Context: an optimization exercise on an open-source flow, tuned for a short achievable clock period. The choices shown serve that exercise and are no tape-out recipe.
Only simulation tests tie the RTL to the original design; equivalence was not proved.
Some runs may be left out. An edit can pass the tests and still lose a function that they never use.

Fig. 1: run 1, signal wires on met1
Bar = 200 µm. Supply wires on this layer in grey.
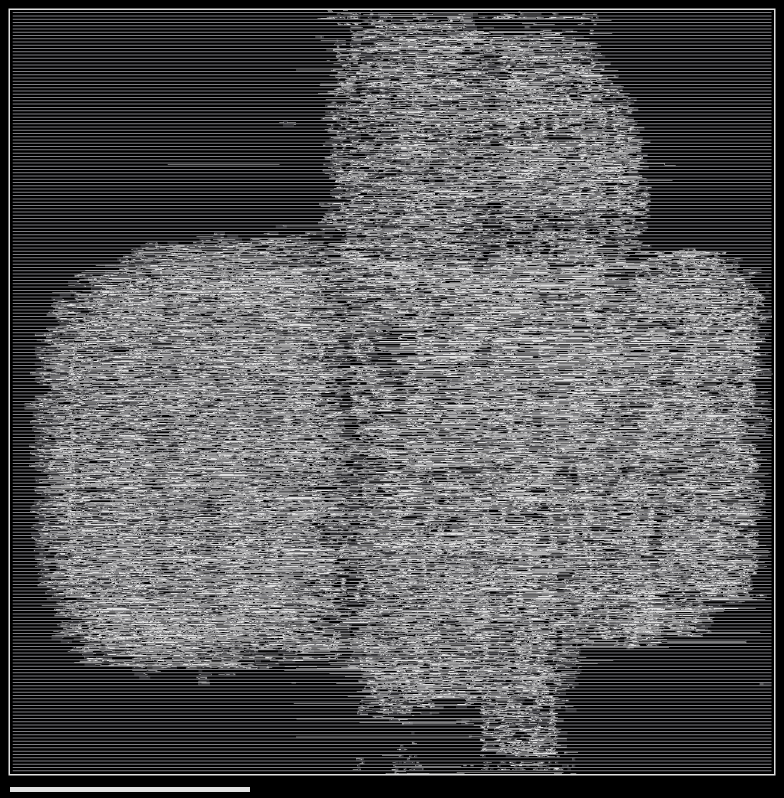
Fig. 2: run 1, the routed nets
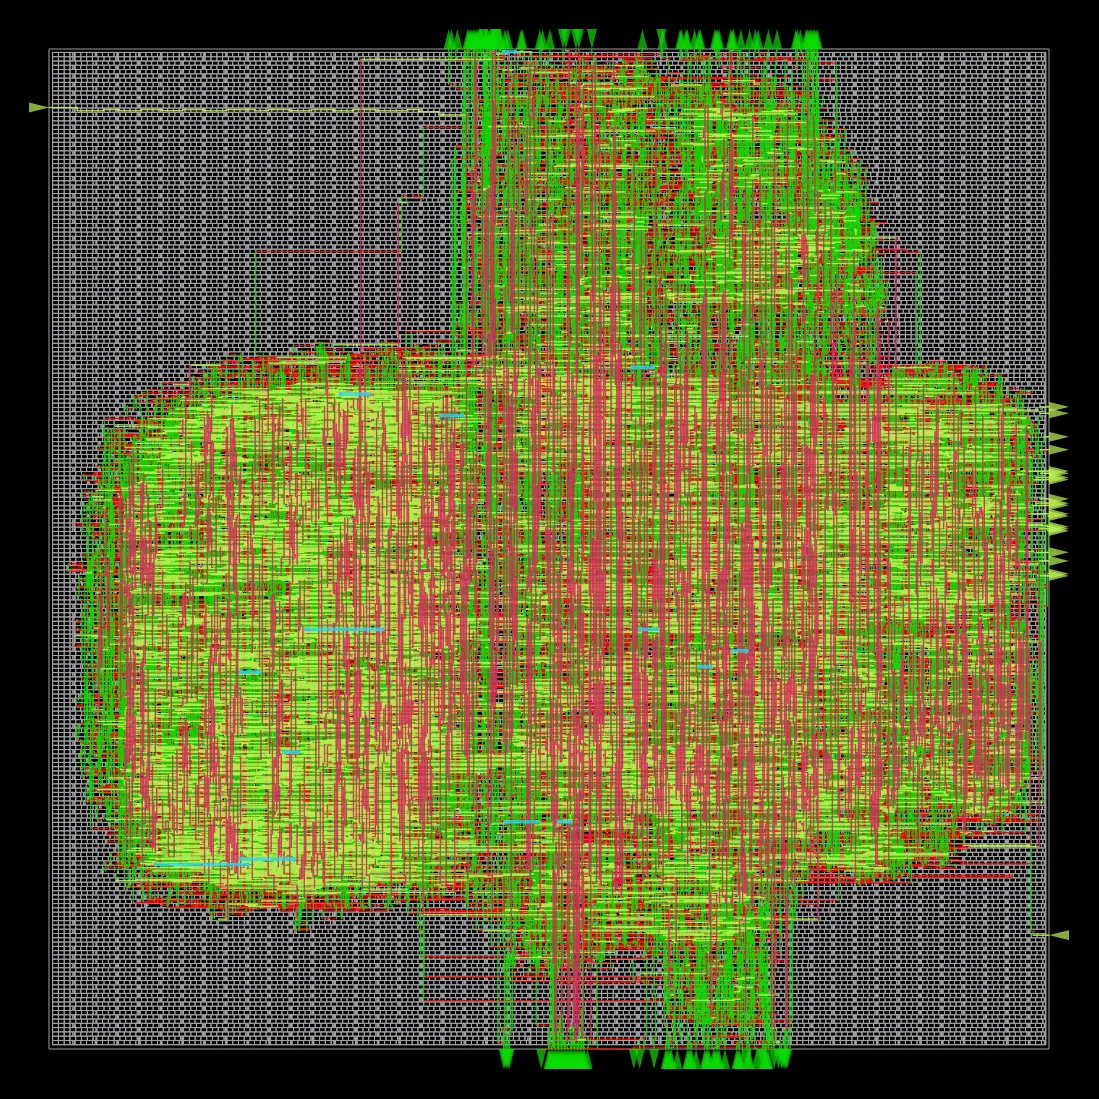
Fig. 3: run 1, close-up of the layout
Region (464, 464) to (489, 489) µm. Cells in grey, sequential cells in the stronger grey; small squares are vias.
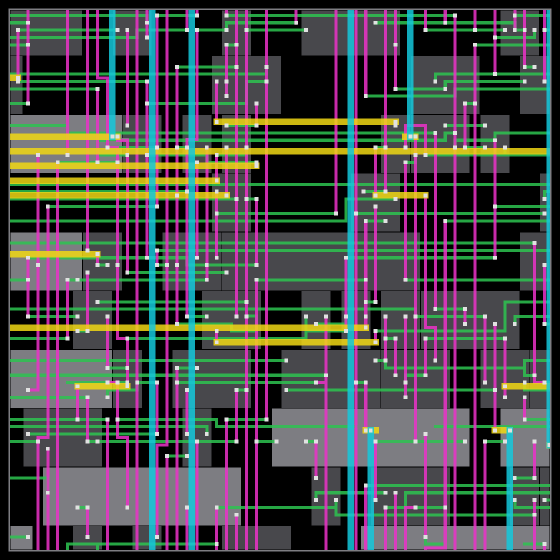
Fig. 4: run 1, placed standard cells
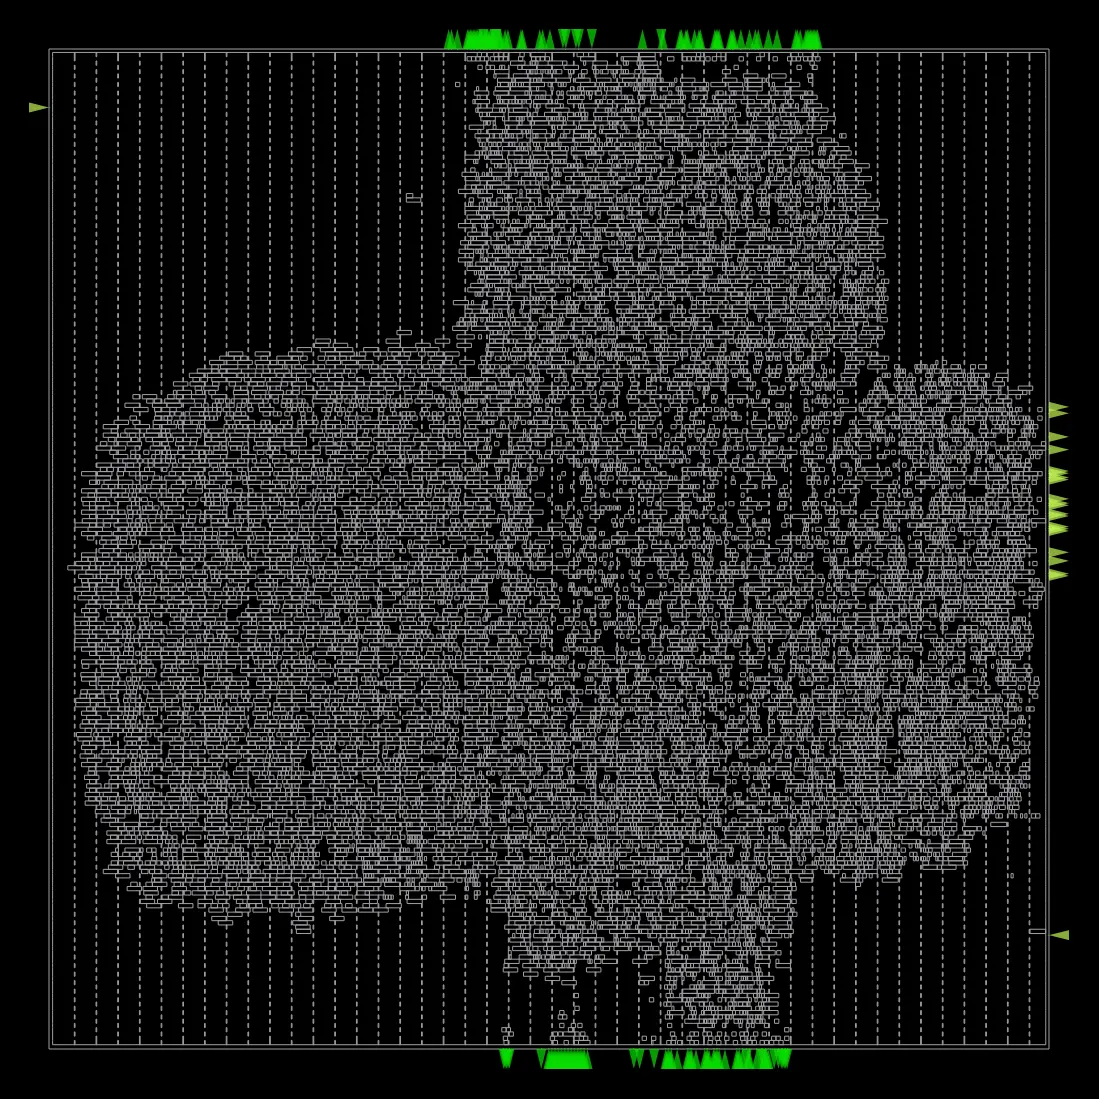
==> design/flow/design.v <==
module signExtend(	input [24:0] instr,
					output [31:0] imm_i,
					output [31:0] imm_s,
					output [31:0] imm_b,
					output [31:0] imm_u,
					output [31:0] imm_j,
					output [31:0] imm_z
					);
assign imm_i = { {20{{instr[24]}}}, instr[24:13]};
assign imm_s = { {20{instr[24]}}, instr[24:18], instr[4:0]};
assign imm_b = { {20{instr[24]}}, instr[0], instr[23:18], instr[4:1], 1'b0};
assign imm_u = { instr[24:5], {12{1'b0}}};
assign imm_j = { {12{instr[24]}}, instr[12:5], instr[13], instr[23:18], instr[17:14], 1'b0};
assign imm_z = { {27{1'b0}}, instr[19:15] };  
endmodule
module SignExtendSelector(	output reg [31:0] out,
							input [31:0] imm_i,
							input [31:0] imm_s,
							input [31:0] imm_b,
							input [31:0] imm_u,
							input [31:0] imm_j,
							input [31:0] imm_z,
							input [6:0] opcode);
always @(*)
begin
	case (opcode)
		7'b0010011:	out = imm_i;
		7'b0000011:	out = imm_i;
		7'b1100111:	out = imm_i;
		7'b1110011:  out = imm_z;
		7'b0100011:		out = imm_s;
		7'b1100011:		out = imm_b;
		7'b1101111:		out = imm_j;
		7'b0010111,
		7'b0110111:	out = imm_u;
		default:		out = 32'b0;
	endcase
end
endmodule
module RegFile (input clock, reset,
				input [4:0] raA, raB, wa,
				input [31:0] raA_oh, raB_oh,	 
				input wen,
				input [31:0] wd,
				output [31:0] rdA, rdB,
				output [31:0] rdA_nb,	 
				output byA);			 
integer i;
reg [31:0] data[31:0];
always @(posedge clock or negedge reset)
begin
	if (reset == 1'b0) begin
		for (i = 0; i < 32; i = i+1)
			data[i] <= 0;
            data[2] <= 256;
    end
	else begin
		if (wen == 1'b1 && wa != 5'b0)
			data[wa] <=  wd;
	end
end
reg [31:0] rdA_rf, rdB_rf;
integer j;
always @(*) begin
	rdA_rf = 32'b0;
	rdB_rf = 32'b0;
	for (j = 0; j < 32; j = j+1) begin
		rdA_rf = rdA_rf | ({32{raA_oh[j]}} & data[j]);
		rdB_rf = rdB_rf | ({32{raB_oh[j]}} & data[j]);
	end
end
assign byA = (wen == 1'b1 && wa == raA && wa != 5'b0);
assign rdA_nb = rdA_rf;
assign rdA = byA ? wd : rdA_rf;
assign rdB = (wen == 1'b1 && wa == raB && wa != 5'b0) ? wd : rdB_rf;
endmodule
module CSRFile (input clock, 
                input reset,
                input [11:0] csrAddr,
                input [11:0] csrWAddr,
                input ren,
                input wen,
                input [31:0] wd,
                output reg [31:0] rd,
                input write_pc,
                input [31:0] PC,
                input [31:0] IDEX_PC,
                input timer_interrupt,
                input software_interrupt,
                input external_interrupt,
                input syscall,
                output reg int_taken,
                output int_taken_nx,
                output reg trap_in_ID,
                output reg flushPipeline,
                output reg [31:0] trap_vector
);
parameter FLUSH_COUNT = 4'd13;
integer i;
reg [31:0] mstatus;  
reg [31:0] mstatush;  
reg [31:0] misa;     
reg [31:0] mie;      
reg [31:0] mtvec;    
reg [31:0] mscratch; 
reg [31:0] mepc;     
reg [31:0] mcause;   
reg [31:0] mtval;    
wire [31:0] mip;      
assign mip = {16'b0,4'b0,external_interrupt,3'b0,timer_interrupt,3'b0,software_interrupt,3'b0}; 
reg [2:0] enableInterrupts;
reg [3:0] pipeline_flush_count;
assign int_taken_nx = flushPipeline ? ((pipeline_flush_count == FLUSH_COUNT) ? 1'b1 : int_taken)
                                    : (write_pc ? 1'b0 : int_taken);
always @(posedge clock or negedge reset)
begin
    if(reset == 1'b0)
    begin
        mstatus <= 32'b0;
        mstatush <= 32'b0;
        misa <= 32'h40000100;
        mie <= 32'b0;
        mtvec <= 32'b0;
        mscratch <= 32'b0;
        mepc <= 32'b0;
        mcause <= 32'b0;
        mtval <= 32'b0;
        int_taken <= 1'b0;
        trap_vector <= 32'b0;
        enableInterrupts <= 3'b111;
        flushPipeline <= 1'b0;
        pipeline_flush_count <= FLUSH_COUNT;
        rd <= 32'b0;
        trap_in_ID <= 1'b0;
    end
    else
    begin
        begin  
            if(wen == 1'b1)
            begin
                case(csrWAddr)
                    12'h300: mstatus <= wd;
                    12'h304: mie <= wd;
                    12'h305: mtvec <= {wd[31:2],2'b0};
                    12'h301: mstatush <= wd;
                    12'h340: mscratch <= wd;
                    12'h341: mepc <= wd;
                    12'h342: mcause <= wd;
                    12'h343: mtval <= wd;
                endcase 
            end
            if(csrAddr==csrWAddr)
            begin
                rd <= wd;
            end
            else begin
                if(write_pc)begin
                    case(csrAddr)
                        12'h300: rd <= mstatus;
                        12'h301: rd <= misa;
                        12'h304: rd <= mie;
                        12'h305: rd <= mtvec;
                        12'h301: rd <= mstatush;
                        12'h340: rd <= mscratch;
                        12'h341: rd <= mepc;
                        12'h342: rd <= mcause;
                        12'h343: rd <= mtval;
                        12'h344: rd <= mip;
                        default: rd <= 32'b0;
                    endcase 
                end
            end
        end
        begin  
            if(enableInterrupts <= 3'b110)
            begin
                enableInterrupts <= enableInterrupts + 1;
                if(enableInterrupts == 3'b110)
                begin
                    mstatus[3] <= mstatus[7];
                end
            end
            if(flushPipeline == 1'b1)
            begin
                if(write_pc == 1'b1)
                    pipeline_flush_count <= pipeline_flush_count + 1;
                if(pipeline_flush_count == FLUSH_COUNT)
                begin
                    flushPipeline <= 1'b0;
                    mepc <= IDEX_PC;
                    int_taken <= 1;
                end
            end
            else if(write_pc == 1'b1)
            begin
                int_taken <= 1'b0;
                trap_in_ID <= 1'b0;
                if(syscall == 1'b1) begin
                    if(csrAddr==0)begin
                        mepc <= IDEX_PC;
                        trap_in_ID <= 1'b1;
                        trap_vector <= {mtvec[31:2],2'b0};
                        mcause <= {1'b1,31'd11};
                        mstatus[7] <= mstatus[3];
                        mstatus[3] <= 1'b0;
                    end
                    else if(csrAddr==1)begin
                        mepc <= IDEX_PC;
                        trap_in_ID <= 1'b1;
                        trap_vector <= {mtvec[31:2],2'b0};
                        mcause <= {1'b1,31'd3};
                        mstatus[7] <= mstatus[3];
                        mstatus[3] <= 1'b0;
                    end
                    else if(csrAddr=='h302)begin
                        trap_in_ID <= 1'b1;
                        trap_vector <= mepc;
                        enableInterrupts <= 0;
                    end
                end
                else if(mstatus[3] == 1'b1) begin
                    if(external_interrupt & mie[11]==1'b1 & mip[11] == 1'b1) begin
                        trap_vector <= {mtvec[31:2],2'b0};
                        mcause <= {1'b1,31'd11};
                        mstatus[7] <= mstatus[3];
                        mstatus[3] <= 1'b0;
                        flushPipeline <= 1'b1;
                        pipeline_flush_count <= 0;
                    end
                    else if(timer_interrupt & mie[7]==1'b1 & mip[7] == 1'b1) begin
                        trap_vector <= {mtvec[31:2],2'b0};
                        mcause <= {1'b1,31'd7};
                        mstatus[7] <= mstatus[3];
                        mstatus[3] <= 1'b0;
                        flushPipeline <= 1'b1;
                        pipeline_flush_count <= 0;
                    end
                    else if(software_interrupt & mie[3]==1'b1 & mip[3] == 1'b1) begin
                        trap_vector <= {mtvec[31:2],2'b0};
                        mcause <= {1'b1,31'd3};
                        mstatus[7] <= mstatus[3];
                        mstatus[3] <= 1'b0;
                        flushPipeline <= 1'b1;
                        pipeline_flush_count <= 0;
                    end
                end
            end
        end
    end
end
endmodule
module ALUCPU #(parameter N = 32) (output [N-1:0] out,
								output zero,
								output overflow,
								input signed [N-1:0] inA, inB,
								input [3:0] op);
wire 	[N-1:0] 	out_val;
/*verilator lint_off UNUSED*/
wire 	[N:0]		unsigned_sub;
/*verilator lint_on UNUSED*/
assign unsigned_sub = {({1'b0, inA} - {1'b0, inB})};
assign {overflow, out_val} = (op == 4'b0000) ? (inA + inB) : 
	(op == 4'b0001) 	? 	(inA - inB) :  
	(op == 4'b0010) 	? 	{1'b0, (inA ^ inB)} :
	(op == 4'b0011)  	? 	{1'b0, (inA | inB)} :
	(op == 4'b0100) 	? 	{1'b0, (inA & inB)} :
	(op == 4'b1110) 	? 	{1'b0, ((!inA) & inB)} :
	(op == 4'b0101) 	? 	{1'b0, (inA << inB[4:0])} :
	(op == 4'b0110) 	? 	{1'b0, (inA >> inB[4:0])} :
	(op == 4'b0111) 	? 	{1'b0, {inA >>> inB[4:0]}} :
	(op == 4'b1000) 	? 	{1'b0, ( (inA < inB) ? 32'b1 : 32'b0 )} :
	(op == 4'b1001)	? 	{1'b0, ( ($unsigned(inA) < $unsigned(inB)) ? 32'b1 : 32'b0)} :
	(op == 4'b1010)  	? 	{1'b0, unsigned_sub[32:1]} :  
	(op == 4'b1011)   	? 	{1'b0, inB[31:12], 12'b0}:
	(op == 4'b1100) 	? 	(inA + {inB[31:12], 12'b0}) : 33'b0;
assign zero = (out == 0);
assign out 	= {{(N-32){out_val[31]}}, out_val[31:0]};
endmodule
module control_alu(	output reg [3:0] ALUOp,
					output reg csr_immidiate,
					input [2:0] ALUcntrl,
					input [2:0] funct3,
					input [6:0] funct7);
always @(ALUcntrl or funct3 or funct7)
begin
	csr_immidiate = 0;
	case (ALUcntrl)
		3'b000: begin
			case (funct3)
				3'b000:	ALUOp = (funct7 == 7'h00) ? 4'b0000 : 4'b0001;
				3'b100:		ALUOp = 4'b0010;
				3'b110:			ALUOp = 4'b0011;
				3'b111:		ALUOp = 4'b0100;
				3'b001:		ALUOp = 4'b0101;
				3'b101:		ALUOp = (funct7 == 7'h00) ? 4'b0110 : 4'b0111;
				3'b010:		ALUOp = 4'b1000;
				3'b011:		ALUOp = 4'b1001;
				default:			ALUOp = 4'b0000;
			endcase
		end
		3'b001: begin
			ALUOp  = 4'b0000;
		end
		3'b010: begin
			case (funct3)
				3'b000, 3'b001, 3'b100, 3'b101:	ALUOp = 4'b0001;
				3'b110, 3'b111:							ALUOp = 4'b1010;
				default:											ALUOp = 4'b0001;
			endcase
		end
		3'b011: begin
			ALUOp = 4'b1011;
		end
		3'b100: begin
			ALUOp = 4'b1100;
		end
		3'b101: begin
			case (funct3)
				3'b000:	ALUOp = 4'b0000;
				3'b100:	ALUOp = 4'b0010;
				3'b110:	ALUOp = 4'b0011;
				3'b111:	ALUOp = 4'b0100;
				3'b001:	ALUOp = 4'b0101;
				3'b101:	ALUOp = (funct7 == 7'h00) ? 4'b0110 : 4'b0111;
				3'b010:	ALUOp = 4'b1000;
				3'b011:	ALUOp = 4'b1001;
				default:		ALUOp = 4'b0000;
			endcase
		end
		3'b110: begin
			ALUOp = 4'b0000;
		end
		3'b111:begin
			case (funct3)
				3'b001:
				begin
					csr_immidiate = 0;
					ALUOp = 4'b0000;
				end
				3'b010:
				begin
					csr_immidiate = 0;
					ALUOp = 4'b0011;
				end
				3'b011:
				begin
					csr_immidiate = 0;
					ALUOp = 4'b1110;
				end
				3'b101:
				begin
					csr_immidiate = 1;
					ALUOp = 4'b0000;
				end
				3'b110:
				begin
					csr_immidiate = 1;
					ALUOp = 4'b0011;
				end
				3'b111:
				begin
					csr_immidiate = 1;
					ALUOp = 4'b1110;
				end
				default:
				begin
					csr_immidiate = 0;
					ALUOp = 4'b0000;
				end
			endcase
		end
		default: begin
			ALUOp = 4'b0000;
		end
	endcase
end
endmodule
module control_branch(	output reg branch_taken,
						input [2:0] funct3,
						input Branch,
						input zero,
						input sign);
always @(*)
begin
	if (Branch) begin
		case (funct3)
			3'b000:	branch_taken = zero;
			3'b001:	branch_taken = ~zero;
			3'b100,
			3'b110:	branch_taken = sign;
			3'b101,
			3'b111:	branch_taken = ~sign;
			default:		branch_taken = 1'b0;
		endcase
	end
	else begin
		branch_taken = 1'b0;
	end
end
endmodule
module control_bypass_ex(
    output reg [31:0] bypassOutA,      
    output reg [31:0] bypassOutB,      
    input [4:0] idex_rs1,              
    input [4:0] idex_rs2,              
    input [4:0] idex_rd,               
    input [1:0] idex_reg_type,         
	input [1:0] exmem_reg_type,              
	input [1:0] memwb_reg_type,              
    input [31:0] idex_rdA,             
    input [31:0] idex_rdB,             
    input [31:0] wRegData,             
    input [31:0] EXMEM_ALUOut,         
    input [31:0] csr_data,             
    input [31:0] WB_csr_data,             
    input [31:0] idex_csr_addr,             
    input [31:0] exmem_csr_addr,             
    input [31:0] memwb_csr_addr,             
    input csr_immidiate,               
	input exmem_csr_write_allowed,
	input memwb_csr_write_allowed,
    input [4:0] exmem_rd,              
    input [4:0] memwb_rd,              
    input exmem_regwrite,              
    input memwb_regwrite               
);
reg [1:0] bypassA;  
reg [1:0] bypassB;  
always @(*) begin
	if (exmem_regwrite == 1'b1 && exmem_rd != 5'b0 && exmem_rd == idex_rs1) begin
		bypassA = 2'b10;  
	end
	else if (memwb_regwrite == 1'b1 && memwb_rd != 5'b0 && memwb_rd == idex_rs1) begin
		bypassA = 2'b01;  
	end
	else begin
		bypassA = 2'b00;  
	end
end
always @(*) begin
	case(idex_reg_type)
	2'b00:begin
		if (exmem_regwrite == 1'b1 && exmem_rd == idex_rs2) begin
			bypassB = 2'b10;  
		end
		else if (memwb_regwrite == 1'b1 && memwb_rd == idex_rs2) begin
			bypassB = 2'b01;  
		end
		else begin
			bypassB = 2'b00;  
		end
	end
	2'b01:begin
		if (exmem_regwrite == 1'b1 && exmem_rd != 5'b0 && exmem_csr_addr == idex_csr_addr) begin
			bypassB = 2'b10;  
		end
		else if (memwb_regwrite == 1'b1 && memwb_rd != 5'b0 && memwb_csr_addr == idex_csr_addr) begin
			bypassB = 2'b01;  
		end
		else begin
			bypassB = 2'b00;  
		end
	end
	default:begin
		bypassB = 2'b00;  
	end
	endcase
end
always @(*) begin
	if(csr_immidiate == 1'b1) begin
		bypassOutA = idex_rs1;
	end
	else begin
		case (bypassA)
			2'b00: bypassOutA = idex_rdA;			 
			2'b01: bypassOutA = (idex_reg_type == 2'b01) ?WB_csr_data:wRegData; 
			default: bypassOutA = EXMEM_ALUOut;		 
		endcase
	end
end
always @(*) begin
    case (bypassB)
        2'b00: bypassOutB = (idex_reg_type == 2'b01) ? csr_data : idex_rdB; 	 
        2'b01: bypassOutB = (idex_reg_type == 2'b01) ? WB_csr_data : wRegData; 	 
        default: bypassOutB = EXMEM_ALUOut;                                		 
    endcase
end
endmodule
module control_main(output reg RegDst,
					output reg Branch,
					output reg MemRead,
					output reg MemWrite,
					output reg MemToReg,
					output reg ALUSrc,
					output reg RegWrite,
					output reg Jump,
					output reg JumpJALR,
					output reg inA_is_PC,
					output reg [1:0] reg_type,
					output reg [2:0] ALUcntrl,
					input [6:0] opcode);
always @(*)
begin
	reg_type = 0;  
	case (opcode)
		7'b0110011: begin 
			RegDst		= 1'b1;
			MemRead		= 1'b0;
			MemWrite	= 1'b0;
			MemToReg	= 1'b0;
			ALUSrc		= 1'b0;
			RegWrite	= 1'b1;
			Branch		= 1'b0;
			Jump		= 0;
			JumpJALR	= 0;
			inA_is_PC	= 1'b0;
			ALUcntrl	= 3'b000;
		end
		7'b0010011: begin
			RegDst 		= 1'b1;
			MemRead 	= 1'b0;
			MemWrite 	= 1'b0;
			MemToReg 	= 1'b0;
			ALUSrc 		= 1'b1;
			RegWrite 	= 1'b1;
			Branch 		= 1'b0;
			Jump 		= 0;
			JumpJALR 	= 0;
			inA_is_PC 	= 1'b0;
			ALUcntrl 	= 3'b101;
		end
		7'b0000011: begin 
			RegDst		= 1'b1;
			MemRead		= 1'b1;
			MemWrite	= 1'b0;
			MemToReg	= 1'b1;
			ALUSrc		= 1'b1;
			RegWrite	= 1'b1;
			Branch		= 1'b0;
			Jump		= 0;
			JumpJALR	= 0;
			inA_is_PC	= 1'b0;
			ALUcntrl	= 3'b001;
		end
		7'b1110011: 	begin
			reg_type 	= 2'b01;  
			RegDst		= 1'b1;
			MemRead		= 1'b0;
			MemWrite	= 1'b0;
			MemToReg	= 1'b0;
			ALUSrc		= 1'b0;
			RegWrite	= 1'b1;
			Branch		= 1'b0;
			Jump		= 0;
			JumpJALR	= 0;
			inA_is_PC	= 1'b0;
			ALUcntrl	= 3'b111;
		end
		7'b1100111: begin
			RegDst		= 1'b1;
			MemRead		= 1'b0;
			MemWrite	= 1'b0;
			MemToReg	= 1'b0;
			ALUSrc		= 1'b0;
			RegWrite	= 1'b1;
			Branch		= 1'b0;
			Jump		= 0;
			JumpJALR	= 1;
			inA_is_PC	= 1'b1;
			ALUcntrl	= 3'b110;
		end
		7'b0100011: begin 
			RegDst		= 1'b0;
			MemRead		= 1'b0;
			MemWrite	= 1'b1;
			MemToReg	= 1'b0;
			ALUSrc		= 1'b1;
			RegWrite	= 1'b0;
			Branch		= 1'b0;
			Jump		= 0;
			JumpJALR	= 0;
			inA_is_PC	= 1'b0;
			ALUcntrl	= 3'b001;
		end
		7'b1100011: begin 
			RegDst		= 1'b0;
			MemRead		= 1'b0;
			MemWrite	= 1'b0;
			MemToReg	= 1'b0;
			ALUSrc		= 1'b0;
			RegWrite	= 1'b0;
			Branch		= 1'b1;
			Jump		= 0;
			JumpJALR	= 0;
			inA_is_PC	= 1'b0;
			ALUcntrl	= 3'b010;
		end
		7'b1101111: begin
			RegDst		= 1'b1;
			MemRead		= 1'b0;
			MemWrite	= 1'b0;
			MemToReg	= 1'b0;
			ALUSrc		= 1'b0;
			RegWrite	= 1'b1;
			Branch		= 1'b0;
			Jump		= 1;
			JumpJALR	= 0;
			inA_is_PC	= 1'b1;
			ALUcntrl	= 3'b110;
		end
		7'b0110111: begin
			RegDst		= 1'b1;
			MemRead		= 1'b0;
			MemWrite	= 1'b0;
			MemToReg	= 1'b0;
			ALUSrc		= 1'b1;
			RegWrite	= 1'b1;
			Branch		= 1'b0;
			Jump		= 1'b0;
			JumpJALR	= 0;
			inA_is_PC	= 1'b0;
			ALUcntrl	= 3'b011;
		end
		7'b0010111: begin
			RegDst		= 1'b1;
			MemRead		= 1'b0;
			MemWrite	= 1'b0;
			MemToReg	= 1'b0;
			ALUSrc		= 1'b1;
			RegWrite	= 1'b1;
			Branch		= 1'b0;
			Jump		= 1'b0;
			JumpJALR	= 0;
			inA_is_PC	= 1'b1;
			ALUcntrl	= 3'b100;
		end
		default: begin
			RegDst		= 1'b0;
			MemRead		= 1'b0;
			MemWrite	= 1'b0;
			MemToReg	= 1'b0;
			ALUSrc		= 1'b0;
			RegWrite	= 1'b0;
			Branch		= 0;
			Jump		= 0;
			JumpJALR	= 0;
			inA_is_PC	= 1'b0;
			ALUcntrl	= 3'b000;
		end
	endcase
end  
endmodule
module  control_stall_id(	
	output reg bubble_ifid,
	output reg bubble_idex,
	output reg bubble_exmem,
	output reg bubble_memwb,
	output reg write_ifid,
	output reg write_idex,
	output reg write_exmem,
	output reg write_memwb,
	output reg write_pc,
	output reg instr_en,
	output reg trap_waiting,
	input [4:0] ifid_rs,
	input [4:0] ifid_rt,
	input [4:0] idex_rd,
	input memRead,
	input idex_memWrite,
	input idex_memread,
	input memReady,
	input Jump,
	input IDEX_Branch,
	input EXMEM_Branch,
	input syscall,
	input int_trap,
	input trap_in_ID,
	input flushPipeline,
	input PCSrc);
reg memStalled;
reg suppressTrap;
reg [3:0] state;
always @(*)
begin
	state = 4'b0000;
	bubble_ifid		= 1'b0;
	bubble_idex		= 1'b0;
	bubble_exmem	= 1'b0;
	bubble_memwb	= 1'b0;
	write_pc		= 1'b1;
	write_ifid		= 1'b1;
	write_idex		= 1'b1;
	write_exmem		= 1'b1;
	write_memwb		= 1'b1;
	memStalled		= 1'b0;
	suppressTrap	= 1'b0;
	trap_waiting   	= syscall;
	instr_en 		= 1'b1;
	if(memReady == 1'b0) begin  
		state = 4'd1;
		memStalled		= 1'b1;
		if(memStalled == 1'b0) begin
			write_exmem		= 1'b0;
			write_idex		= 1'b0;
			write_ifid		= 1'b1;
			write_pc		= 1'b0;
		end
		else begin
			write_memwb		= 1'b0;
			write_exmem		= 1'b0;
			write_idex		= 1'b0;
			write_ifid		= 1'b0;
			write_pc		= 1'b0;
			trap_waiting	= 1'b0;
		end
	end
	else if((IDEX_Branch|EXMEM_Branch) && (syscall))begin
		state = 4'd2;
		suppressTrap=1;
		bubble_idex	= 1'b1;
		write_ifid	= 1'b0;
		trap_waiting= 1'b0;
	end
	else if(memRead==1'b1 && idex_memWrite == 1'b1)begin
		state = 4'd3;
		bubble_idex	= 1'b1;
		write_ifid	= 1'b0;
		write_pc	= 1'b0;
		instr_en	= 1'b0;
		trap_waiting= 1'b0;
	end
	else if ((idex_memread == 1'b1) && ((idex_rd==ifid_rs) || (idex_rd==ifid_rt))) begin  
		state = 4'd4;
		bubble_idex	= 1'b1;
		write_ifid	= 1'b0;
		write_pc	= 1'b0;
		instr_en 	= 1'b0;
		trap_waiting= 1'b0;
	end
	else if (Jump == 1'b1||trap_in_ID == 1'b1) begin  
		state = 4'd5;
		bubble_ifid	= 1'b1;
	end
	if(int_trap == 1'b1) begin  
		state = 4'd6;
		bubble_ifid		= 1'b1;
		bubble_idex		= 1'b1;
		bubble_exmem	= 1'b1;
		bubble_memwb	= 1'b1;
		write_pc	= 1'b1;
	end
	else if (PCSrc == 1'b1) begin  
		state = 4'd7;
		bubble_ifid		= 1'b1;
		bubble_idex		= 1'b1;
		bubble_exmem	= 1'b1;
		write_pc	= 1'b1;  
		instr_en = 1'b0;
	end
	if(flushPipeline == 1'b1) begin
		state = 4'd8;
		bubble_ifid		= 1'b1;
	end
end
endmodule
module mem_read_selector(	input [2:0] mem_select,
							input [31:0] DMemOut,
							input [1:0] byte_index,
							output reg [31:0] out);
wire [7:0] byte_sel;
wire [15:0] half;
assign byte_sel = (byte_index == 2'b00) ? DMemOut[7:0] :
				(byte_index == 2'b01) ? DMemOut[15:8] :
				(byte_index == 2'b10) ? DMemOut[23:16] : DMemOut[31:24];
assign half = (byte_index[1] == 1'b0) ? DMemOut[15:0] : DMemOut[31:16];
always @(*)
begin
	case (mem_select)
		3'b000:		out = {{24{byte_sel[7]}}, byte_sel};
		3'b001:		out = {{16{half[15]}}, half};
		3'b100:	out = {{24{1'b0}}, byte_sel};
		3'b101:	out = {{16{1'b0}}, half};
		default:		out = DMemOut;
	endcase
end
endmodule
module mem_write_selector(	input [2:0] mem_select,
							input [31:0] ALUin,
							input [1:0] offset,
							output reg [3:0] byte_select_vector,
							output reg [31:0] out);
always @(*)
begin
	case (mem_select)
		3'b000  : byte_select_vector = 4'b0001 << offset; 
		3'b001  : byte_select_vector = (offset[1] == 1'b1) ? 4'b1100 : 4'b0011;
		default: byte_select_vector = 4'b1111;
	endcase
end
always @(*)
begin
	if (mem_select == 3'b000)
		case (offset)
			2'b00: out = ALUin;
			2'b01: out = ALUin << 8;
			2'b10: out = ALUin << 16;
			2'b11: out = ALUin << 24;
		endcase
	else if (mem_select == 3'b001)
		case (offset)
			2'b00:		out = ALUin;
			2'b10:		out = ALUin << 16;
			default:	out = 32'b0;
		endcase
	else
		out = ALUin;
end
endmodule
module add_sx12(input [31:0] base, input [31:0] imm, output [31:0] sum);
	wire [12:0] lo = {1'b0, base[11:0]} + {1'b0, imm[11:0]};
	wire [19:0] hi_inc = base[31:12] + 20'd1;
	wire [19:0] hi_dec = base[31:12] - 20'd1;
	wire up = lo[12] & ~imm[11];
	wire dn = ~lo[12] & imm[11];
	assign sum[11:0] = lo[11:0];
	assign sum[31:12] = up ? hi_inc : dn ? hi_dec : base[31:12];
endmodule
module cpu(	input clock,
			input reset,
			output 	[31:0] PC_out,
			input  	[31:0] instr_in,
			output 	[31:0] data_addr,
			output ren,
			output wen,
			output instr_en,
			output 	[31:0] data_out,
			input 	[31:0] data_in,
			output 	[3:0]  byte_select,
			input software_interrupt,
			input timer_interrupt,
			input external_interrupt,
			input memReady
			);
wire mr = memReady;
reg		[31:0]	IFID_instr;
reg 	[31:0]  PC_IF2;
reg		[31:0]	PC, IFID_PC, IDEX_PC;
wire	[31:0]	JumpAddress;
reg 	[31:0]  PC_new;
wire	[31:0]	instr;
reg		[31:0]	IF2_instr;
reg     [31:0]  delayed_instr;
wire			inA_is_PC;
reg		[31:0]	IDEX_signExtend;
wire	[31:0]	signExtend;
wire	[31:0]	rdA, rdB, rdA_nb;
wire			rf_byA;
reg		[31:0]	IDEX_rdA, IDEX_rdB;
reg		[2:0]	IDEX_funct3;
reg		[4:0]	IDEX_instr_rs2, IDEX_instr_rs1, IDEX_instr_rd;
reg				IDEX_RegDst, IDEX_ALUSrc, IDEX_inA_is_PC, IDEX_Jump, IDEX_JumpJALR;
reg 	[1:0] 	IDEX_reg_type;
reg				IDEX_MemRead, IDEX_MemWrite;
reg				IDEX_MemToReg, IDEX_RegWrite;
reg				IDEX_csr_imm;
reg 	[2:0]	EXMEM_funct3;
reg 	[4:0]	EXMEM_RegWriteAddr;
reg 	[31:0]	EXMEM_ALUOut;
reg 	[31:0]	EXMEM_BranchALUOut;
reg 	[1:0] 	EXMEM_reg_type;
reg				EXMEM_JumpJALR;
reg				EXMEM_MemRead, EXMEM_MemWrite, EXMEM_RegWrite, EXMEM_MemToReg;
reg		[4:0]	MEMWB_RegWriteAddr;
reg				MEMWB_RegWrite;
wire			RegDst, MemRead, MemWrite, MemToReg, ALUSrc, RegWrite, Jump, JumpJALR;
wire 	[1:0] 	reg_type;
wire			Branch;
reg				IDEX_Branch, EXMEM_Branch;
wire	[6:0]	opcode;
wire	[2:0]	funct3, ALUcntrl;
wire 	[31:0] 	csr_data;
reg 	[31:0] 	EXMEM_csr_data;
wire 	[11:0]	csr_addr;
reg 	[11:0]	IDEX_csr_addr;
reg 	[11:0]	EXMEM_csr_addr;
reg 	[11:0]	MEMWB_csr_addr;
reg 			csr_write_allowed;
reg 			IDEX_csr_write_allowed;
reg 			EXMEM_csr_write_allowed;
reg 			MEMWB_csr_write_allowed;
wire	[6:0]	funct7;
wire	[4:0]	instr_rs1, instr_rs2, instr_rd, RegWriteAddr;
wire	[31:0]	imm_i, imm_s, imm_b, imm_u, imm_j, imm_z;
reg keepDelayInstr;
wire flushPipeline;
wire int_taken, int_taken_nx;
wire [31:0] trap_vector;
wire syscall, trap_waiting;
wire trap_in_ID;
reg		[31:0]	MEMWB_wRegData;		 
reg		[31:0]	MEMWB_wbData;		 
wire	[31:0]	WB_csr_data = mr ? MEMWB_wbData : 32'b0;
reg		s2_q;		 
reg		s34_q;		 
reg		X_q;		 
reg		brtaken_q;	 
reg		Y_q;		 
wire PCSrc = EXMEM_JumpJALR | brtaken_q;
wire int_trap = int_taken;
wire stallY = ~s2_q & s34_q;
wire write_pc		= int_trap | PCSrc | (mr & ~stallY);
wire write_ifid		= mr & ~s2_q & ~s34_q;
wire write_idex		= mr;
wire write_exmem	= mr;
wire write_memwb	= mr;
wire bubble_idex	= int_trap | PCSrc | (mr & (s2_q | s34_q));
wire bubble_exmem	= int_trap | PCSrc;
wire bubble_ifid	= int_trap | PCSrc | flushPipeline | (mr & ~s2_q & ~s34_q & (Jump | trap_in_ID));
assign trap_waiting	= mr & syscall & ~s2_q & ~s34_q;
assign instr_en		= ~(X_q | (mr & Y_q));
assign PC_out = PC;
assign instr = instr_in;
assign wen = EXMEM_MemWrite;
always @(posedge clock or negedge reset)
begin
	if (reset == 1'b0)
		PC <= 32'h00000000;
	else if (write_pc == 1'b1)
		PC <= PC_new;
end
reg bubble_ifid_delayed;
always @(posedge clock or negedge reset)
begin
	if(reset == 1'b0)begin
		PC_IF2 <= 32'b0;
		bubble_ifid_delayed <= 1'b0;
		delayed_instr <= 32'b0;
		keepDelayInstr <= 1'b0;
	end
	else begin
		if(write_ifid == 1'b1)begin
			if(bubble_ifid == 1'b1)
				PC_IF2 <= 32'hffffffff;
			else
				PC_IF2 <= PC;
			bubble_ifid_delayed <= bubble_ifid;
			delayed_instr <= 0;
			keepDelayInstr <= 0;
		end
		else begin
			if(bubble_ifid == 1'b1||bubble_ifid_delayed == 1'b1)
				PC_IF2 <= 32'hffffffff;
			if(keepDelayInstr ==1'b0) begin
				keepDelayInstr <= 1;
				delayed_instr <= (PCSrc)?32'hffffffff: instr;
			end
		end
	end
end
always@(*)
begin
	if(delayed_instr == 0)
		IF2_instr = instr;
	else if(bubble_ifid_delayed == 1'b1)
		IF2_instr = 32'b0;
	else
		IF2_instr = delayed_instr;
end
always @(*) begin
	if(int_taken||trap_in_ID)
		PC_new = trap_vector;
	else if (PCSrc == 1'b0) begin
		if (Jump == 1'b0)
			PC_new = PC + ((flushPipeline == 1'b1) ? 32'd0 : 32'd4);
		else
			PC_new = JumpAddress;
	end
	else
		PC_new = EXMEM_BranchALUOut;
end
assign JumpAddress = IFID_PC + signExtend;
signExtend signExtendUnit (
	.instr(IF2_instr[31:7]),
	.imm_i(imm_i),
	.imm_s(imm_s),
	.imm_b(imm_b),
	.imm_u(imm_u),
	.imm_j(imm_j),
	.imm_z(imm_z)
);
wire [31:0] signExtend_if2;
SignExtendSelector SignExtendSelector (
	.out(signExtend_if2),
	.imm_i(imm_i),
	.imm_s(imm_s),
	.imm_b(imm_b),
	.imm_u(imm_u),
	.imm_j(imm_j),
	.imm_z(imm_z),
	.opcode(IF2_instr[6:0])
);
reg [31:0] IFID_imm;
assign signExtend = IFID_imm;
reg [31:0] IFID_rs1_oh, IFID_rs2_oh;
wire [31:0] rs1_oh_if2 = 32'b1 << IF2_instr[19:15];
wire [31:0] rs2_oh_if2 = 32'b1 << IF2_instr[24:20];
wire ifid_clear = bubble_ifid_delayed | bubble_ifid;
wire [31:0] IFID_instr_d = ifid_clear ? 32'b0 : (write_ifid ? IF2_instr : IFID_instr);
always @(posedge clock or negedge reset)
begin
	if((reset == 1'b0))
	begin
		IFID_PC			<= 32'b0;
		IFID_instr		<= 32'b0;
		IFID_imm		<= 32'b0;
		IFID_rs1_oh		<= 32'b1;
		IFID_rs2_oh		<= 32'b1;
	end
	else begin
		IFID_instr <= IFID_instr_d;
		if (ifid_clear) begin
			IFID_PC			<= 32'hffffffff;
			IFID_imm		<= 32'b0;
			IFID_rs1_oh		<= 32'b1;
			IFID_rs2_oh		<= 32'b1;
		end
		else if (write_ifid == 1'b1) begin
			IFID_PC			<= PC_IF2;
			IFID_imm		<= signExtend_if2;
			IFID_rs1_oh		<= rs1_oh_if2;
			IFID_rs2_oh		<= rs2_oh_if2;
		end
	end
end
assign opcode		= IFID_instr[6:0];
assign funct3		= IFID_instr[14:12];
assign funct7		= IFID_instr[31:25];
assign instr_rs1	= IFID_instr[19:15];
assign csr_addr		= IFID_instr[31:20];
assign instr_rs2	= IFID_instr[24:20];
assign instr_rd		= IFID_instr[11:7];
assign syscall		= (IDEX_Jump==1'b0 &
						IDEX_JumpJALR==1'b0&opcode == 7'b1110011 & funct3==0) ? 1'b1 : 1'b0;
always @(*) begin
	if(reg_type == 2'b01) begin
		if(funct3[1:0] == 2'b00)
			csr_write_allowed = 1'b0;
		else if(funct3[1:0] == 2'b01)
			csr_write_allowed = 1'b1;
		else
			csr_write_allowed = (instr_rs1 != 5'b0);
	end
	else
		csr_write_allowed = 1'b0;
end
RegFile cpu_regs (
	.clock(clock),
	.reset(reset),
	.raA(instr_rs1),
	.raB(instr_rs2),
	.raA_oh(IFID_rs1_oh),
	.raB_oh(IFID_rs2_oh),
	.wa(MEMWB_RegWriteAddr),
	.wen(MEMWB_RegWrite),
	.wd(MEMWB_wRegData),
	.rdA(rdA),
	.rdB(rdB),
	.rdA_nb(rdA_nb),
	.byA(rf_byA)
);
localparam NOPS = 13;
localparam O_ADD = 0, O_SUB = 1, O_XOR = 2, O_OR = 3, O_AND = 4, O_SLL = 5, O_SRL = 6,
           O_SRA = 7, O_SLT = 8, O_SLTU = 9, O_SUBU = 10, O_LUI = 11, O_CLEAR = 12;
wire [3:0] ALUOp_id;
wire csr_imm_id;
control_alu control_alu(
	.ALUOp(ALUOp_id),
	.ALUcntrl(ALUcntrl),
	.csr_immidiate(csr_imm_id),
	.funct3(funct3),
	.funct7(funct7)
);
reg [NOPS-1:0] op_id;
always @(*) begin
	op_id = 0;
	case (ALUOp_id)
		4'b0000:   op_id[O_ADD] = 1'b1;
		4'b1100: op_id[O_ADD] = 1'b1;
		4'b0001:   op_id[O_SUB] = 1'b1;
		4'b0010:   op_id[O_XOR] = 1'b1;
		4'b0011:    op_id[O_OR] = 1'b1;
		4'b0100:   op_id[O_AND] = 1'b1;
		4'b0101:   op_id[O_SLL] = 1'b1;
		4'b0110:   op_id[O_SRL] = 1'b1;
		4'b0111:   op_id[O_SRA] = 1'b1;
		4'b1000:   op_id[O_SLT] = 1'b1;
		4'b1001:  op_id[O_SLTU] = 1'b1;
		4'b1010:  op_id[O_SUBU] = 1'b1;
		4'b1011:   op_id[O_LUI] = 1'b1;
		4'b1110: op_id[O_CLEAR] = 1'b1;
		default: op_id = 0;
	endcase
end
reg [NOPS-1:0] IDEX_op;
always @(posedge clock or negedge reset)
begin
	if ((reset == 1'b0)) begin
		IDEX_inA_is_PC	<= 1'b0;
		IDEX_Jump		<= 1'b0;
		IDEX_JumpJALR	<= 1'b0;
		IDEX_signExtend	<= 32'b0;
		IDEX_instr_rd	<= 5'b0;
		IDEX_instr_rs1	<= 5'b0;
		IDEX_instr_rs2	<= 5'b0;
		IDEX_RegDst		<= 1'b0;
		IDEX_ALUSrc		<= 1'b0;
		IDEX_Branch		<= 1'b0;
		IDEX_MemRead	<= 1'b0;
		IDEX_MemWrite	<= 1'b0;
		IDEX_MemToReg	<= 1'b0;
		IDEX_RegWrite	<= 1'b0;
		IDEX_funct3		<= 3'b0;
		IDEX_PC			<= 32'b0;
		IDEX_rdA		<= 32'b0;
		IDEX_rdB		<= 32'b0;
		IDEX_reg_type	<= 2'b0;
		IDEX_csr_addr	<= 12'b0;
		IDEX_csr_write_allowed <= 1'b0;
		IDEX_csr_imm	<= 1'b0;
		IDEX_op			<= 1 << O_ADD;
	end
	else
	begin
		if ((bubble_idex == 1'b1)) begin
			IDEX_inA_is_PC	<= 1'b0;
			IDEX_Jump		<= 1'b0;
			IDEX_JumpJALR	<= 1'b0;
			IDEX_signExtend	<= 32'b0;
			IDEX_instr_rd	<= 5'b0;
			IDEX_instr_rs1	<= 5'b0;
			IDEX_instr_rs2	<= 5'b0;
			IDEX_RegDst		<= 1'b0;
			IDEX_ALUSrc		<= 1'b0;
			IDEX_Branch		<= 1'b0;
			IDEX_MemRead	<= 1'b0;
			IDEX_MemWrite	<= 1'b0;
			IDEX_MemToReg	<= 1'b0;
			IDEX_RegWrite	<= 1'b0;
			IDEX_funct3		<= 3'b0;
			IDEX_rdA		<= 32'b0;
			IDEX_rdB		<= 32'b0;
			IDEX_reg_type	<= 2'b0;
			IDEX_csr_addr	<= 12'b0;
			IDEX_csr_write_allowed <= 1'b0;
			IDEX_csr_imm	<= 1'b0;
			IDEX_op			<= 1 << O_ADD;
			IDEX_PC			<= 32'hffffffff;
		end
		else if (write_idex == 1'b1) begin
			IDEX_inA_is_PC	<= inA_is_PC;
			IDEX_Jump		<= Jump;
			IDEX_JumpJALR	<= JumpJALR;
			IDEX_signExtend	<= signExtend;
			IDEX_instr_rd	<= instr_rd;
			IDEX_instr_rs1	<= instr_rs1;
			IDEX_instr_rs2	<= instr_rs2;
			IDEX_RegDst		<= RegDst;
			IDEX_ALUSrc		<= ALUSrc;
			IDEX_Branch		<= Branch;
			IDEX_MemRead	<= MemRead;
			IDEX_MemWrite	<= MemWrite;
			IDEX_MemToReg	<= MemToReg;
			IDEX_RegWrite	<= RegWrite;
			IDEX_funct3		<= funct3;
			IDEX_PC			<= IFID_PC;
			IDEX_rdA		<= rdA;
			IDEX_rdB		<= rdB;
			IDEX_reg_type	<= reg_type;
			IDEX_csr_addr	<= csr_addr;
			IDEX_csr_write_allowed <= csr_write_allowed;
			IDEX_csr_imm	<= csr_imm_id;
			IDEX_op			<= op_id;
		end
	end
end
reg [31:0] newmepc;
localparam MEPC_IDLE = 1'b0;
localparam MEPC_WAITINGJUMP = 1'b1;
reg mepc_state;
always@(posedge clock or negedge reset)begin
	if(reset==1'b0)begin
		newmepc <= 32'h0;
		mepc_state <= MEPC_IDLE;
	end
	else
	begin
		case(mepc_state)
			MEPC_IDLE:begin
				if(flushPipeline)
				begin
					if(brtaken_q||Jump||EXMEM_JumpJALR)
						newmepc <= PC_new;
					else if(write_pc==1'b0&&IFID_PC!=32'hffffffff)
						newmepc <= IFID_PC;
					else if(PC_IF2!=32'hffffffff)
						newmepc <= PC_IF2;
					else
						newmepc <= PC;
					mepc_state <= MEPC_WAITINGJUMP;
				end
			end
			MEPC_WAITINGJUMP:begin
				if(brtaken_q||Jump||EXMEM_JumpJALR)
					newmepc <= PC_new;
				if(flushPipeline==1'b0)
					mepc_state <= MEPC_IDLE;
			end
		endcase
	end
end
CSRFile csrFile(
	.clock(clock),
	.reset(reset),
	.wen(MEMWB_csr_write_allowed),
	.ren(reg_type==2'b01),
	.csrAddr(csr_addr),
	.csrWAddr(MEMWB_csr_addr),
	.wd(WB_csr_data),
	.rd(csr_data),
	.write_pc(write_pc),
	.PC(PC),
	.IDEX_PC(newmepc),
	.software_interrupt(software_interrupt),
	.timer_interrupt(timer_interrupt),
	.external_interrupt(external_interrupt),
	.syscall(trap_waiting),
	.int_taken(int_taken),
	.int_taken_nx(int_taken_nx),
	.trap_in_ID(trap_in_ID),
	.flushPipeline(flushPipeline),
	.trap_vector(trap_vector)
);
control_main control_main (
	.RegDst(RegDst),
	.reg_type(reg_type),
	.Branch(Branch),
	.MemRead(MemRead),
	.MemWrite(MemWrite),
	.MemToReg(MemToReg),
	.ALUSrc(ALUSrc),
	.RegWrite(RegWrite),
	.Jump(Jump),
	.JumpJALR(JumpJALR),
	.inA_is_PC(inA_is_PC),
	.ALUcntrl(ALUcntrl),
	.opcode(opcode)
);
reg fA_ex, fA_wb;		 
reg fB_ex, fB_wb;		 
reg bA_imm, bA_ex, bA_wbc, bA_wbr, bA_rf;			 
reg aA_pc, aA_imm, aA_ex, aA_wbc, aA_wbr, aA_rf;	 
reg bB_ex, bB_wbc, bB_wbr, bB_csr, bB_rf;			 
reg aB_4, aB_imm, aB_ex, aB_wbc, aB_wbr, aB_csr, aB_rf;	 
wire [31:0] bypassOutA = ({32{bA_imm}} & {27'b0, IDEX_instr_rs1}) | ({32{bA_ex}} & EXMEM_ALUOut) |
                         ({32{bA_wbc}} & MEMWB_wbData) | ({32{bA_wbr}} & MEMWB_wRegData) |
                         ({32{bA_rf}} & IDEX_rdA);
wire [31:0] bypassOutB = ({32{bB_ex}} & EXMEM_ALUOut) | ({32{bB_wbc}} & MEMWB_wbData) |
                         ({32{bB_wbr}} & MEMWB_wRegData) | ({32{bB_csr}} & csr_data) |
                         ({32{bB_rf}} & IDEX_rdB);
wire [31:0] ALUInA = ({32{aA_pc}} & IDEX_PC) | ({32{aA_imm}} & {27'b0, IDEX_instr_rs1}) |
                     ({32{aA_ex}} & EXMEM_ALUOut) | ({32{aA_wbc}} & MEMWB_wbData) |
                     ({32{aA_wbr}} & MEMWB_wRegData) | ({32{aA_rf}} & IDEX_rdA);
wire [31:0] ALUInB = ({32{aB_4}} & 32'd4) | ({32{aB_imm}} & IDEX_signExtend) |
                     ({32{aB_ex}} & EXMEM_ALUOut) | ({32{aB_wbc}} & MEMWB_wbData) |
                     ({32{aB_wbr}} & MEMWB_wRegData) | ({32{aB_csr}} & csr_data) |
                     ({32{aB_rf}} & IDEX_rdB);
wire [31:0] BranchInA = (IDEX_JumpJALR == 1'b1) ? bypassOutA : IDEX_PC;
wire [31:0] BranchALUOut = BranchInA + IDEX_signExtend;
wire [31:0] alu_add = ALUInA + ALUInB;
wire [31:0] alu_sub = ALUInA - ALUInB;
wire [32:0] alu_usub = {1'b0, ALUInA} - {1'b0, ALUInB};
wire signed [31:0] sALUInA = ALUInA;
wire signed [31:0] sALUInB = ALUInB;
wire        alu_lt  = sALUInA < sALUInB;
wire        alu_ltu = ALUInA < ALUInB;
wire [31:0] alu_sra = sALUInA >>> ALUInB[4:0];
wire [31:0] alu_log =
	({32{IDEX_op[O_XOR]}}   & (ALUInA ^ ALUInB)) |
	({32{IDEX_op[O_OR]}}    & (ALUInA | ALUInB)) |
	({32{IDEX_op[O_AND]}}   & (ALUInA & ALUInB)) |
	({32{IDEX_op[O_LUI]}}   & {ALUInB[31:12], 12'b0});
wire        alu_clr = (ALUInA == 32'b0) & ALUInB[0];
wire [31:0] alu_sh =
	({32{IDEX_op[O_SLL]}}   & (ALUInA << ALUInB[4:0])) |
	({32{IDEX_op[O_SRL]}}   & (ALUInA >> ALUInB[4:0])) |
	({32{IDEX_op[O_SRA]}}   & alu_sra);
wire        alu_ltx = (IDEX_op[O_SLT] & alu_lt) | (IDEX_op[O_SLTU] & alu_ltu) | (IDEX_op[O_CLEAR] & alu_clr);
wire        op_log = IDEX_op[O_XOR] | IDEX_op[O_OR] | IDEX_op[O_AND] | IDEX_op[O_LUI];
wire        op_sh  = IDEX_op[O_SLL] | IDEX_op[O_SRL] | IDEX_op[O_SRA];
wire        op_lt  = IDEX_op[O_SLT] | IDEX_op[O_SLTU] | IDEX_op[O_CLEAR];
wire [31:0] ALUOut =
	({32{IDEX_op[O_ADD]}}   & alu_add) |
	({32{IDEX_op[O_SUB]}}   & alu_sub) |
	alu_log | alu_sh | {31'b0, alu_ltx} |
	({32{IDEX_op[O_SUBU]}}  & alu_usub[32:1]);
reg brcond;
always @(*) begin
	case (IDEX_funct3)
		3'b000:	brcond = (ALUInA == ALUInB);
		3'b001:	brcond = (ALUInA != ALUInB);
		3'b100:	brcond = alu_sub[31];
		3'b101:	brcond = ~alu_sub[31];
		3'b110:	brcond = alu_usub[32];
		3'b111:	brcond = ~alu_usub[32];
		default:		brcond = 1'b0;
	endcase
end
assign RegWriteAddr = (IDEX_RegDst==1'b0) ? IDEX_instr_rs2 : IDEX_instr_rd;
always @(posedge clock or negedge reset)
begin
	if ((reset == 1'b0)) begin
		EXMEM_ALUOut		<= 32'b0;
		EXMEM_JumpJALR 		<= 1'b0;
		EXMEM_BranchALUOut	<= 32'b0;
		EXMEM_RegWriteAddr	<= 5'b0;
		EXMEM_Branch		<= 1'b0;
		EXMEM_MemRead		<= 1'b0;
		EXMEM_MemWrite		<= 1'b0;
		EXMEM_MemToReg		<= 1'b0;
		EXMEM_RegWrite		<= 1'b0;
		EXMEM_funct3		<= 3'b0;
		EXMEM_csr_data		<= 32'b0;
		EXMEM_reg_type		<= 2'b00;
		EXMEM_csr_addr		<= 12'b0;
		EXMEM_csr_write_allowed <= 1'b0;
		brtaken_q			<= 1'b0;
	end
	else
	begin
		if ((bubble_exmem == 1'b1)) begin
			EXMEM_ALUOut		<= 32'b0;
			EXMEM_JumpJALR 		<= 1'b0;
			EXMEM_BranchALUOut	<= 32'b0;
			EXMEM_RegWriteAddr	<= 5'b0;
			EXMEM_Branch		<= 1'b0;
			EXMEM_MemRead		<= 1'b0;
			EXMEM_MemWrite		<= 1'b0;
			EXMEM_MemToReg		<= 1'b0;
			EXMEM_RegWrite		<= 1'b0;
			EXMEM_funct3		<= 3'b0;
			EXMEM_csr_data		<= 32'b0;
			EXMEM_reg_type		<= 2'b00;
			EXMEM_csr_addr		<= 12'b0;
			EXMEM_csr_write_allowed <= 1'b0;
			brtaken_q			<= 1'b0;
		end
		else if (write_exmem == 1'b1) begin
			EXMEM_ALUOut		<= ALUOut;
			EXMEM_JumpJALR		<= IDEX_JumpJALR;
			EXMEM_BranchALUOut	<= BranchALUOut;
			EXMEM_RegWriteAddr	<= RegWriteAddr;
			EXMEM_Branch		<= IDEX_Branch;
			EXMEM_MemRead		<= IDEX_MemRead;
			EXMEM_MemWrite		<= IDEX_MemWrite;
			EXMEM_MemToReg		<= IDEX_MemToReg;
			EXMEM_RegWrite		<= IDEX_RegWrite;
			EXMEM_funct3		<= IDEX_funct3;
			EXMEM_csr_data		<= csr_data;
			EXMEM_reg_type		<= IDEX_reg_type;
			EXMEM_csr_addr		<= IDEX_csr_addr;
			EXMEM_csr_write_allowed <= IDEX_csr_write_allowed;
			brtaken_q			<= IDEX_Branch & brcond;
		end
	end
end
wire [31:0] staddr;
add_sx12 add_staddr(.base(bypassOutA), .imm(IDEX_signExtend), .sum(staddr));
wire [3:0]  bsel_ex;
wire [31:0] wdata_ex;
mem_write_selector mem_write_selector(
	.mem_select(IDEX_funct3),
	.ALUin(bypassOutB),
	.offset(staddr[1:0]),
	.byte_select_vector(bsel_ex),
	.out(wdata_ex)
);
reg [3:0]  bsel_q;
reg [31:0] wdata_q;
always @(posedge clock or negedge reset)
begin
	if (reset == 1'b0) begin
		bsel_q  <= 4'b0;
		wdata_q <= 32'b0;
	end
	else if (mr == 1'b1) begin
		bsel_q  <= bsel_ex;
		wdata_q <= wdata_ex;
	end
end
assign byte_select = bsel_q;
assign data_out = wdata_q;
reg [3:0] mf_b0;		 
reg       mf_b1lo, mf_b1hi, mf_b1sg;	 
reg       mf_hw, mf_hsg;	 
reg [3:0] mf_sg;		 
reg       wb_m, wb_a, wb_c;	 
wire ld_lb  = (IDEX_funct3 == 3'b000);
wire ld_lh  = (IDEX_funct3 == 3'b001);
wire ld_lbu = (IDEX_funct3 == 3'b100);
wire ld_lhu = (IDEX_funct3 == 3'b101);
wire ld_w   = ~(ld_lb | ld_lh | ld_lbu | ld_lhu);
wire [1:0] ld_off = da_q[1:0];
always @(posedge clock or negedge reset)
begin
	if (reset == 1'b0) begin
		mf_b0 <= 4'b0; mf_b1lo <= 1'b0; mf_b1hi <= 1'b0; mf_b1sg <= 1'b0;
		mf_hw <= 1'b0; mf_hsg <= 1'b0; mf_sg <= 4'b0;
		wb_m <= 1'b0; wb_a <= 1'b1; wb_c <= 1'b0;
	end
	else if (bubble_exmem == 1'b1) begin
		mf_b0 <= 4'b0; mf_b1lo <= 1'b0; mf_b1hi <= 1'b0; mf_b1sg <= 1'b0;
		mf_hw <= 1'b0; mf_hsg <= 1'b0; mf_sg <= 4'b0;
		wb_m <= 1'b0; wb_a <= 1'b1; wb_c <= 1'b0;
	end
	else if (write_exmem == 1'b1) begin
		mf_b0[0] <= ld_w | ((ld_lb | ld_lbu) & (ld_off == 2'd0)) | ((ld_lh | ld_lhu) & ~ld_off[1]);
		mf_b0[1] <= (ld_lb | ld_lbu) & (ld_off == 2'd1);
		mf_b0[2] <= ((ld_lb | ld_lbu) & (ld_off == 2'd2)) | ((ld_lh | ld_lhu) & ld_off[1]);
		mf_b0[3] <= (ld_lb | ld_lbu) & (ld_off == 2'd3);
		mf_b1lo  <= ld_w | ((ld_lh | ld_lhu) & ~ld_off[1]);
		mf_b1hi  <= (ld_lh | ld_lhu) & ld_off[1];
		mf_b1sg  <= ld_lb;
		mf_hw    <= ld_w;
		mf_hsg   <= ld_lb | ld_lh;
		mf_sg[0] <= ld_lb & (ld_off == 2'd0);
		mf_sg[1] <= (ld_lb & (ld_off == 2'd1)) | (ld_lh & ~ld_off[1]);
		mf_sg[2] <= ld_lb & (ld_off == 2'd2);
		mf_sg[3] <= (ld_lb & (ld_off == 2'd3)) | (ld_lh & ld_off[1]);
		wb_m <= (IDEX_reg_type == 2'b00) & IDEX_MemToReg;
		wb_a <= (IDEX_reg_type == 2'b00) & ~IDEX_MemToReg;
		wb_c <= (IDEX_reg_type != 2'b00);
	end
end
wire ld_sgn = (mf_sg[0] & data_in[7]) | (mf_sg[1] & data_in[15]) | (mf_sg[2] & data_in[23]) | (mf_sg[3] & data_in[31]);
wire [31:0] MemOut_mem;
assign MemOut_mem[7:0] = ({8{mf_b0[0]}} & data_in[7:0]) | ({8{mf_b0[1]}} & data_in[15:8]) |
                         ({8{mf_b0[2]}} & data_in[23:16]) | ({8{mf_b0[3]}} & data_in[31:24]);
assign MemOut_mem[15:8] = ({8{mf_b1lo}} & data_in[15:8]) | ({8{mf_b1hi}} & data_in[31:24]) | {8{mf_b1sg & ld_sgn}};
assign MemOut_mem[31:16] = ({16{mf_hw}} & data_in[31:16]) | {16{mf_hsg & ld_sgn}};
wire [31:0] wbData_nx = (EXMEM_MemToReg == 1'b0) ? EXMEM_ALUOut : MemOut_mem;
wire [31:0] wRegData_nx = ({32{wb_m}} & MemOut_mem) | ({32{wb_a}} & EXMEM_ALUOut) | ({32{wb_c}} & EXMEM_csr_data);
always @(posedge clock or negedge reset)
begin
	if (reset == 1'b0) begin
		MEMWB_RegWriteAddr	<= 5'b0;
		MEMWB_RegWrite		<= 1'b0;
		MEMWB_csr_addr		<= 12'b0;
		MEMWB_csr_write_allowed <= 1'b0;
		MEMWB_wRegData		<= 32'b0;
		MEMWB_wbData		<= 32'b0;
	end
	else if (write_memwb == 1'b1) begin
		MEMWB_RegWriteAddr	<= EXMEM_RegWriteAddr;
		MEMWB_RegWrite		<= EXMEM_RegWrite;
		MEMWB_csr_addr		<= EXMEM_csr_addr;
		MEMWB_csr_write_allowed <= EXMEM_csr_write_allowed;
		MEMWB_wRegData		<= wRegData_nx;
		MEMWB_wbData		<= wbData_nx;
	end
end
wire [4:0]  IDEX_rs1_d   = bubble_idex ? 5'b0 : (write_idex ? instr_rs1 : IDEX_instr_rs1);
wire [4:0]  IDEX_rs2_d   = bubble_idex ? 5'b0 : (write_idex ? instr_rs2 : IDEX_instr_rs2);
wire [4:0]  IDEX_rd_d    = bubble_idex ? 5'b0 : (write_idex ? instr_rd : IDEX_instr_rd);
wire [11:0] IDEX_csra_d  = bubble_idex ? 12'b0 : (write_idex ? csr_addr : IDEX_csr_addr);
wire [1:0]  IDEX_rt_d    = bubble_idex ? 2'b0 : (write_idex ? reg_type : IDEX_reg_type);
wire        IDEX_MemRead_d  = bubble_idex ? 1'b0 : (write_idex ? MemRead : IDEX_MemRead);
wire        IDEX_MemWrite_d = bubble_idex ? 1'b0 : (write_idex ? MemWrite : IDEX_MemWrite);
wire        IDEX_Branch_d   = bubble_idex ? 1'b0 : (write_idex ? Branch : IDEX_Branch);
wire        IDEX_Jump_d     = bubble_idex ? 1'b0 : (write_idex ? Jump : IDEX_Jump);
wire        IDEX_JumpJALR_d = bubble_idex ? 1'b0 : (write_idex ? JumpJALR : IDEX_JumpJALR);
wire [4:0]  EXMEM_rd_d   = bubble_exmem ? 5'b0 : (write_exmem ? RegWriteAddr : EXMEM_RegWriteAddr);
wire        EXMEM_rw_d   = bubble_exmem ? 1'b0 : (write_exmem ? IDEX_RegWrite : EXMEM_RegWrite);
wire [11:0] EXMEM_csra_d = bubble_exmem ? 12'b0 : (write_exmem ? IDEX_csr_addr : EXMEM_csr_addr);
wire        EXMEM_Branch_d = bubble_exmem ? 1'b0 : (write_exmem ? IDEX_Branch : EXMEM_Branch);
wire        EXMEM_JumpJALR_d = bubble_exmem ? 1'b0 : (write_exmem ? IDEX_JumpJALR : EXMEM_JumpJALR);
wire        brtaken_d    = bubble_exmem ? 1'b0 : (write_exmem ? (IDEX_Branch & brcond) : brtaken_q);
wire [4:0]  MEMWB_rd_d   = write_memwb ? EXMEM_RegWriteAddr : MEMWB_RegWriteAddr;
wire        MEMWB_rw_d   = write_memwb ? EXMEM_RegWrite : MEMWB_RegWrite;
wire [11:0] MEMWB_csra_d = write_memwb ? EXMEM_csr_addr : MEMWB_csr_addr;
wire fA_ex_d = EXMEM_rw_d & (EXMEM_rd_d != 5'b0) & (EXMEM_rd_d == IDEX_rs1_d);
wire fA_wb_d = ~fA_ex_d & MEMWB_rw_d & (MEMWB_rd_d != 5'b0) & (MEMWB_rd_d == IDEX_rs1_d);
wire fB_ex_d = (IDEX_rt_d == 2'b00) ? (EXMEM_rw_d & (EXMEM_rd_d == IDEX_rs2_d)) :
               (IDEX_rt_d == 2'b01) ? (EXMEM_rw_d & (EXMEM_rd_d != 5'b0) & (EXMEM_csra_d == IDEX_csra_d)) : 1'b0;
wire fB_wb_d = ~fB_ex_d & ((IDEX_rt_d == 2'b00) ? (MEMWB_rw_d & (MEMWB_rd_d == IDEX_rs2_d)) :
               (IDEX_rt_d == 2'b01) ? (MEMWB_rw_d & (MEMWB_rd_d != 5'b0) & (MEMWB_csra_d == IDEX_csra_d)) : 1'b0);
wire csrimm_d = bubble_idex ? 1'b0 : (write_idex ? csr_imm_id : IDEX_csr_imm);
wire inApc_d  = bubble_idex ? 1'b0 : (write_idex ? inA_is_PC : IDEX_inA_is_PC);
wire alusrc_d = bubble_idex ? 1'b0 : (write_idex ? ALUSrc : IDEX_ALUSrc);
wire jmp_d    = IDEX_Jump_d | IDEX_JumpJALR_d;
wire rt01_d   = (IDEX_rt_d == 2'b01);
wire bA_imm_d = csrimm_d;
wire bA_ex_d  = ~csrimm_d & fA_ex_d;
wire bA_wbc_d = ~csrimm_d & fA_wb_d & rt01_d;
wire bA_wbr_d = ~csrimm_d & fA_wb_d & ~rt01_d;
wire bA_rf_d  = ~csrimm_d & ~fA_ex_d & ~fA_wb_d;
wire bB_ex_d  = fB_ex_d;
wire bB_wbc_d = fB_wb_d & rt01_d;
wire bB_wbr_d = fB_wb_d & ~rt01_d;
wire bB_csr_d = ~fB_ex_d & ~fB_wb_d & rt01_d;
wire bB_rf_d  = ~fB_ex_d & ~fB_wb_d & ~rt01_d;
wire bBsel_d  = ~jmp_d & ~alusrc_d;
wire [31:0] ifid_nx = IFID_instr_d;
wire        sys_nx  = ~IDEX_Jump_d & ~IDEX_JumpJALR_d & (ifid_nx[6:0] == 7'b1110011) & (ifid_nx[14:12] == 3'b000);
wire        s2_d    = (IDEX_Branch_d | EXMEM_Branch_d) & sys_nx;
wire        s34_d   = ((ifid_nx[6:0] == 7'b0000011) & IDEX_MemWrite_d) |
                      (IDEX_MemRead_d & ((IDEX_rd_d == ifid_nx[19:15]) | (IDEX_rd_d == ifid_nx[24:20])));
wire        X_d     = ~int_taken_nx & (EXMEM_JumpJALR_d | brtaken_d);
wire ldf_ex = IDEX_RegWrite & (RegWriteAddr != 5'b0) & (RegWriteAddr == instr_rs1);
wire ldf_wb = EXMEM_RegWrite & (EXMEM_RegWriteAddr != 5'b0) & (EXMEM_RegWriteAddr == instr_rs1);
wire [31:0] ld_csa_s  = ALUInA ^ ALUInB ^ signExtend;
wire [31:0] ld_csa_c  = (ALUInA & ALUInB) | (ALUInA & signExtend) | (ALUInB & signExtend);
wire [31:0] ld_csu_s  = ALUInA ^ ~ALUInB ^ signExtend;
wire [31:0] ld_csu_c  = (ALUInA & ~ALUInB) | (ALUInA & signExtend) | (~ALUInB & signExtend);
wire [31:0] ld_add    = ld_csa_s + {ld_csa_c[30:0], 1'b0};
wire [31:0] ld_sub    = ld_csu_s + {ld_csu_c[30:0], 1'b1};
wire [31:0] ld_log, ld_sh;
add_sx12 add_ld_log(.base(alu_log), .imm(signExtend), .sum(ld_log));
add_sx12 add_ld_sh(.base(alu_sh), .imm(signExtend), .sum(ld_sh));
wire [31:0] imm_p1    = signExtend + 32'd1;
wire [31:0] ld_lt     = alu_ltx ? imm_p1 : signExtend;
wire [31:0] ld_wbm, ld_wbr, ld_rfw, ld_rfr;
add_sx12 add_ld_wbm(.base(MemOut_mem), .imm(signExtend), .sum(ld_wbm));
add_sx12 add_ld_wbr(.base(({32{wb_a}} & EXMEM_ALUOut) | ({32{wb_c}} & EXMEM_csr_data)), .imm(signExtend), .sum(ld_wbr));
add_sx12 add_ld_rfw(.base(MEMWB_wRegData), .imm(signExtend), .sum(ld_rfw));
add_sx12 add_ld_rfr(.base(rdA_nb), .imm(signExtend), .sum(ld_rfr));
wire        ld_enter  = MemRead & ~(int_trap | PCSrc | s2_q | s34_q);
wire        ldsel_x   = ld_enter & ldf_ex;
wire        ldsel_w   = ld_enter & ~ldf_ex & ldf_wb;
wire        ldsel_r   = ld_enter & ~ldf_ex & ~ldf_wb;
wire [31:0] da_d =
	({32{ldsel_x & IDEX_op[O_ADD]}} & ld_add) | ({32{ldsel_x & IDEX_op[O_SUB]}} & ld_sub) |
	({32{ldsel_x & op_log}} & ld_log) | ({32{ldsel_x & op_sh}} & ld_sh) | ({32{ldsel_x & op_lt}} & ld_lt) |
	({32{ldsel_w & wb_m}} & ld_wbm) | ({32{ldsel_w & ~wb_m}} & ld_wbr) |
	({32{ldsel_r & rf_byA}} & ld_rfw) | ({32{ldsel_r & ~rf_byA}} & ld_rfr) |
	({32{~ld_enter}} & staddr);
reg [31:0] da_q;
reg        ren_q;
always @(posedge clock or negedge reset)
begin
	if (reset == 1'b0) begin
		fA_ex <= 1'b0;
		fA_wb <= 1'b0;
		fB_ex <= 1'b0;
		fB_wb <= 1'b0;
		bA_imm <= 1'b0; bA_ex <= 1'b0; bA_wbc <= 1'b0; bA_wbr <= 1'b0; bA_rf <= 1'b1;
		aA_pc <= 1'b0; aA_imm <= 1'b0; aA_ex <= 1'b0; aA_wbc <= 1'b0; aA_wbr <= 1'b0; aA_rf <= 1'b1;
		bB_ex <= 1'b0; bB_wbc <= 1'b0; bB_wbr <= 1'b0; bB_csr <= 1'b0; bB_rf <= 1'b1;
		aB_4 <= 1'b0; aB_imm <= 1'b0; aB_ex <= 1'b0; aB_wbc <= 1'b0; aB_wbr <= 1'b0; aB_csr <= 1'b0; aB_rf <= 1'b1;
		s2_q  <= 1'b0;
		s34_q <= 1'b0;
		X_q   <= 1'b0;
		Y_q   <= 1'b0;
		ren_q <= 1'b0;
		da_q  <= 32'b0;
	end
	else begin
		fA_ex <= fA_ex_d;
		fA_wb <= fA_wb_d;
		fB_ex <= fB_ex_d;
		fB_wb <= fB_wb_d;
		bA_imm <= bA_imm_d; bA_ex <= bA_ex_d; bA_wbc <= bA_wbc_d; bA_wbr <= bA_wbr_d; bA_rf <= bA_rf_d;
		aA_pc  <= inApc_d;
		aA_imm <= ~inApc_d & bA_imm_d; aA_ex <= ~inApc_d & bA_ex_d; aA_wbc <= ~inApc_d & bA_wbc_d;
		aA_wbr <= ~inApc_d & bA_wbr_d; aA_rf <= ~inApc_d & bA_rf_d;
		bB_ex <= bB_ex_d; bB_wbc <= bB_wbc_d; bB_wbr <= bB_wbr_d; bB_csr <= bB_csr_d; bB_rf <= bB_rf_d;
		aB_4   <= jmp_d;
		aB_imm <= ~jmp_d & alusrc_d;
		aB_ex <= bBsel_d & bB_ex_d; aB_wbc <= bBsel_d & bB_wbc_d; aB_wbr <= bBsel_d & bB_wbr_d;
		aB_csr <= bBsel_d & bB_csr_d; aB_rf <= bBsel_d & bB_rf_d;
		s2_q  <= s2_d;
		s34_q <= s34_d;
		X_q   <= X_d;
		Y_q   <= ~s2_d & s34_d;
		ren_q <= IDEX_MemRead_d & ~brtaken_d;
		if (mr == 1'b1)
			da_q <= da_d;
	end
end
assign ren = ren_q;
assign data_addr = da_q;
endmodule
module riscv_core (
	input         clock,
	input         reset,
	output [31:0] PC_out,
	input  [31:0] instr_in,
	output        instr_en,
	output [31:0] data_addr,
	output        ren,
	output        wen,
	output [31:0] data_out,
	input  [31:0] data_in,
	output [3:0]  byte_select,
	input         memReady,
	input         software_interrupt,
	input         timer_interrupt,
	input         external_interrupt
);
	cpu cpu1 (
		.clock(clock),
		.reset(reset),
		.PC_out(PC_out),
		.instr_in(instr_in),
		.data_addr(data_addr),
		.ren(ren),
		.wen(wen),
		.instr_en(instr_en),
		.data_out(data_out),
		.data_in(data_in),
		.byte_select(byte_select),
		.software_interrupt(software_interrupt),
		.timer_interrupt(timer_interrupt),
		.external_interrupt(external_interrupt),
		.memReady(memReady)
	);
endmodule
==> design/flow/flow/run.sh <==
#!/bin/bash
# Layout flow: the standard flow (standard.sh) with these changes to how the
# layout is optimised; synthesis is the standard one, run first on its own.
#  - the setup repair steps aim for a larger slack margin, so that repair_timing
#    keeps improving paths that already meet the 12.5 ns clock;
#  - memReady and instr_en, the only input-to-output path, get adjacent pins;
#  - ports are buffered with buf_4 and the delay cells are not used, so that
#    the resizer does not put slow delay buffers on the port paths.
set -euo pipefail
here=$(pwd)
bash standard.sh synth > "$here/synth.log" 2>&1
export DONT_USE_CELLS="sky130_fd_sc_hd__dlygate4sd1_1 sky130_fd_sc_hd__dlygate4sd2_1 sky130_fd_sc_hd__dlygate4sd3_1 sky130_fd_sc_hd__clkdlybuf4s15_1 sky130_fd_sc_hd__clkdlybuf4s15_2 sky130_fd_sc_hd__clkdlybuf4s18_1 sky130_fd_sc_hd__clkdlybuf4s18_2 sky130_fd_sc_hd__clkdlybuf4s25_1 sky130_fd_sc_hd__clkdlybuf4s25_2 sky130_fd_sc_hd__clkdlybuf4s50_1 sky130_fd_sc_hd__clkdlybuf4s50_2 sky130_fd_sc_hd__dlymetal6s2s_1 sky130_fd_sc_hd__dlymetal6s4s_1 sky130_fd_sc_hd__dlymetal6s6s_1"
bash standard.sh SETUP_SLACK_MARGIN=7.3 IO_CONSTRAINTS="$here/flow/io.tcl" \
  "BUFFER_PORTS_ARGS=-buffer_cell sky130_fd_sc_hd__buf_4" finish > "$here/layout.log" 2>&1
==> design/flow/flow/io.tcl <==
set_io_pin_constraint -group -order -pin_names {memReady instr_en}
==> design/flow/standard.sh <==
#!/bin/bash
# synth_recipe.tcl (not shown) runs the flow's synth.tcl, then flattens the netlist and writes it again
# the make line also repeats each setting of config.mk as NAME=value (left out here)
make -C /OpenROAD-flow-scripts/flow DESIGN_CONFIG=/design/flow/config.mk WORK_HOME=/design/flow/orfs CLKGATE_MAP_FILE= SYNTH_SCRIPT=/design/flow/synth_recipe.tcl "${@:-finish}"
==> design/flow/config.mk <==
export PLATFORM = sky130hd
export DESIGN_NAME = riscv_core
export DESIGN_NICKNAME = riscv_core
export VERILOG_FILES = /design/flow/design.v
export SDC_FILE = /design/flow/constraint.sdc
export NUM_CORES = 8
export LEC_CHECK = 0
export CAP_MARGIN = 20
export CORE_MARGIN = 2
export CORE_UTILIZATION = 32
export SLEW_MARGIN = 20
==> design/flow/constraint.sdc <==
create_clock -name core_clock -period 12.5 [get_ports {clock}]
set_input_delay 2.5000 -clock core_clock [delete_from_list [all_inputs] [get_ports {clock}]]
set_output_delay 2.5000 -clock core_clock [all_outputs]
set_load 0.01 [all_outputs]
==> flow_summary.json, run 1 <==
{
  "grt_overflow": 0,
  "crit_arrival_ps": 6820,
  "nets": 14190,
  "r2r_start": "cpu1.wb_a",
  "synth_top_area_cell": "dfrtp_1",
  "cp_top_family": "compound AO/OA/AOI/OAI gates",
  "finalSetupViolations": 0,
  "grt_pass1_vias": 120261,
  "multi_input_gates": 9899,
  "min_path_type": "flop to flop",
  "postCtsSetupBuffers": 329,
  "root_buffer": "clkbuf_16",
  "synth_area_mm2": 0.128,
  "synth_mux_area_frac": 0.113,
  "cp_slowest_stage_delay_ps": 690,
  "largest_register_ffs": 1024,
  "gr-max-usage-layer": "met2",
  "via_count": 128103,
  "critPathRequiredTime_ps": 13340,
  "preCtsSetupSlack_ps": 4550,
  "seq_area_frac_synth": 0.413,
  "syn_inst": 13519,
  "ys_warn_count": 8,
  "yosys-top-cells-area": "dfrtp_1 41%, mux2_2 9.1%, a22oi_1 6.0%",
  "clk_pin_slew_ps": 60,
  "grt_max_degree": 169,
  "yosys-top-cells-count": "2093 x dfrtp_1, 1181 x nand2_1, 1032 x mux2_2",
  "worst_pin_slew_ps": 1300,
  "numSequentialCells": 2108,
  "timing.final.crit_share": 0.478,
  "largest-register": "cpu1.cpu_regs.data",
  "dieArea_mm2": 0.404,
  "drcViolationCount": 0,
  "fin_crit_ps": 5980,
  "setup_tns_ps": 0,
  "synth_xor_area_frac": 0.0331,
  "end_kind": "flop",
  "crit_chain": "buf_12, a22o_1, ha_1, inv_1, fa_1, nand2b_1, a21oi_4, o31ai_1, a21oi_1, o21a_2, nand2_1, or2_2, o32ai_2, xnor2_1, a222oi_1, o211ai_1, a2111o_1, o32a_1",
  "synth.net_count": 13988,
  "reg2reg_setup_slack_ps": 6520,
  "clockBufferCount": 343,
  "synth_fa_ha_area_frac": 0.0435,
  "clk_share": 0.0550,
  "layout-drive-gt1-share": 0.234,
  "drtIter0Drc": 21169,
  "use_met3": 0.129,
  "largest_cell_class": "multi-input combinational cells",
  "start_util": 0.321,
  "async_reset_ff_frac": 1.00,
  "numCtsBuffers": 240,
  "critPathLaunch": "cpu1.wb_a",
  "finish.utilization": 0.383,
  "cts_buffer_depth": 4,
  "multi_input_area_mm2": 0.0733,
  "cts_tree": "built",
  "place_area_mm2": 0.136,
  "regArea_mm2": 0.0529,
  "timing.fmax_mhz": 167,
  "drtPass1Iterations": 14,
  "final_common_cell": "dfrtp_1",
  "whs_ps": 404,
  "multi_input_area_share": 0.480,
  "dieWidth_um": 636,
  "buffers": 1044,
  "critPathMaxFanout": 23,
  "synth_edf_count": 0,
  "crit_end": "cpu1.da_q[28]",
  "setup.worst_path.start_class": "flop",
  "vias_per_cell": 6.67,
  "inverters": 428,
  "n_antenna_cell": 31,
  "cts_hold_buf": 0,
  "reg2reg_depth": 18,
  "portBuffers": 172,
  "clock_sinks": 2108,
  "yosys_register_bits": 2108,
  "nonClkBufAreaFrac": 0.0634,
  "max_slew_margin": 0.130,
  "drv_slew": 0,
  "grt_use_met2": 0.484,
  "dpl.hpwl_um": 485000,
  "finalHoldViolCount": 0,
  "grt_setup_unrepaired": "true",
  "crit_slowest_cell": "dfstp_4",
  "postRouteAntennaNets": 0,
  "seq_area_frac": 0.347,
  "status": "finished clean",
  "num_io_pins": 173,
  "hold_path.startpoint": "cpu1.cpu_regs.data[0][15]",
  "layout_common_cells": "2009 x dfrtp_1, 1137 x nand2_1, 1029 x mux2_2",
  "grt_first_pass_wirelength_um": 992000,
  "die_y_um": 636,
  "min_path_cells": 0,
  "hold_end": "cpu1.cpu_regs.data[0][15]",
  "path_depth": 18,
  "placed_cells": 18325,
  "cts_htree_levels": 4,
  "synth-simple-area-share": 0.122,
  "dr_wl_met3_um": 102000,
  "path_buf_inv": 2,
  "path_class": "flop to flop",
  "cts_resized": 759,
  "setup_ws_ps": 6520,
  "gp_congestion": 1.08,
  "area_delta_synth_final_pct": 19.5,
  "synth.avg_cell_area_um2": 9.45,
  "antenna_found_initial": 43,
  "grtUsageTotal": 0.346,
  "clk_latency_ps": 1010,
  "final_design_area_no_fill_mm2": 0.153,
  "maxCapViolCount": 0,
  "worstReg2RegEnd": "cpu1.da_q[28]",
  "synth_compound_area_frac": 0.229,
  "yosys_most_used_dff": "dfrtp_1",
  "fin_skew_ps": 88.3,
  "synth.distinct_cells": 102,
  "yosysMostFrequentCell": "dfrtp_1",
  "synth_top_area_share": 0.410,
  "synth_top_family_by_area": "compound AO/OA/AOI/OAI gates"
}
## Picture notes: Fig. 1
share of all routed wire	35%
main direction	horizontal
GRT met1 Usage: 0.411
DRT Wirelength: 729000 µm

## Picture notes: Fig. 2
wire per inst: 37.9 µm
highest metal used: met5
met2 wire length: 289000 µm
M1 WL: 254000 µm

## Picture notes: Fig. 3
colour	layer
cyan	M4
green	M1
yellow	M3
magenta	M2
netlist names of flops here include	`cpu1.EXMEM_BranchALUOut` (3), `cpu1.IDEX_PC` (1)
sequential cells in the window	4
cells with their middle in the window	39
most frequent	nor2_1 (6), nand2_1 (5), a21oi_1 (5)

## Picture notes: Fig. 4
Post-Layout Cell Count: 19218
Core ar.: 0.399 mm²
Filler Cell Count: 39761
row cnt: 232
# Taps: 5265

==> run 2: changes to the inputs <==
--- a/design/flow/design.v
+++ b/design/flow/design.v
@@ -42,2 +42,4 @@
 				input [31:0] raA_oh, raB_oh,	 
+				input [31:0] raC_oh,			 
+				output [31:0] rdC,
 				input wen,
@@ -61,3 +63,3 @@
 end
-reg [31:0] rdA_rf, rdB_rf;
+reg [31:0] rdA_rf, rdB_rf, rdC_rf;
 integer j;
@@ -66,2 +68,3 @@
 	rdB_rf = 32'b0;
+	rdC_rf = 32'b0;
 	for (j = 0; j < 32; j = j+1) begin
@@ -69,2 +72,3 @@
 		rdB_rf = rdB_rf | ({32{raB_oh[j]}} & data[j]);
+		rdC_rf = rdC_rf | ({32{raC_oh[j]}} & data[j]);
 	end
@@ -73,2 +77,3 @@
 assign rdA_nb = rdA_rf;
+assign rdC = rdC_rf;
 assign rdA = byA ? wd : rdA_rf;
@@ -1004,2 +1009,7 @@
 reg [31:0] IFID_rs1_oh, IFID_rs2_oh;
+reg [31:0] IFID_rs1val;
+wire [31:0] rs1v_rf_if2;
+wire rf_wr_if2 = MEMWB_RegWrite & (MEMWB_RegWriteAddr != 5'b0) & (MEMWB_RegWriteAddr == IF2_instr[19:15]);
+wire [31:0] rs1v_if2 = rf_wr_if2 ? MEMWB_wRegData : rs1v_rf_if2;
+wire [31:0] rdA_f = rf_byA ? MEMWB_wRegData : IFID_rs1val;	 
 wire [31:0] rs1_oh_if2 = 32'b1 << IF2_instr[19:15];
@@ -1015,4 +1025,5 @@
 		IFID_imm		<= 32'b0;
-		IFID_rs1_oh		<= 32'b1;
-		IFID_rs2_oh		<= 32'b1;
+		IFID_rs1_oh		<= 32'b0;
+		IFID_rs2_oh		<= 32'b0;
+		IFID_rs1val		<= 32'b0;
 	end
@@ -1023,4 +1034,5 @@
 			IFID_imm		<= 32'b0;
-			IFID_rs1_oh		<= 32'b1;
-			IFID_rs2_oh		<= 32'b1;
+			IFID_rs1_oh		<= 32'b0;
+			IFID_rs2_oh		<= 32'b0;
+			IFID_rs1val		<= 32'b0;
 		end
@@ -1031,3 +1043,6 @@
 			IFID_rs2_oh		<= rs2_oh_if2;
+			IFID_rs1val		<= rs1v_if2;
 		end
+		else if (rf_byA)
+			IFID_rs1val		<= MEMWB_wRegData;
 	end
@@ -1062,2 +1077,4 @@
 	.raB_oh(IFID_rs2_oh),
+	.raC_oh(rs1_oh_if2),
+	.rdC(rs1v_rf_if2),
 	.wa(MEMWB_RegWriteAddr),
@@ -1130,2 +1147,5 @@
 		IDEX_op			<= 1 << O_ADD;
+		IDEX_opA		<= 32'b0;
+		IDEX_opA2		<= 32'b0;
+		IDEX_opB		<= 32'b0;
 	end
@@ -1156,2 +1176,5 @@
 			IDEX_op			<= 1 << O_ADD;
+			IDEX_opA		<= 32'b0;
+			IDEX_opA2		<= 32'b0;
+			IDEX_opB		<= 32'b0;
 			IDEX_PC			<= 32'hffffffff;
@@ -1175,3 +1198,3 @@
 			IDEX_PC			<= IFID_PC;
-			IDEX_rdA		<= rdA;
+			IDEX_rdA		<= rdA_f;
 			IDEX_rdB		<= rdB;
@@ -1182,2 +1205,5 @@
 			IDEX_op			<= op_id;
+			IDEX_opA		<= inA_is_PC ? IFID_PC : csr_imm_id ? {27'b0, instr_rs1} : rdA_f;
+			IDEX_opA2		<= csr_imm_id ? {27'b0, instr_rs1} : rdA_f;
+			IDEX_opB		<= (Jump | JumpJALR) ? 32'd4 : ALUSrc ? signExtend : rdB;
 		end
@@ -1259,19 +1285,16 @@
 reg fB_ex, fB_wb;		 
-reg bA_imm, bA_ex, bA_wbc, bA_wbr, bA_rf;			 
-reg aA_pc, aA_imm, aA_ex, aA_wbc, aA_wbr, aA_rf;	 
-reg bB_ex, bB_wbc, bB_wbr, bB_csr, bB_rf;			 
-reg aB_4, aB_imm, aB_ex, aB_wbc, aB_wbr, aB_csr, aB_rf;	 
-wire [31:0] bypassOutA = ({32{bA_imm}} & {27'b0, IDEX_instr_rs1}) | ({32{bA_ex}} & EXMEM_ALUOut) |
-                         ({32{bA_wbc}} & MEMWB_wbData) | ({32{bA_wbr}} & MEMWB_wRegData) |
-                         ({32{bA_rf}} & IDEX_rdA);
-wire [31:0] bypassOutB = ({32{bB_ex}} & EXMEM_ALUOut) | ({32{bB_wbc}} & MEMWB_wbData) |
-                         ({32{bB_wbr}} & MEMWB_wRegData) | ({32{bB_csr}} & csr_data) |
-                         ({32{bB_rf}} & IDEX_rdB);
-wire [31:0] ALUInA = ({32{aA_pc}} & IDEX_PC) | ({32{aA_imm}} & {27'b0, IDEX_instr_rs1}) |
-                     ({32{aA_ex}} & EXMEM_ALUOut) | ({32{aA_wbc}} & MEMWB_wbData) |
-                     ({32{aA_wbr}} & MEMWB_wRegData) | ({32{aA_rf}} & IDEX_rdA);
-wire [31:0] ALUInB = ({32{aB_4}} & 32'd4) | ({32{aB_imm}} & IDEX_signExtend) |
-                     ({32{aB_ex}} & EXMEM_ALUOut) | ({32{aB_wbc}} & MEMWB_wbData) |
-                     ({32{aB_wbr}} & MEMWB_wRegData) | ({32{aB_csr}} & csr_data) |
-                     ({32{aB_rf}} & IDEX_rdB);
+reg bA_op, bA_ex, bA_wb;				 
+reg aA_op, aA_ex, aA_wb;				 
+reg bB_rf, bB_ex, bB_wb, bB_csr;		 
+reg aB_op, aB_ex, aB_wb, aB_csr;		 
+reg [31:0] IDEX_opA;	 
+reg [31:0] IDEX_opA2;	 
+reg [31:0] IDEX_opB;	 
+reg [31:0] wbX;			 
+wire [31:0] bypassOutA = ({32{bA_op}} & IDEX_opA2) | ({32{bA_ex}} & EXMEM_ALUOut) | ({32{bA_wb}} & wbX);
+wire [31:0] bypassOutB = ({32{bB_rf}} & IDEX_rdB) | ({32{bB_ex}} & EXMEM_ALUOut) | ({32{bB_wb}} & wbX) |
+                         ({32{bB_csr}} & csr_data);
+wire [31:0] ALUInA = ({32{aA_op}} & IDEX_opA) | ({32{aA_ex}} & EXMEM_ALUOut) | ({32{aA_wb}} & wbX);
+wire [31:0] ALUInB = ({32{aB_op}} & IDEX_opB) | ({32{aB_ex}} & EXMEM_ALUOut) | ({32{aB_wb}} & wbX) |
+                     ({32{aB_csr}} & csr_data);
 wire [31:0] BranchInA = (IDEX_JumpJALR == 1'b1) ? bypassOutA : IDEX_PC;
@@ -1500,10 +1523,7 @@
 wire rt01_d   = (IDEX_rt_d == 2'b01);
-wire bA_imm_d = csrimm_d;
+wire bA_op_d  = csrimm_d | (~fA_ex_d & ~fA_wb_d);
 wire bA_ex_d  = ~csrimm_d & fA_ex_d;
-wire bA_wbc_d = ~csrimm_d & fA_wb_d & rt01_d;
-wire bA_wbr_d = ~csrimm_d & fA_wb_d & ~rt01_d;
-wire bA_rf_d  = ~csrimm_d & ~fA_ex_d & ~fA_wb_d;
+wire bA_wb_d  = ~csrimm_d & fA_wb_d;
 wire bB_ex_d  = fB_ex_d;
-wire bB_wbc_d = fB_wb_d & rt01_d;
-wire bB_wbr_d = fB_wb_d & ~rt01_d;
+wire bB_wb_d  = fB_wb_d;
 wire bB_csr_d = ~fB_ex_d & ~fB_wb_d & rt01_d;
@@ -1534,3 +1554,3 @@
 add_sx12 add_ld_rfw(.base(MEMWB_wRegData), .imm(signExtend), .sum(ld_rfw));
-add_sx12 add_ld_rfr(.base(rdA_nb), .imm(signExtend), .sum(ld_rfr));
+add_sx12 add_ld_rfr(.base(IFID_rs1val), .imm(signExtend), .sum(ld_rfr));
 wire        ld_enter  = MemRead & ~(int_trap | PCSrc | s2_q | s34_q);
@@ -1539,5 +1559,8 @@
 wire        ldsel_r   = ld_enter & ~ldf_ex & ~ldf_wb;
-wire [31:0] da_d =
-	({32{ldsel_x & IDEX_op[O_ADD]}} & ld_add) | ({32{ldsel_x & IDEX_op[O_SUB]}} & ld_sub) |
-	({32{ldsel_x & op_log}} & ld_log) | ({32{ldsel_x & op_sh}} & ld_sh) | ({32{ldsel_x & op_lt}} & ld_lt) |
+wire [31:0] da_add_d = {32{ldsel_x & IDEX_op[O_ADD]}} & ld_add;
+wire [31:0] da_sub_d = {32{ldsel_x & IDEX_op[O_SUB]}} & ld_sub;
+wire [31:0] da_log_d = {32{ldsel_x & op_log}} & ld_log;
+wire [31:0] da_sh_d  = {32{ldsel_x & op_sh}} & ld_sh;
+wire [31:0] da_oth_d =
+	({32{ldsel_x & op_lt}} & ld_lt) |
 	({32{ldsel_w & wb_m}} & ld_wbm) | ({32{ldsel_w & ~wb_m}} & ld_wbr) |
@@ -1545,4 +1568,4 @@
 	({32{~ld_enter}} & staddr);
-reg [31:0] da_q;
-reg        ren_q;
+reg [31:0] da_add_q, da_sub_q, da_log_q, da_sh_q, da_oth_q;
+wire [31:0] da_q = da_add_q | da_sub_q | da_log_q | da_sh_q | da_oth_q;
 always @(posedge clock or negedge reset)
@@ -1554,6 +1577,7 @@
 		fB_wb <= 1'b0;
-		bA_imm <= 1'b0; bA_ex <= 1'b0; bA_wbc <= 1'b0; bA_wbr <= 1'b0; bA_rf <= 1'b1;
-		aA_pc <= 1'b0; aA_imm <= 1'b0; aA_ex <= 1'b0; aA_wbc <= 1'b0; aA_wbr <= 1'b0; aA_rf <= 1'b1;
-		bB_ex <= 1'b0; bB_wbc <= 1'b0; bB_wbr <= 1'b0; bB_csr <= 1'b0; bB_rf <= 1'b1;
-		aB_4 <= 1'b0; aB_imm <= 1'b0; aB_ex <= 1'b0; aB_wbc <= 1'b0; aB_wbr <= 1'b0; aB_csr <= 1'b0; aB_rf <= 1'b1;
+		bA_op <= 1'b0; bA_ex <= 1'b0; bA_wb <= 1'b0;
+		aA_op <= 1'b0; aA_ex <= 1'b0; aA_wb <= 1'b0;
+		bB_rf <= 1'b0; bB_ex <= 1'b0; bB_wb <= 1'b0; bB_csr <= 1'b0;
+		aB_op <= 1'b0; aB_ex <= 1'b0; aB_wb <= 1'b0; aB_csr <= 1'b0;
+		wbX <= 32'b0;
 		s2_q  <= 1'b0;
@@ -1562,4 +1586,7 @@
 		Y_q   <= 1'b0;
-		ren_q <= 1'b0;
-		da_q  <= 32'b0;
+		da_add_q <= 32'b0;
+		da_sub_q <= 32'b0;
+		da_log_q <= 32'b0;
+		da_sh_q  <= 32'b0;
+		da_oth_q <= 32'b0;
 	end
@@ -1570,11 +1597,8 @@
 		fB_wb <= fB_wb_d;
-		bA_imm <= bA_imm_d; bA_ex <= bA_ex_d; bA_wbc <= bA_wbc_d; bA_wbr <= bA_wbr_d; bA_rf <= bA_rf_d;
-		aA_pc  <= inApc_d;
-		aA_imm <= ~inApc_d & bA_imm_d; aA_ex <= ~inApc_d & bA_ex_d; aA_wbc <= ~inApc_d & bA_wbc_d;
-		aA_wbr <= ~inApc_d & bA_wbr_d; aA_rf <= ~inApc_d & bA_rf_d;
-		bB_ex <= bB_ex_d; bB_wbc <= bB_wbc_d; bB_wbr <= bB_wbr_d; bB_csr <= bB_csr_d; bB_rf <= bB_rf_d;
-		aB_4   <= jmp_d;
-		aB_imm <= ~jmp_d & alusrc_d;
-		aB_ex <= bBsel_d & bB_ex_d; aB_wbc <= bBsel_d & bB_wbc_d; aB_wbr <= bBsel_d & bB_wbr_d;
-		aB_csr <= bBsel_d & bB_csr_d; aB_rf <= bBsel_d & bB_rf_d;
+		bA_op <= bA_op_d; bA_ex <= bA_ex_d; bA_wb <= bA_wb_d;
+		aA_op <= inApc_d | bA_op_d; aA_ex <= ~inApc_d & bA_ex_d; aA_wb <= ~inApc_d & bA_wb_d;
+		bB_rf <= bB_rf_d; bB_ex <= bB_ex_d; bB_wb <= bB_wb_d; bB_csr <= bB_csr_d;
+		aB_op <= ~bBsel_d | bB_rf_d; aB_ex <= bBsel_d & bB_ex_d; aB_wb <= bBsel_d & bB_wb_d;
+		aB_csr <= bBsel_d & bB_csr_d;
+		wbX <= rt01_d ? (write_memwb ? wbData_nx : MEMWB_wbData) : (write_memwb ? wRegData_nx : MEMWB_wRegData);
 		s2_q  <= s2_d;
@@ -1583,8 +1607,12 @@
 		Y_q   <= ~s2_d & s34_d;
-		ren_q <= IDEX_MemRead_d & ~brtaken_d;
-		if (mr == 1'b1)
-			da_q <= da_d;
+		if (mr == 1'b1) begin
+			da_add_q <= da_add_d;
+			da_sub_q <= da_sub_d;
+			da_log_q <= da_log_d;
+			da_sh_q  <= da_sh_d;
+			da_oth_q <= da_oth_d;
+		end
 	end
 end
-assign ren = ren_q;
+assign ren = IDEX_MemRead & ~brtaken_q;
 assign data_addr = da_q;
Fig. 5: run 2, placement by cell class
Bar = 200 µm.
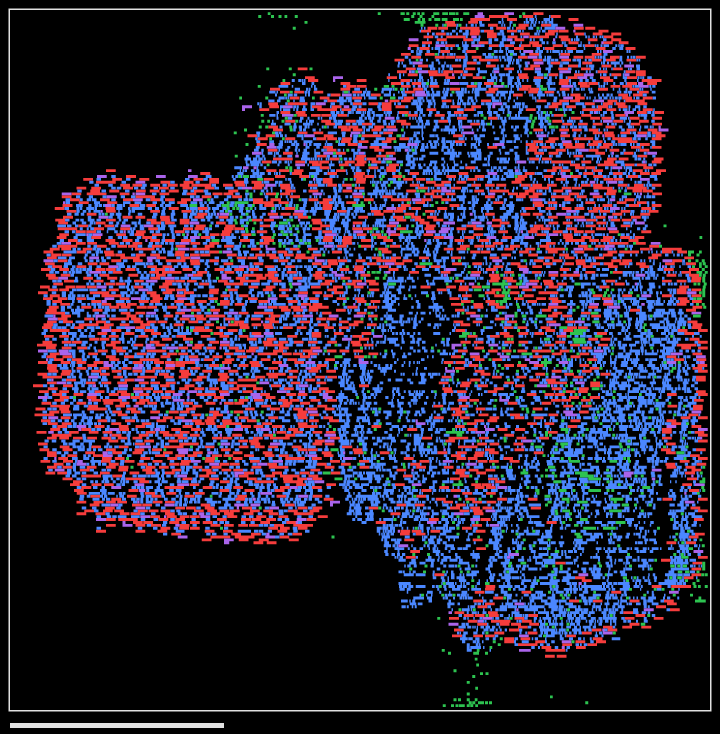
colour	class	cells	share of their area
red	registers	2324	38%
purple	clock drivers and dummy loads	494	6.2%
blue	remaining logic cells	10704	50%
green	remaining buffers and delay cells	936	5.4%
Core ar.: 0.423 mm²
final core utilization: 0.376
row cnt: 239
Seq/total area: 0.367

Fig. 6: run 2, the routed nets
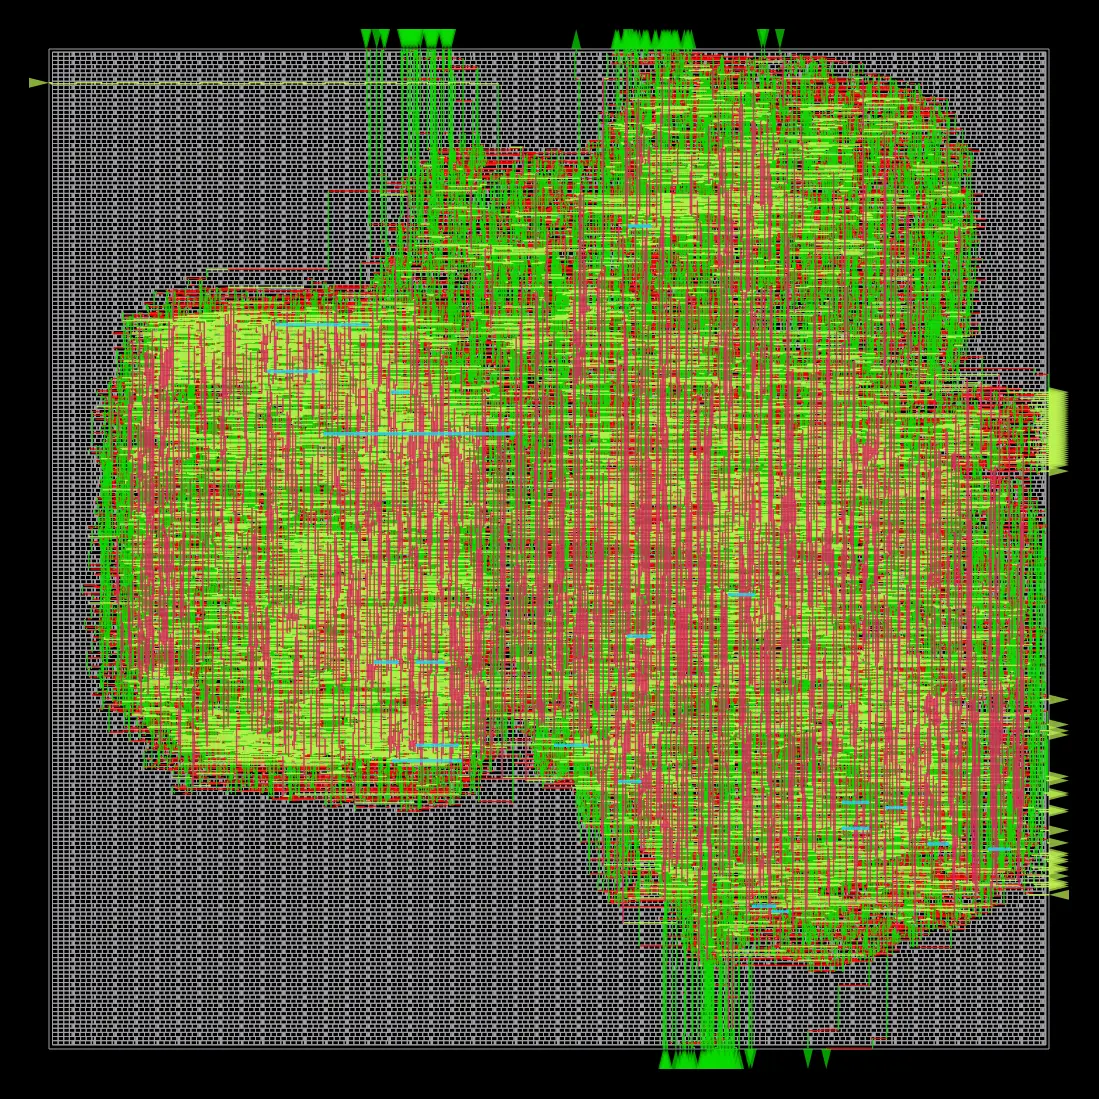
wire per inst: 36.9 µm
met2 wire length: 301000 µm

==> run 2 against run 1 <==
Net effect: still clean; worst setup slack better by 73 ps; critical path depth up 4; flip-flop and latch count up 216; global-route usage down 1.2 points; maximum frequency up 1.2%; count of clock-buffer cells in the layout up 41; critical endpoint is now cpu1.da_sh_q[30]; largest cell class unchanged; highest routed layer unchanged.
==> flow_summary.json, run 2 <==
{
  "status": "finished clean",
  "synth-simple-area-share": 0.125,
  "finalHoldViolCount": 0,
  "fin_crit_ps": 5910,
  "drt-met1-wl_um": 260000,
  "path_buf_inv": 3,
  "seq_area_frac_synth": 0.429,
  "largest_cell_class": "multi-input combinational cells",
  "synth_area_mm2": 0.136,
  "num_io_pins": 173,
  "cts_hold_buf": 0,
  "reg2reg_depth": 22,
  "syn_inst": 14180,
  "yosys_register_bits": 2324,
  "dieWidth_um": 655,
  "layout-drive-gt1-share": 0.209,
  "numSequentialCells": 2324,
  "gr-max-usage-layer": "met2",
  "antenna_found_initial": 65,
  "grtUsageMet1": 0.394,
  "n_antenna_cell": 51,
  "cp_slowest_stage_delay_ps": 490,
  "via_count": 133357,
  "clock_sinks": 2324,
  "end_kind": "flop",
  "dr_wl_met3_um": 104000,
  "clk_pin_slew_ps": 60,
  "synth_mux_area_frac": 0.103,
  "num-fill-cells": 42532,
  "highest_layer": "met5",
  "path_class": "flop to flop",
  "critPathLaunch": "cpu1.aA_ex",
  "finalSetupViolations": 0,
  "crit_end": "cpu1.da_sh_q[30]",
  "grt_pass1_vias": 124742,
  "dpl.hpwl_um": 492000,
  "r2r_start": "cpu1.aA_ex",
  "regArea_mm2": 0.0582,
  "yosys_most_used_dff": "dfrtp_1",
  "timing.final.crit_share": 0.473,
  "maxCapViolCount": 0,
  "crit_chain": "buf_6, buf_16, a222oi_1, buf_4, o21ai_4, and2_4, a222oi_1, o22ai_1, o21bai_4, o22a_4, ha_4, nor2b_1, o21a_1, o21ai_2, a21o_1, o211a_4, or3_4, or3_1, o31a_1, a2111oi_4, xnor2_1, o2bb2ai_1",
  "vias_per_cell": 6.61,
  "die_y_um": 655,
  "critPathMaxFanout": 8,
  "synth.net_count": 14649,
  "clockBufferCount": 384,
  "setup_tns_ps": 0,
  "synth_top_family_by_area": "compound AO/OA/AOI/OAI gates",
  "timing.fmax_mhz": 169,
  "worstReg2RegEnd": "cpu1.da_sh_q[30]",
  "yosys-top-cells-area": "dfrtp_1 43%, mux2_2 8.3%, a22oi_1 3.7%",
  "grt_use_met2": 0.474,
  "yosys-top-cells-count": "2315 x dfrtp_1, 1224 x nand2_1, 1134 x nor2_1",
  "synth.avg_cell_area_um2": 9.56,
  "grtUsageTotal": 0.334,
  "dieArea_mm2": 0.429,
  "setup.worst_path.start_class": "flop",
  "grt_max_degree": 181,
  "cts_htree_levels": 5,
  "clk_share": 0.0589,
  "grt_overflow": 0,
  "grt_setup_unrepaired": "true",
  "fin_skew_ps": 77.8,
  "preCtsSetupSlack_ps": 5640,
  "yosysMostFrequentCell": "dfrtp_1",
  "use_met3": 0.134,
  "taps": 5663,
  "inverters": 418,
  "drtPass1Iterations": 10,
  "synth_xor_area_frac": 0.0306,
  "min_path_cells": 0,
  "buffers": 936,
  "wl_um": 744000
}
Fig. 7: run 2, close-up of the layout
Region (479, 479) to (504, 504) µm. Cells in grey, sequential cells in the stronger grey; small squares are vias.
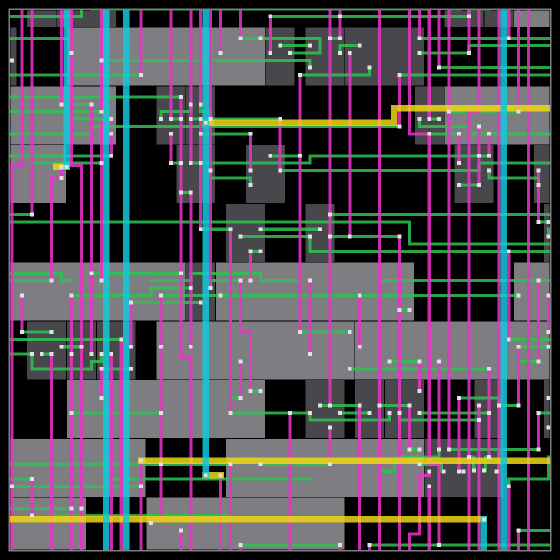
colour	layer
cyan	M4
magenta	M2
green	M1
yellow	M3
most frequent	dfrtp_1 (11), nand2_1 (5), o21ai_0 (5)
netlist names of flops here include	`cpu1.EXMEM_BranchALUOut` (3), `cpu1.csrFile.mepc` (2)
cells with their middle in the window	31
sequential cells in the window	11

--- run 3: outline of the changes from run 2 ---
design/flow/design.v: 1654 -> 1518 lines; modules unchanged: 10
  RegFile: edited, 42 -> 22 lines
  CSRFile: edited, 175 -> 172 lines
  cpu: edited, 787 -> 679 lines
  riscv_core: edited, 35 -> 39 lines
  removed: add_sx12
==> module RegFile as of run 3 <==
module RegFile (input clock, reset,
				input [4:0] raA, raB, wa,
				input wen,
				input [31:0] wd,
				output [31:0] rdA, rdB);
integer i;
reg [31:0] data[31:0];
always @(posedge clock or negedge reset)
begin
	if (reset == 1'b0) begin
		for (i = 0; i < 32; i = i+1)
			data[i] <= 0;
            data[2] <= 256;
    end
	else begin
		if (wen == 1'b1 && wa != 5'b0)
			data[wa] <=  wd;
	end
end
assign rdA = (wen == 1'b1 && wa == raA && wa != 5'b0) ? wd : data[raA];
assign rdB = (wen == 1'b1 && wa == raB && wa != 5'b0) ? wd : data[raB];
endmodule
==> module riscv_core as of run 3 <==
module riscv_core (
	input         clock,
	input         reset,
	output [31:0] PC_out,
	input  [31:0] instr_in,
	output        instr_en,
	output [31:0] data_addr,
	output        ren,
	output        wen,
	output [31:0] data_out,
	input  [31:0] data_in,
	output [3:0]  byte_select,
	input         memReady,
	input         software_interrupt,
	input         timer_interrupt,
	input         external_interrupt
);
	wire overflow_unused;
	wire write_pc_unused;
	cpu cpu1 (
		.clock(clock),
		.reset(reset),
		.overflow(overflow_unused),
		.PC_out(PC_out),
		.instr_in(instr_in),
		.data_addr(data_addr),
		.ren(ren),
		.wen(wen),
		.instr_en(instr_en),
		.data_out(data_out),
		.data_in(data_in),
		.byte_select(byte_select),
		.software_interrupt(software_interrupt),
		.timer_interrupt(timer_interrupt),
		.external_interrupt(external_interrupt),
		.write_pc_out(write_pc_unused),
		.memReady(memReady)
	);
endmodule
==> design/flow/run.sh (new file) <==
#!/bin/bash
# synth_recipe.tcl (not shown) runs the flow's synth.tcl, then flattens the netlist and writes it again
# the make line also repeats each setting of config.mk as NAME=value (left out here)
make -C /OpenROAD-flow-scripts/flow DESIGN_CONFIG=/design/flow/config.mk WORK_HOME=/design/flow/orfs CLKGATE_MAP_FILE= SYNTH_SCRIPT=/design/flow/synth_recipe.tcl finish
removed: design/flow/flow/run.sh
removed: design/flow/flow/io.tcl
removed: design/flow/standard.sh
Fig. 8: run 3, signal wires on met3
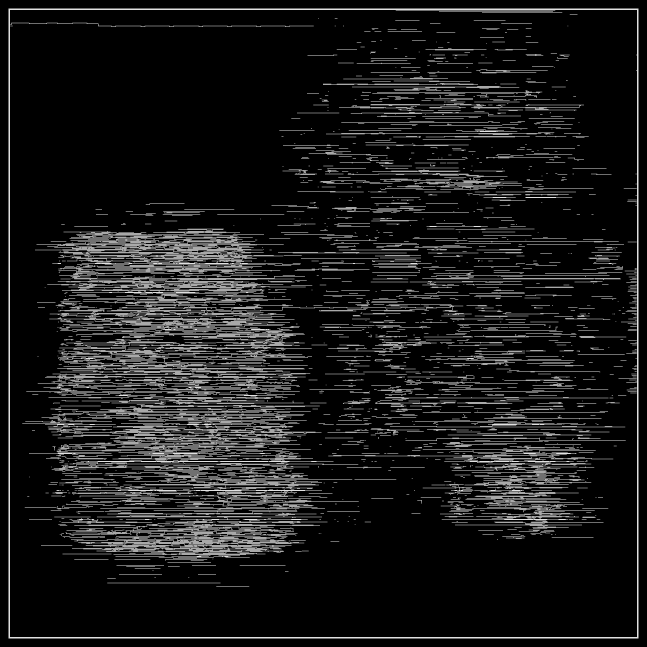
wire length on this layer	80.3 mm
nets with wire on the layer	1824
routing usage on met3: 0.119
via count: 110386
DRT Wirelength: 608000 µm

Fig. 9: run 3, signal wires on met1
Bar = 200 µm. Supply wires on this layer in grey.
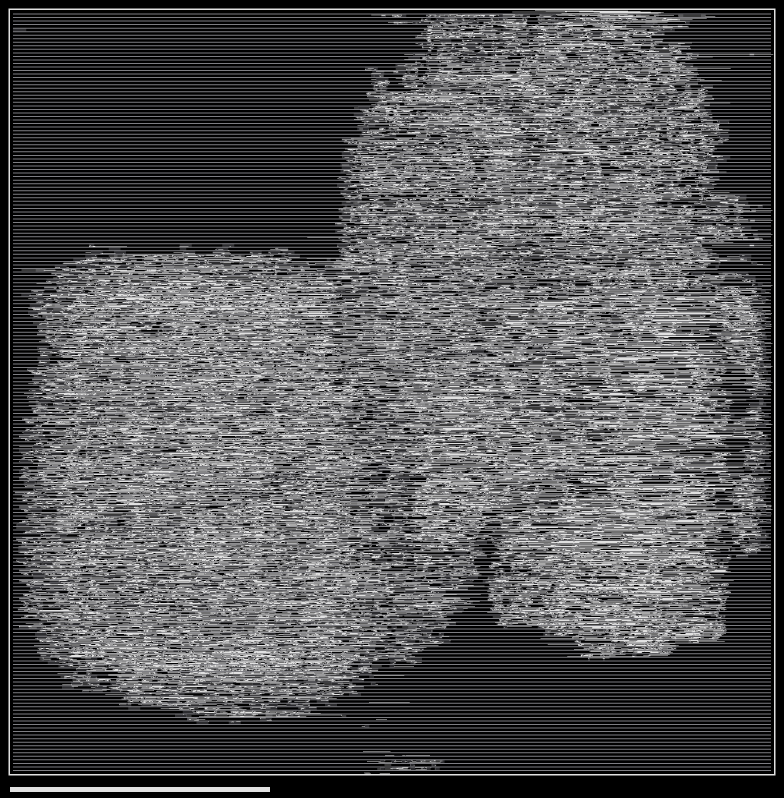
wire length on this layer	223 mm
main direction	horizontal
longest straight run	180 µm
nets with wire on the layer	11791
GRT met1 Usage: 0.421

==> run 3 against run 2 <==
Net effect: still clean on timing, DRC and antenna; register-to-register slack worse by 3400 ps; non-clock buffer count shrank 298; count of clock-buffer cells in the layout down 69; design area shrank 21%.
==> flow_summary.json, run 3 <==
{
  "status": "finished clean",
  "hold_path.startpoint": "cpu1.cpu_regs.data[0][29]",
  "clk_latency_ps": 970,
  "gp_congestion": 1.04,
  "postRouteAntennaNets": 0,
  "grt_overflow": 0,
  "drtPass1Iterations": 10,
  "multi_input_area_share": 0.452,
  "synth_top_area_cell": "dfrtp_1",
  "cp_top_family": "compound AO/OA/AOI/OAI gates",
  "gr-max-usage-layer": "met2",
  "yosysMostFrequentCell": "dfrtp_1",
  "num_io_pins": 173,
  "multi_input_gates": 9215,
  "post_drt_wl_per_cell_um": 35.9,
  "synth_fa_ha_area_frac": 0.0197,
  "max_slew_margin": 0.118,
  "vias_per_cell": 6.51,
  "path_depth": 27,
  "layout-drive-gt1-share": 0.109,
  "hold_end": "cpu1.cpu_regs.data[0][29]",
  "yosys_register_bits": 1957,
  "syn_inst": 12457,
  "cts_htree_levels": 4,
  "largest_cell_class": "multi-input combinational cells",
  "maxCapViolCount": 0,
  "preCtsSetupSlack_ps": -182,
  "inverters": 178,
  "synth.distinct_cells": 107,
  "yosys_most_used_dff": "dfrtp_1",
  "largest_register_ffs": 1024,
  "grt_pass1_vias": 101955,
  "yosys-top-cells-area": "dfrtp_1 45%, o21ai_0 6.7%, nand2_1 5.5%",
  "cp_slowest_stage_delay_ps": 860,
  "final_cells": 16959,
  "timing.final.crit_share": 0.975,
  "cts_buffer_depth": 4,
  "worst_pin_slew_ps": 1320,
  "reg2reg_depth": 28,
  "reg2reg_setup_slack_ps": 3190,
  "grt_setup_unrepaired": "false",
  "synth_top_area_share": 0.447,
  "dieWidth_um": 588,
  "critPathMaxFanout": 34,
  "setup.worst_path.start_class": "flop",
  "clock_sinks": 1957,
  "drv_slew": 0,
  "grt_max_degree": 170,
  "n_antenna_cell": 36,
  "drtIter0Drc": 17848,
  "highest_layer": "met5",
  "nets": 12447,
  "layout_common_cells": "1940 x dfrtp_1, 1560 x nand2_1, 1464 x o21ai_0",
  "crit_end": "data_addr[30]",
  "fin_skew_ps": 103,
  "clk_pin_slew_ps": 70,
  "async_reset_ff_frac": 1.00,
  "numSequentialCells": 1957,
  "synth-simple-area-share": 0.157,
  "multi_input_area_mm2": 0.0564,
  "synth_edf_count": 0,
  "cts_tree": "built",
  "cts_hold_buf": 0,
  "dieArea_mm2": 0.346,
  "whs_ps": 404,
  "path_buf_inv": 5,
  "placed_cells": 16521,
  "r2r_start": "cpu1.MEMWB_ALUOut[0]",
  "clk_share": 0.0611,
  "setup_tns_ps": 0,
  "finalSetupViolations": 0,
  "grt_first_pass_wirelength_um": 837000,
  "critPathRequiredTime_ps": 10000,
  "drt-met1-wl_um": 223000,
  "min_path_type": "flop to flop",
  "largest-register": "cpu1.cpu_regs.data",
  "yosys-top-cells-count": "1950 x dfrtp_1, 1584 x nand2_1, 1467 x o21ai_0",
  "numCtsBuffers": 218,
  "path_class": "flop to output pin",
  "synth_top_family_by_area": "compound AO/OA/AOI/OAI gates",
  "drcViolationCount": 0,
  "rows": 214,
  "taps": 4536,
  "num-fill-cells": 34746,
  "seq_area_frac_synth": 0.449,
  "crit_arrival_ps": 9690,
  "min_path_cells": 0,
  "end_kind": "output pin",
  "dr_wl_met3_um": 80300,
  "postCtsSetupBuffers": 0,
  "wl_met2_um": 249000,
  "synth_area_mm2": 0.109,
  "die_y_um": 588,
  "buffers": 638,
  "place_area_mm2": 0.117,
  "root_buffer": "clkbuf_16",
  "cts_resized": 3,
  "start_util": 0.321,
  "crit_slowest_cell": "a2111oi_2",
  "fin_crit_ps": 12190,
  "timing.fmax_mhz": 82.0
}
Fig. 10: run 3, placement by cell class
Bar = 200 µm.
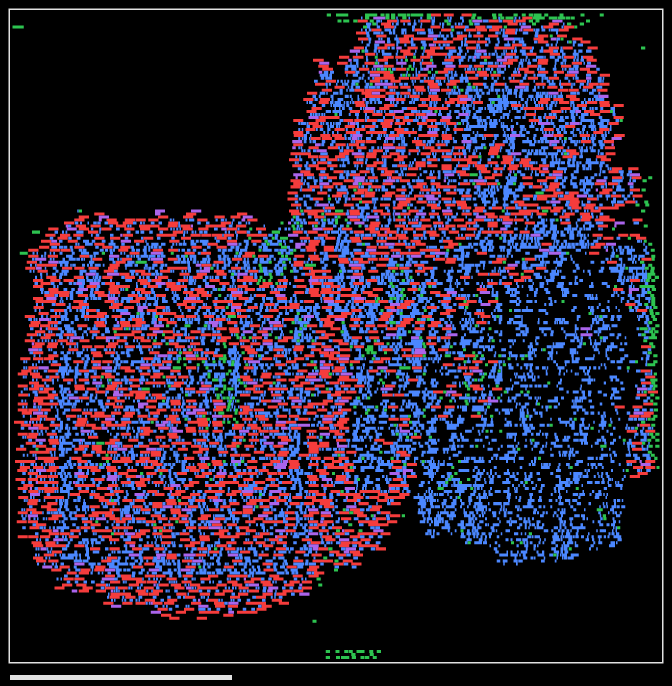
colour	class	cells	share of their area
blue	remaining logic cells	9393	48%
red	registers	1957	41%
purple	clock drivers and dummy loads	399	6.4%
green	remaining buffers and delay cells	638	4.6%
Seq/total area: 0.392
Core ar.: 0.340 mm²
final core utilization: 0.368
Final Cell Area: 0.125 mm²

-- what the ideal ports hide --
Ports are ideal in the flow. The routed layouts listed here were re-timed in OpenROAD.
Step 1, drivers: a clkbuf_16 drives clock and a buf_2 each remaining input, both assumed.
Step 2 times the ports against the registers' clock, not the clock port: input delays grow and output delays shrink by t, the midpoint of the rising clock arrivals with the driver on.
Three values: ideal ports, drivers, drivers and shift; two values: the first two.
run	t, ns	setup slack, ns	worst setup path after step 2	worst slew at a driven data input, ns	cell pins on the clock port's net
run 1	1.079	6.519 / 6.481 / 5.401	input to register	0.31	1
run 2	1.085	6.592 / 6.592 / 6.163	input to register	0.36	1
run 3	1.036	0.307 / 0.204 / 0.290	input to output	0.16	1
After both steps every run listed still meets setup and hold. For run 1, which loses most, drivers alone change the setup slack by -0.038 ns; drivers and shift together by -1.118 ns.
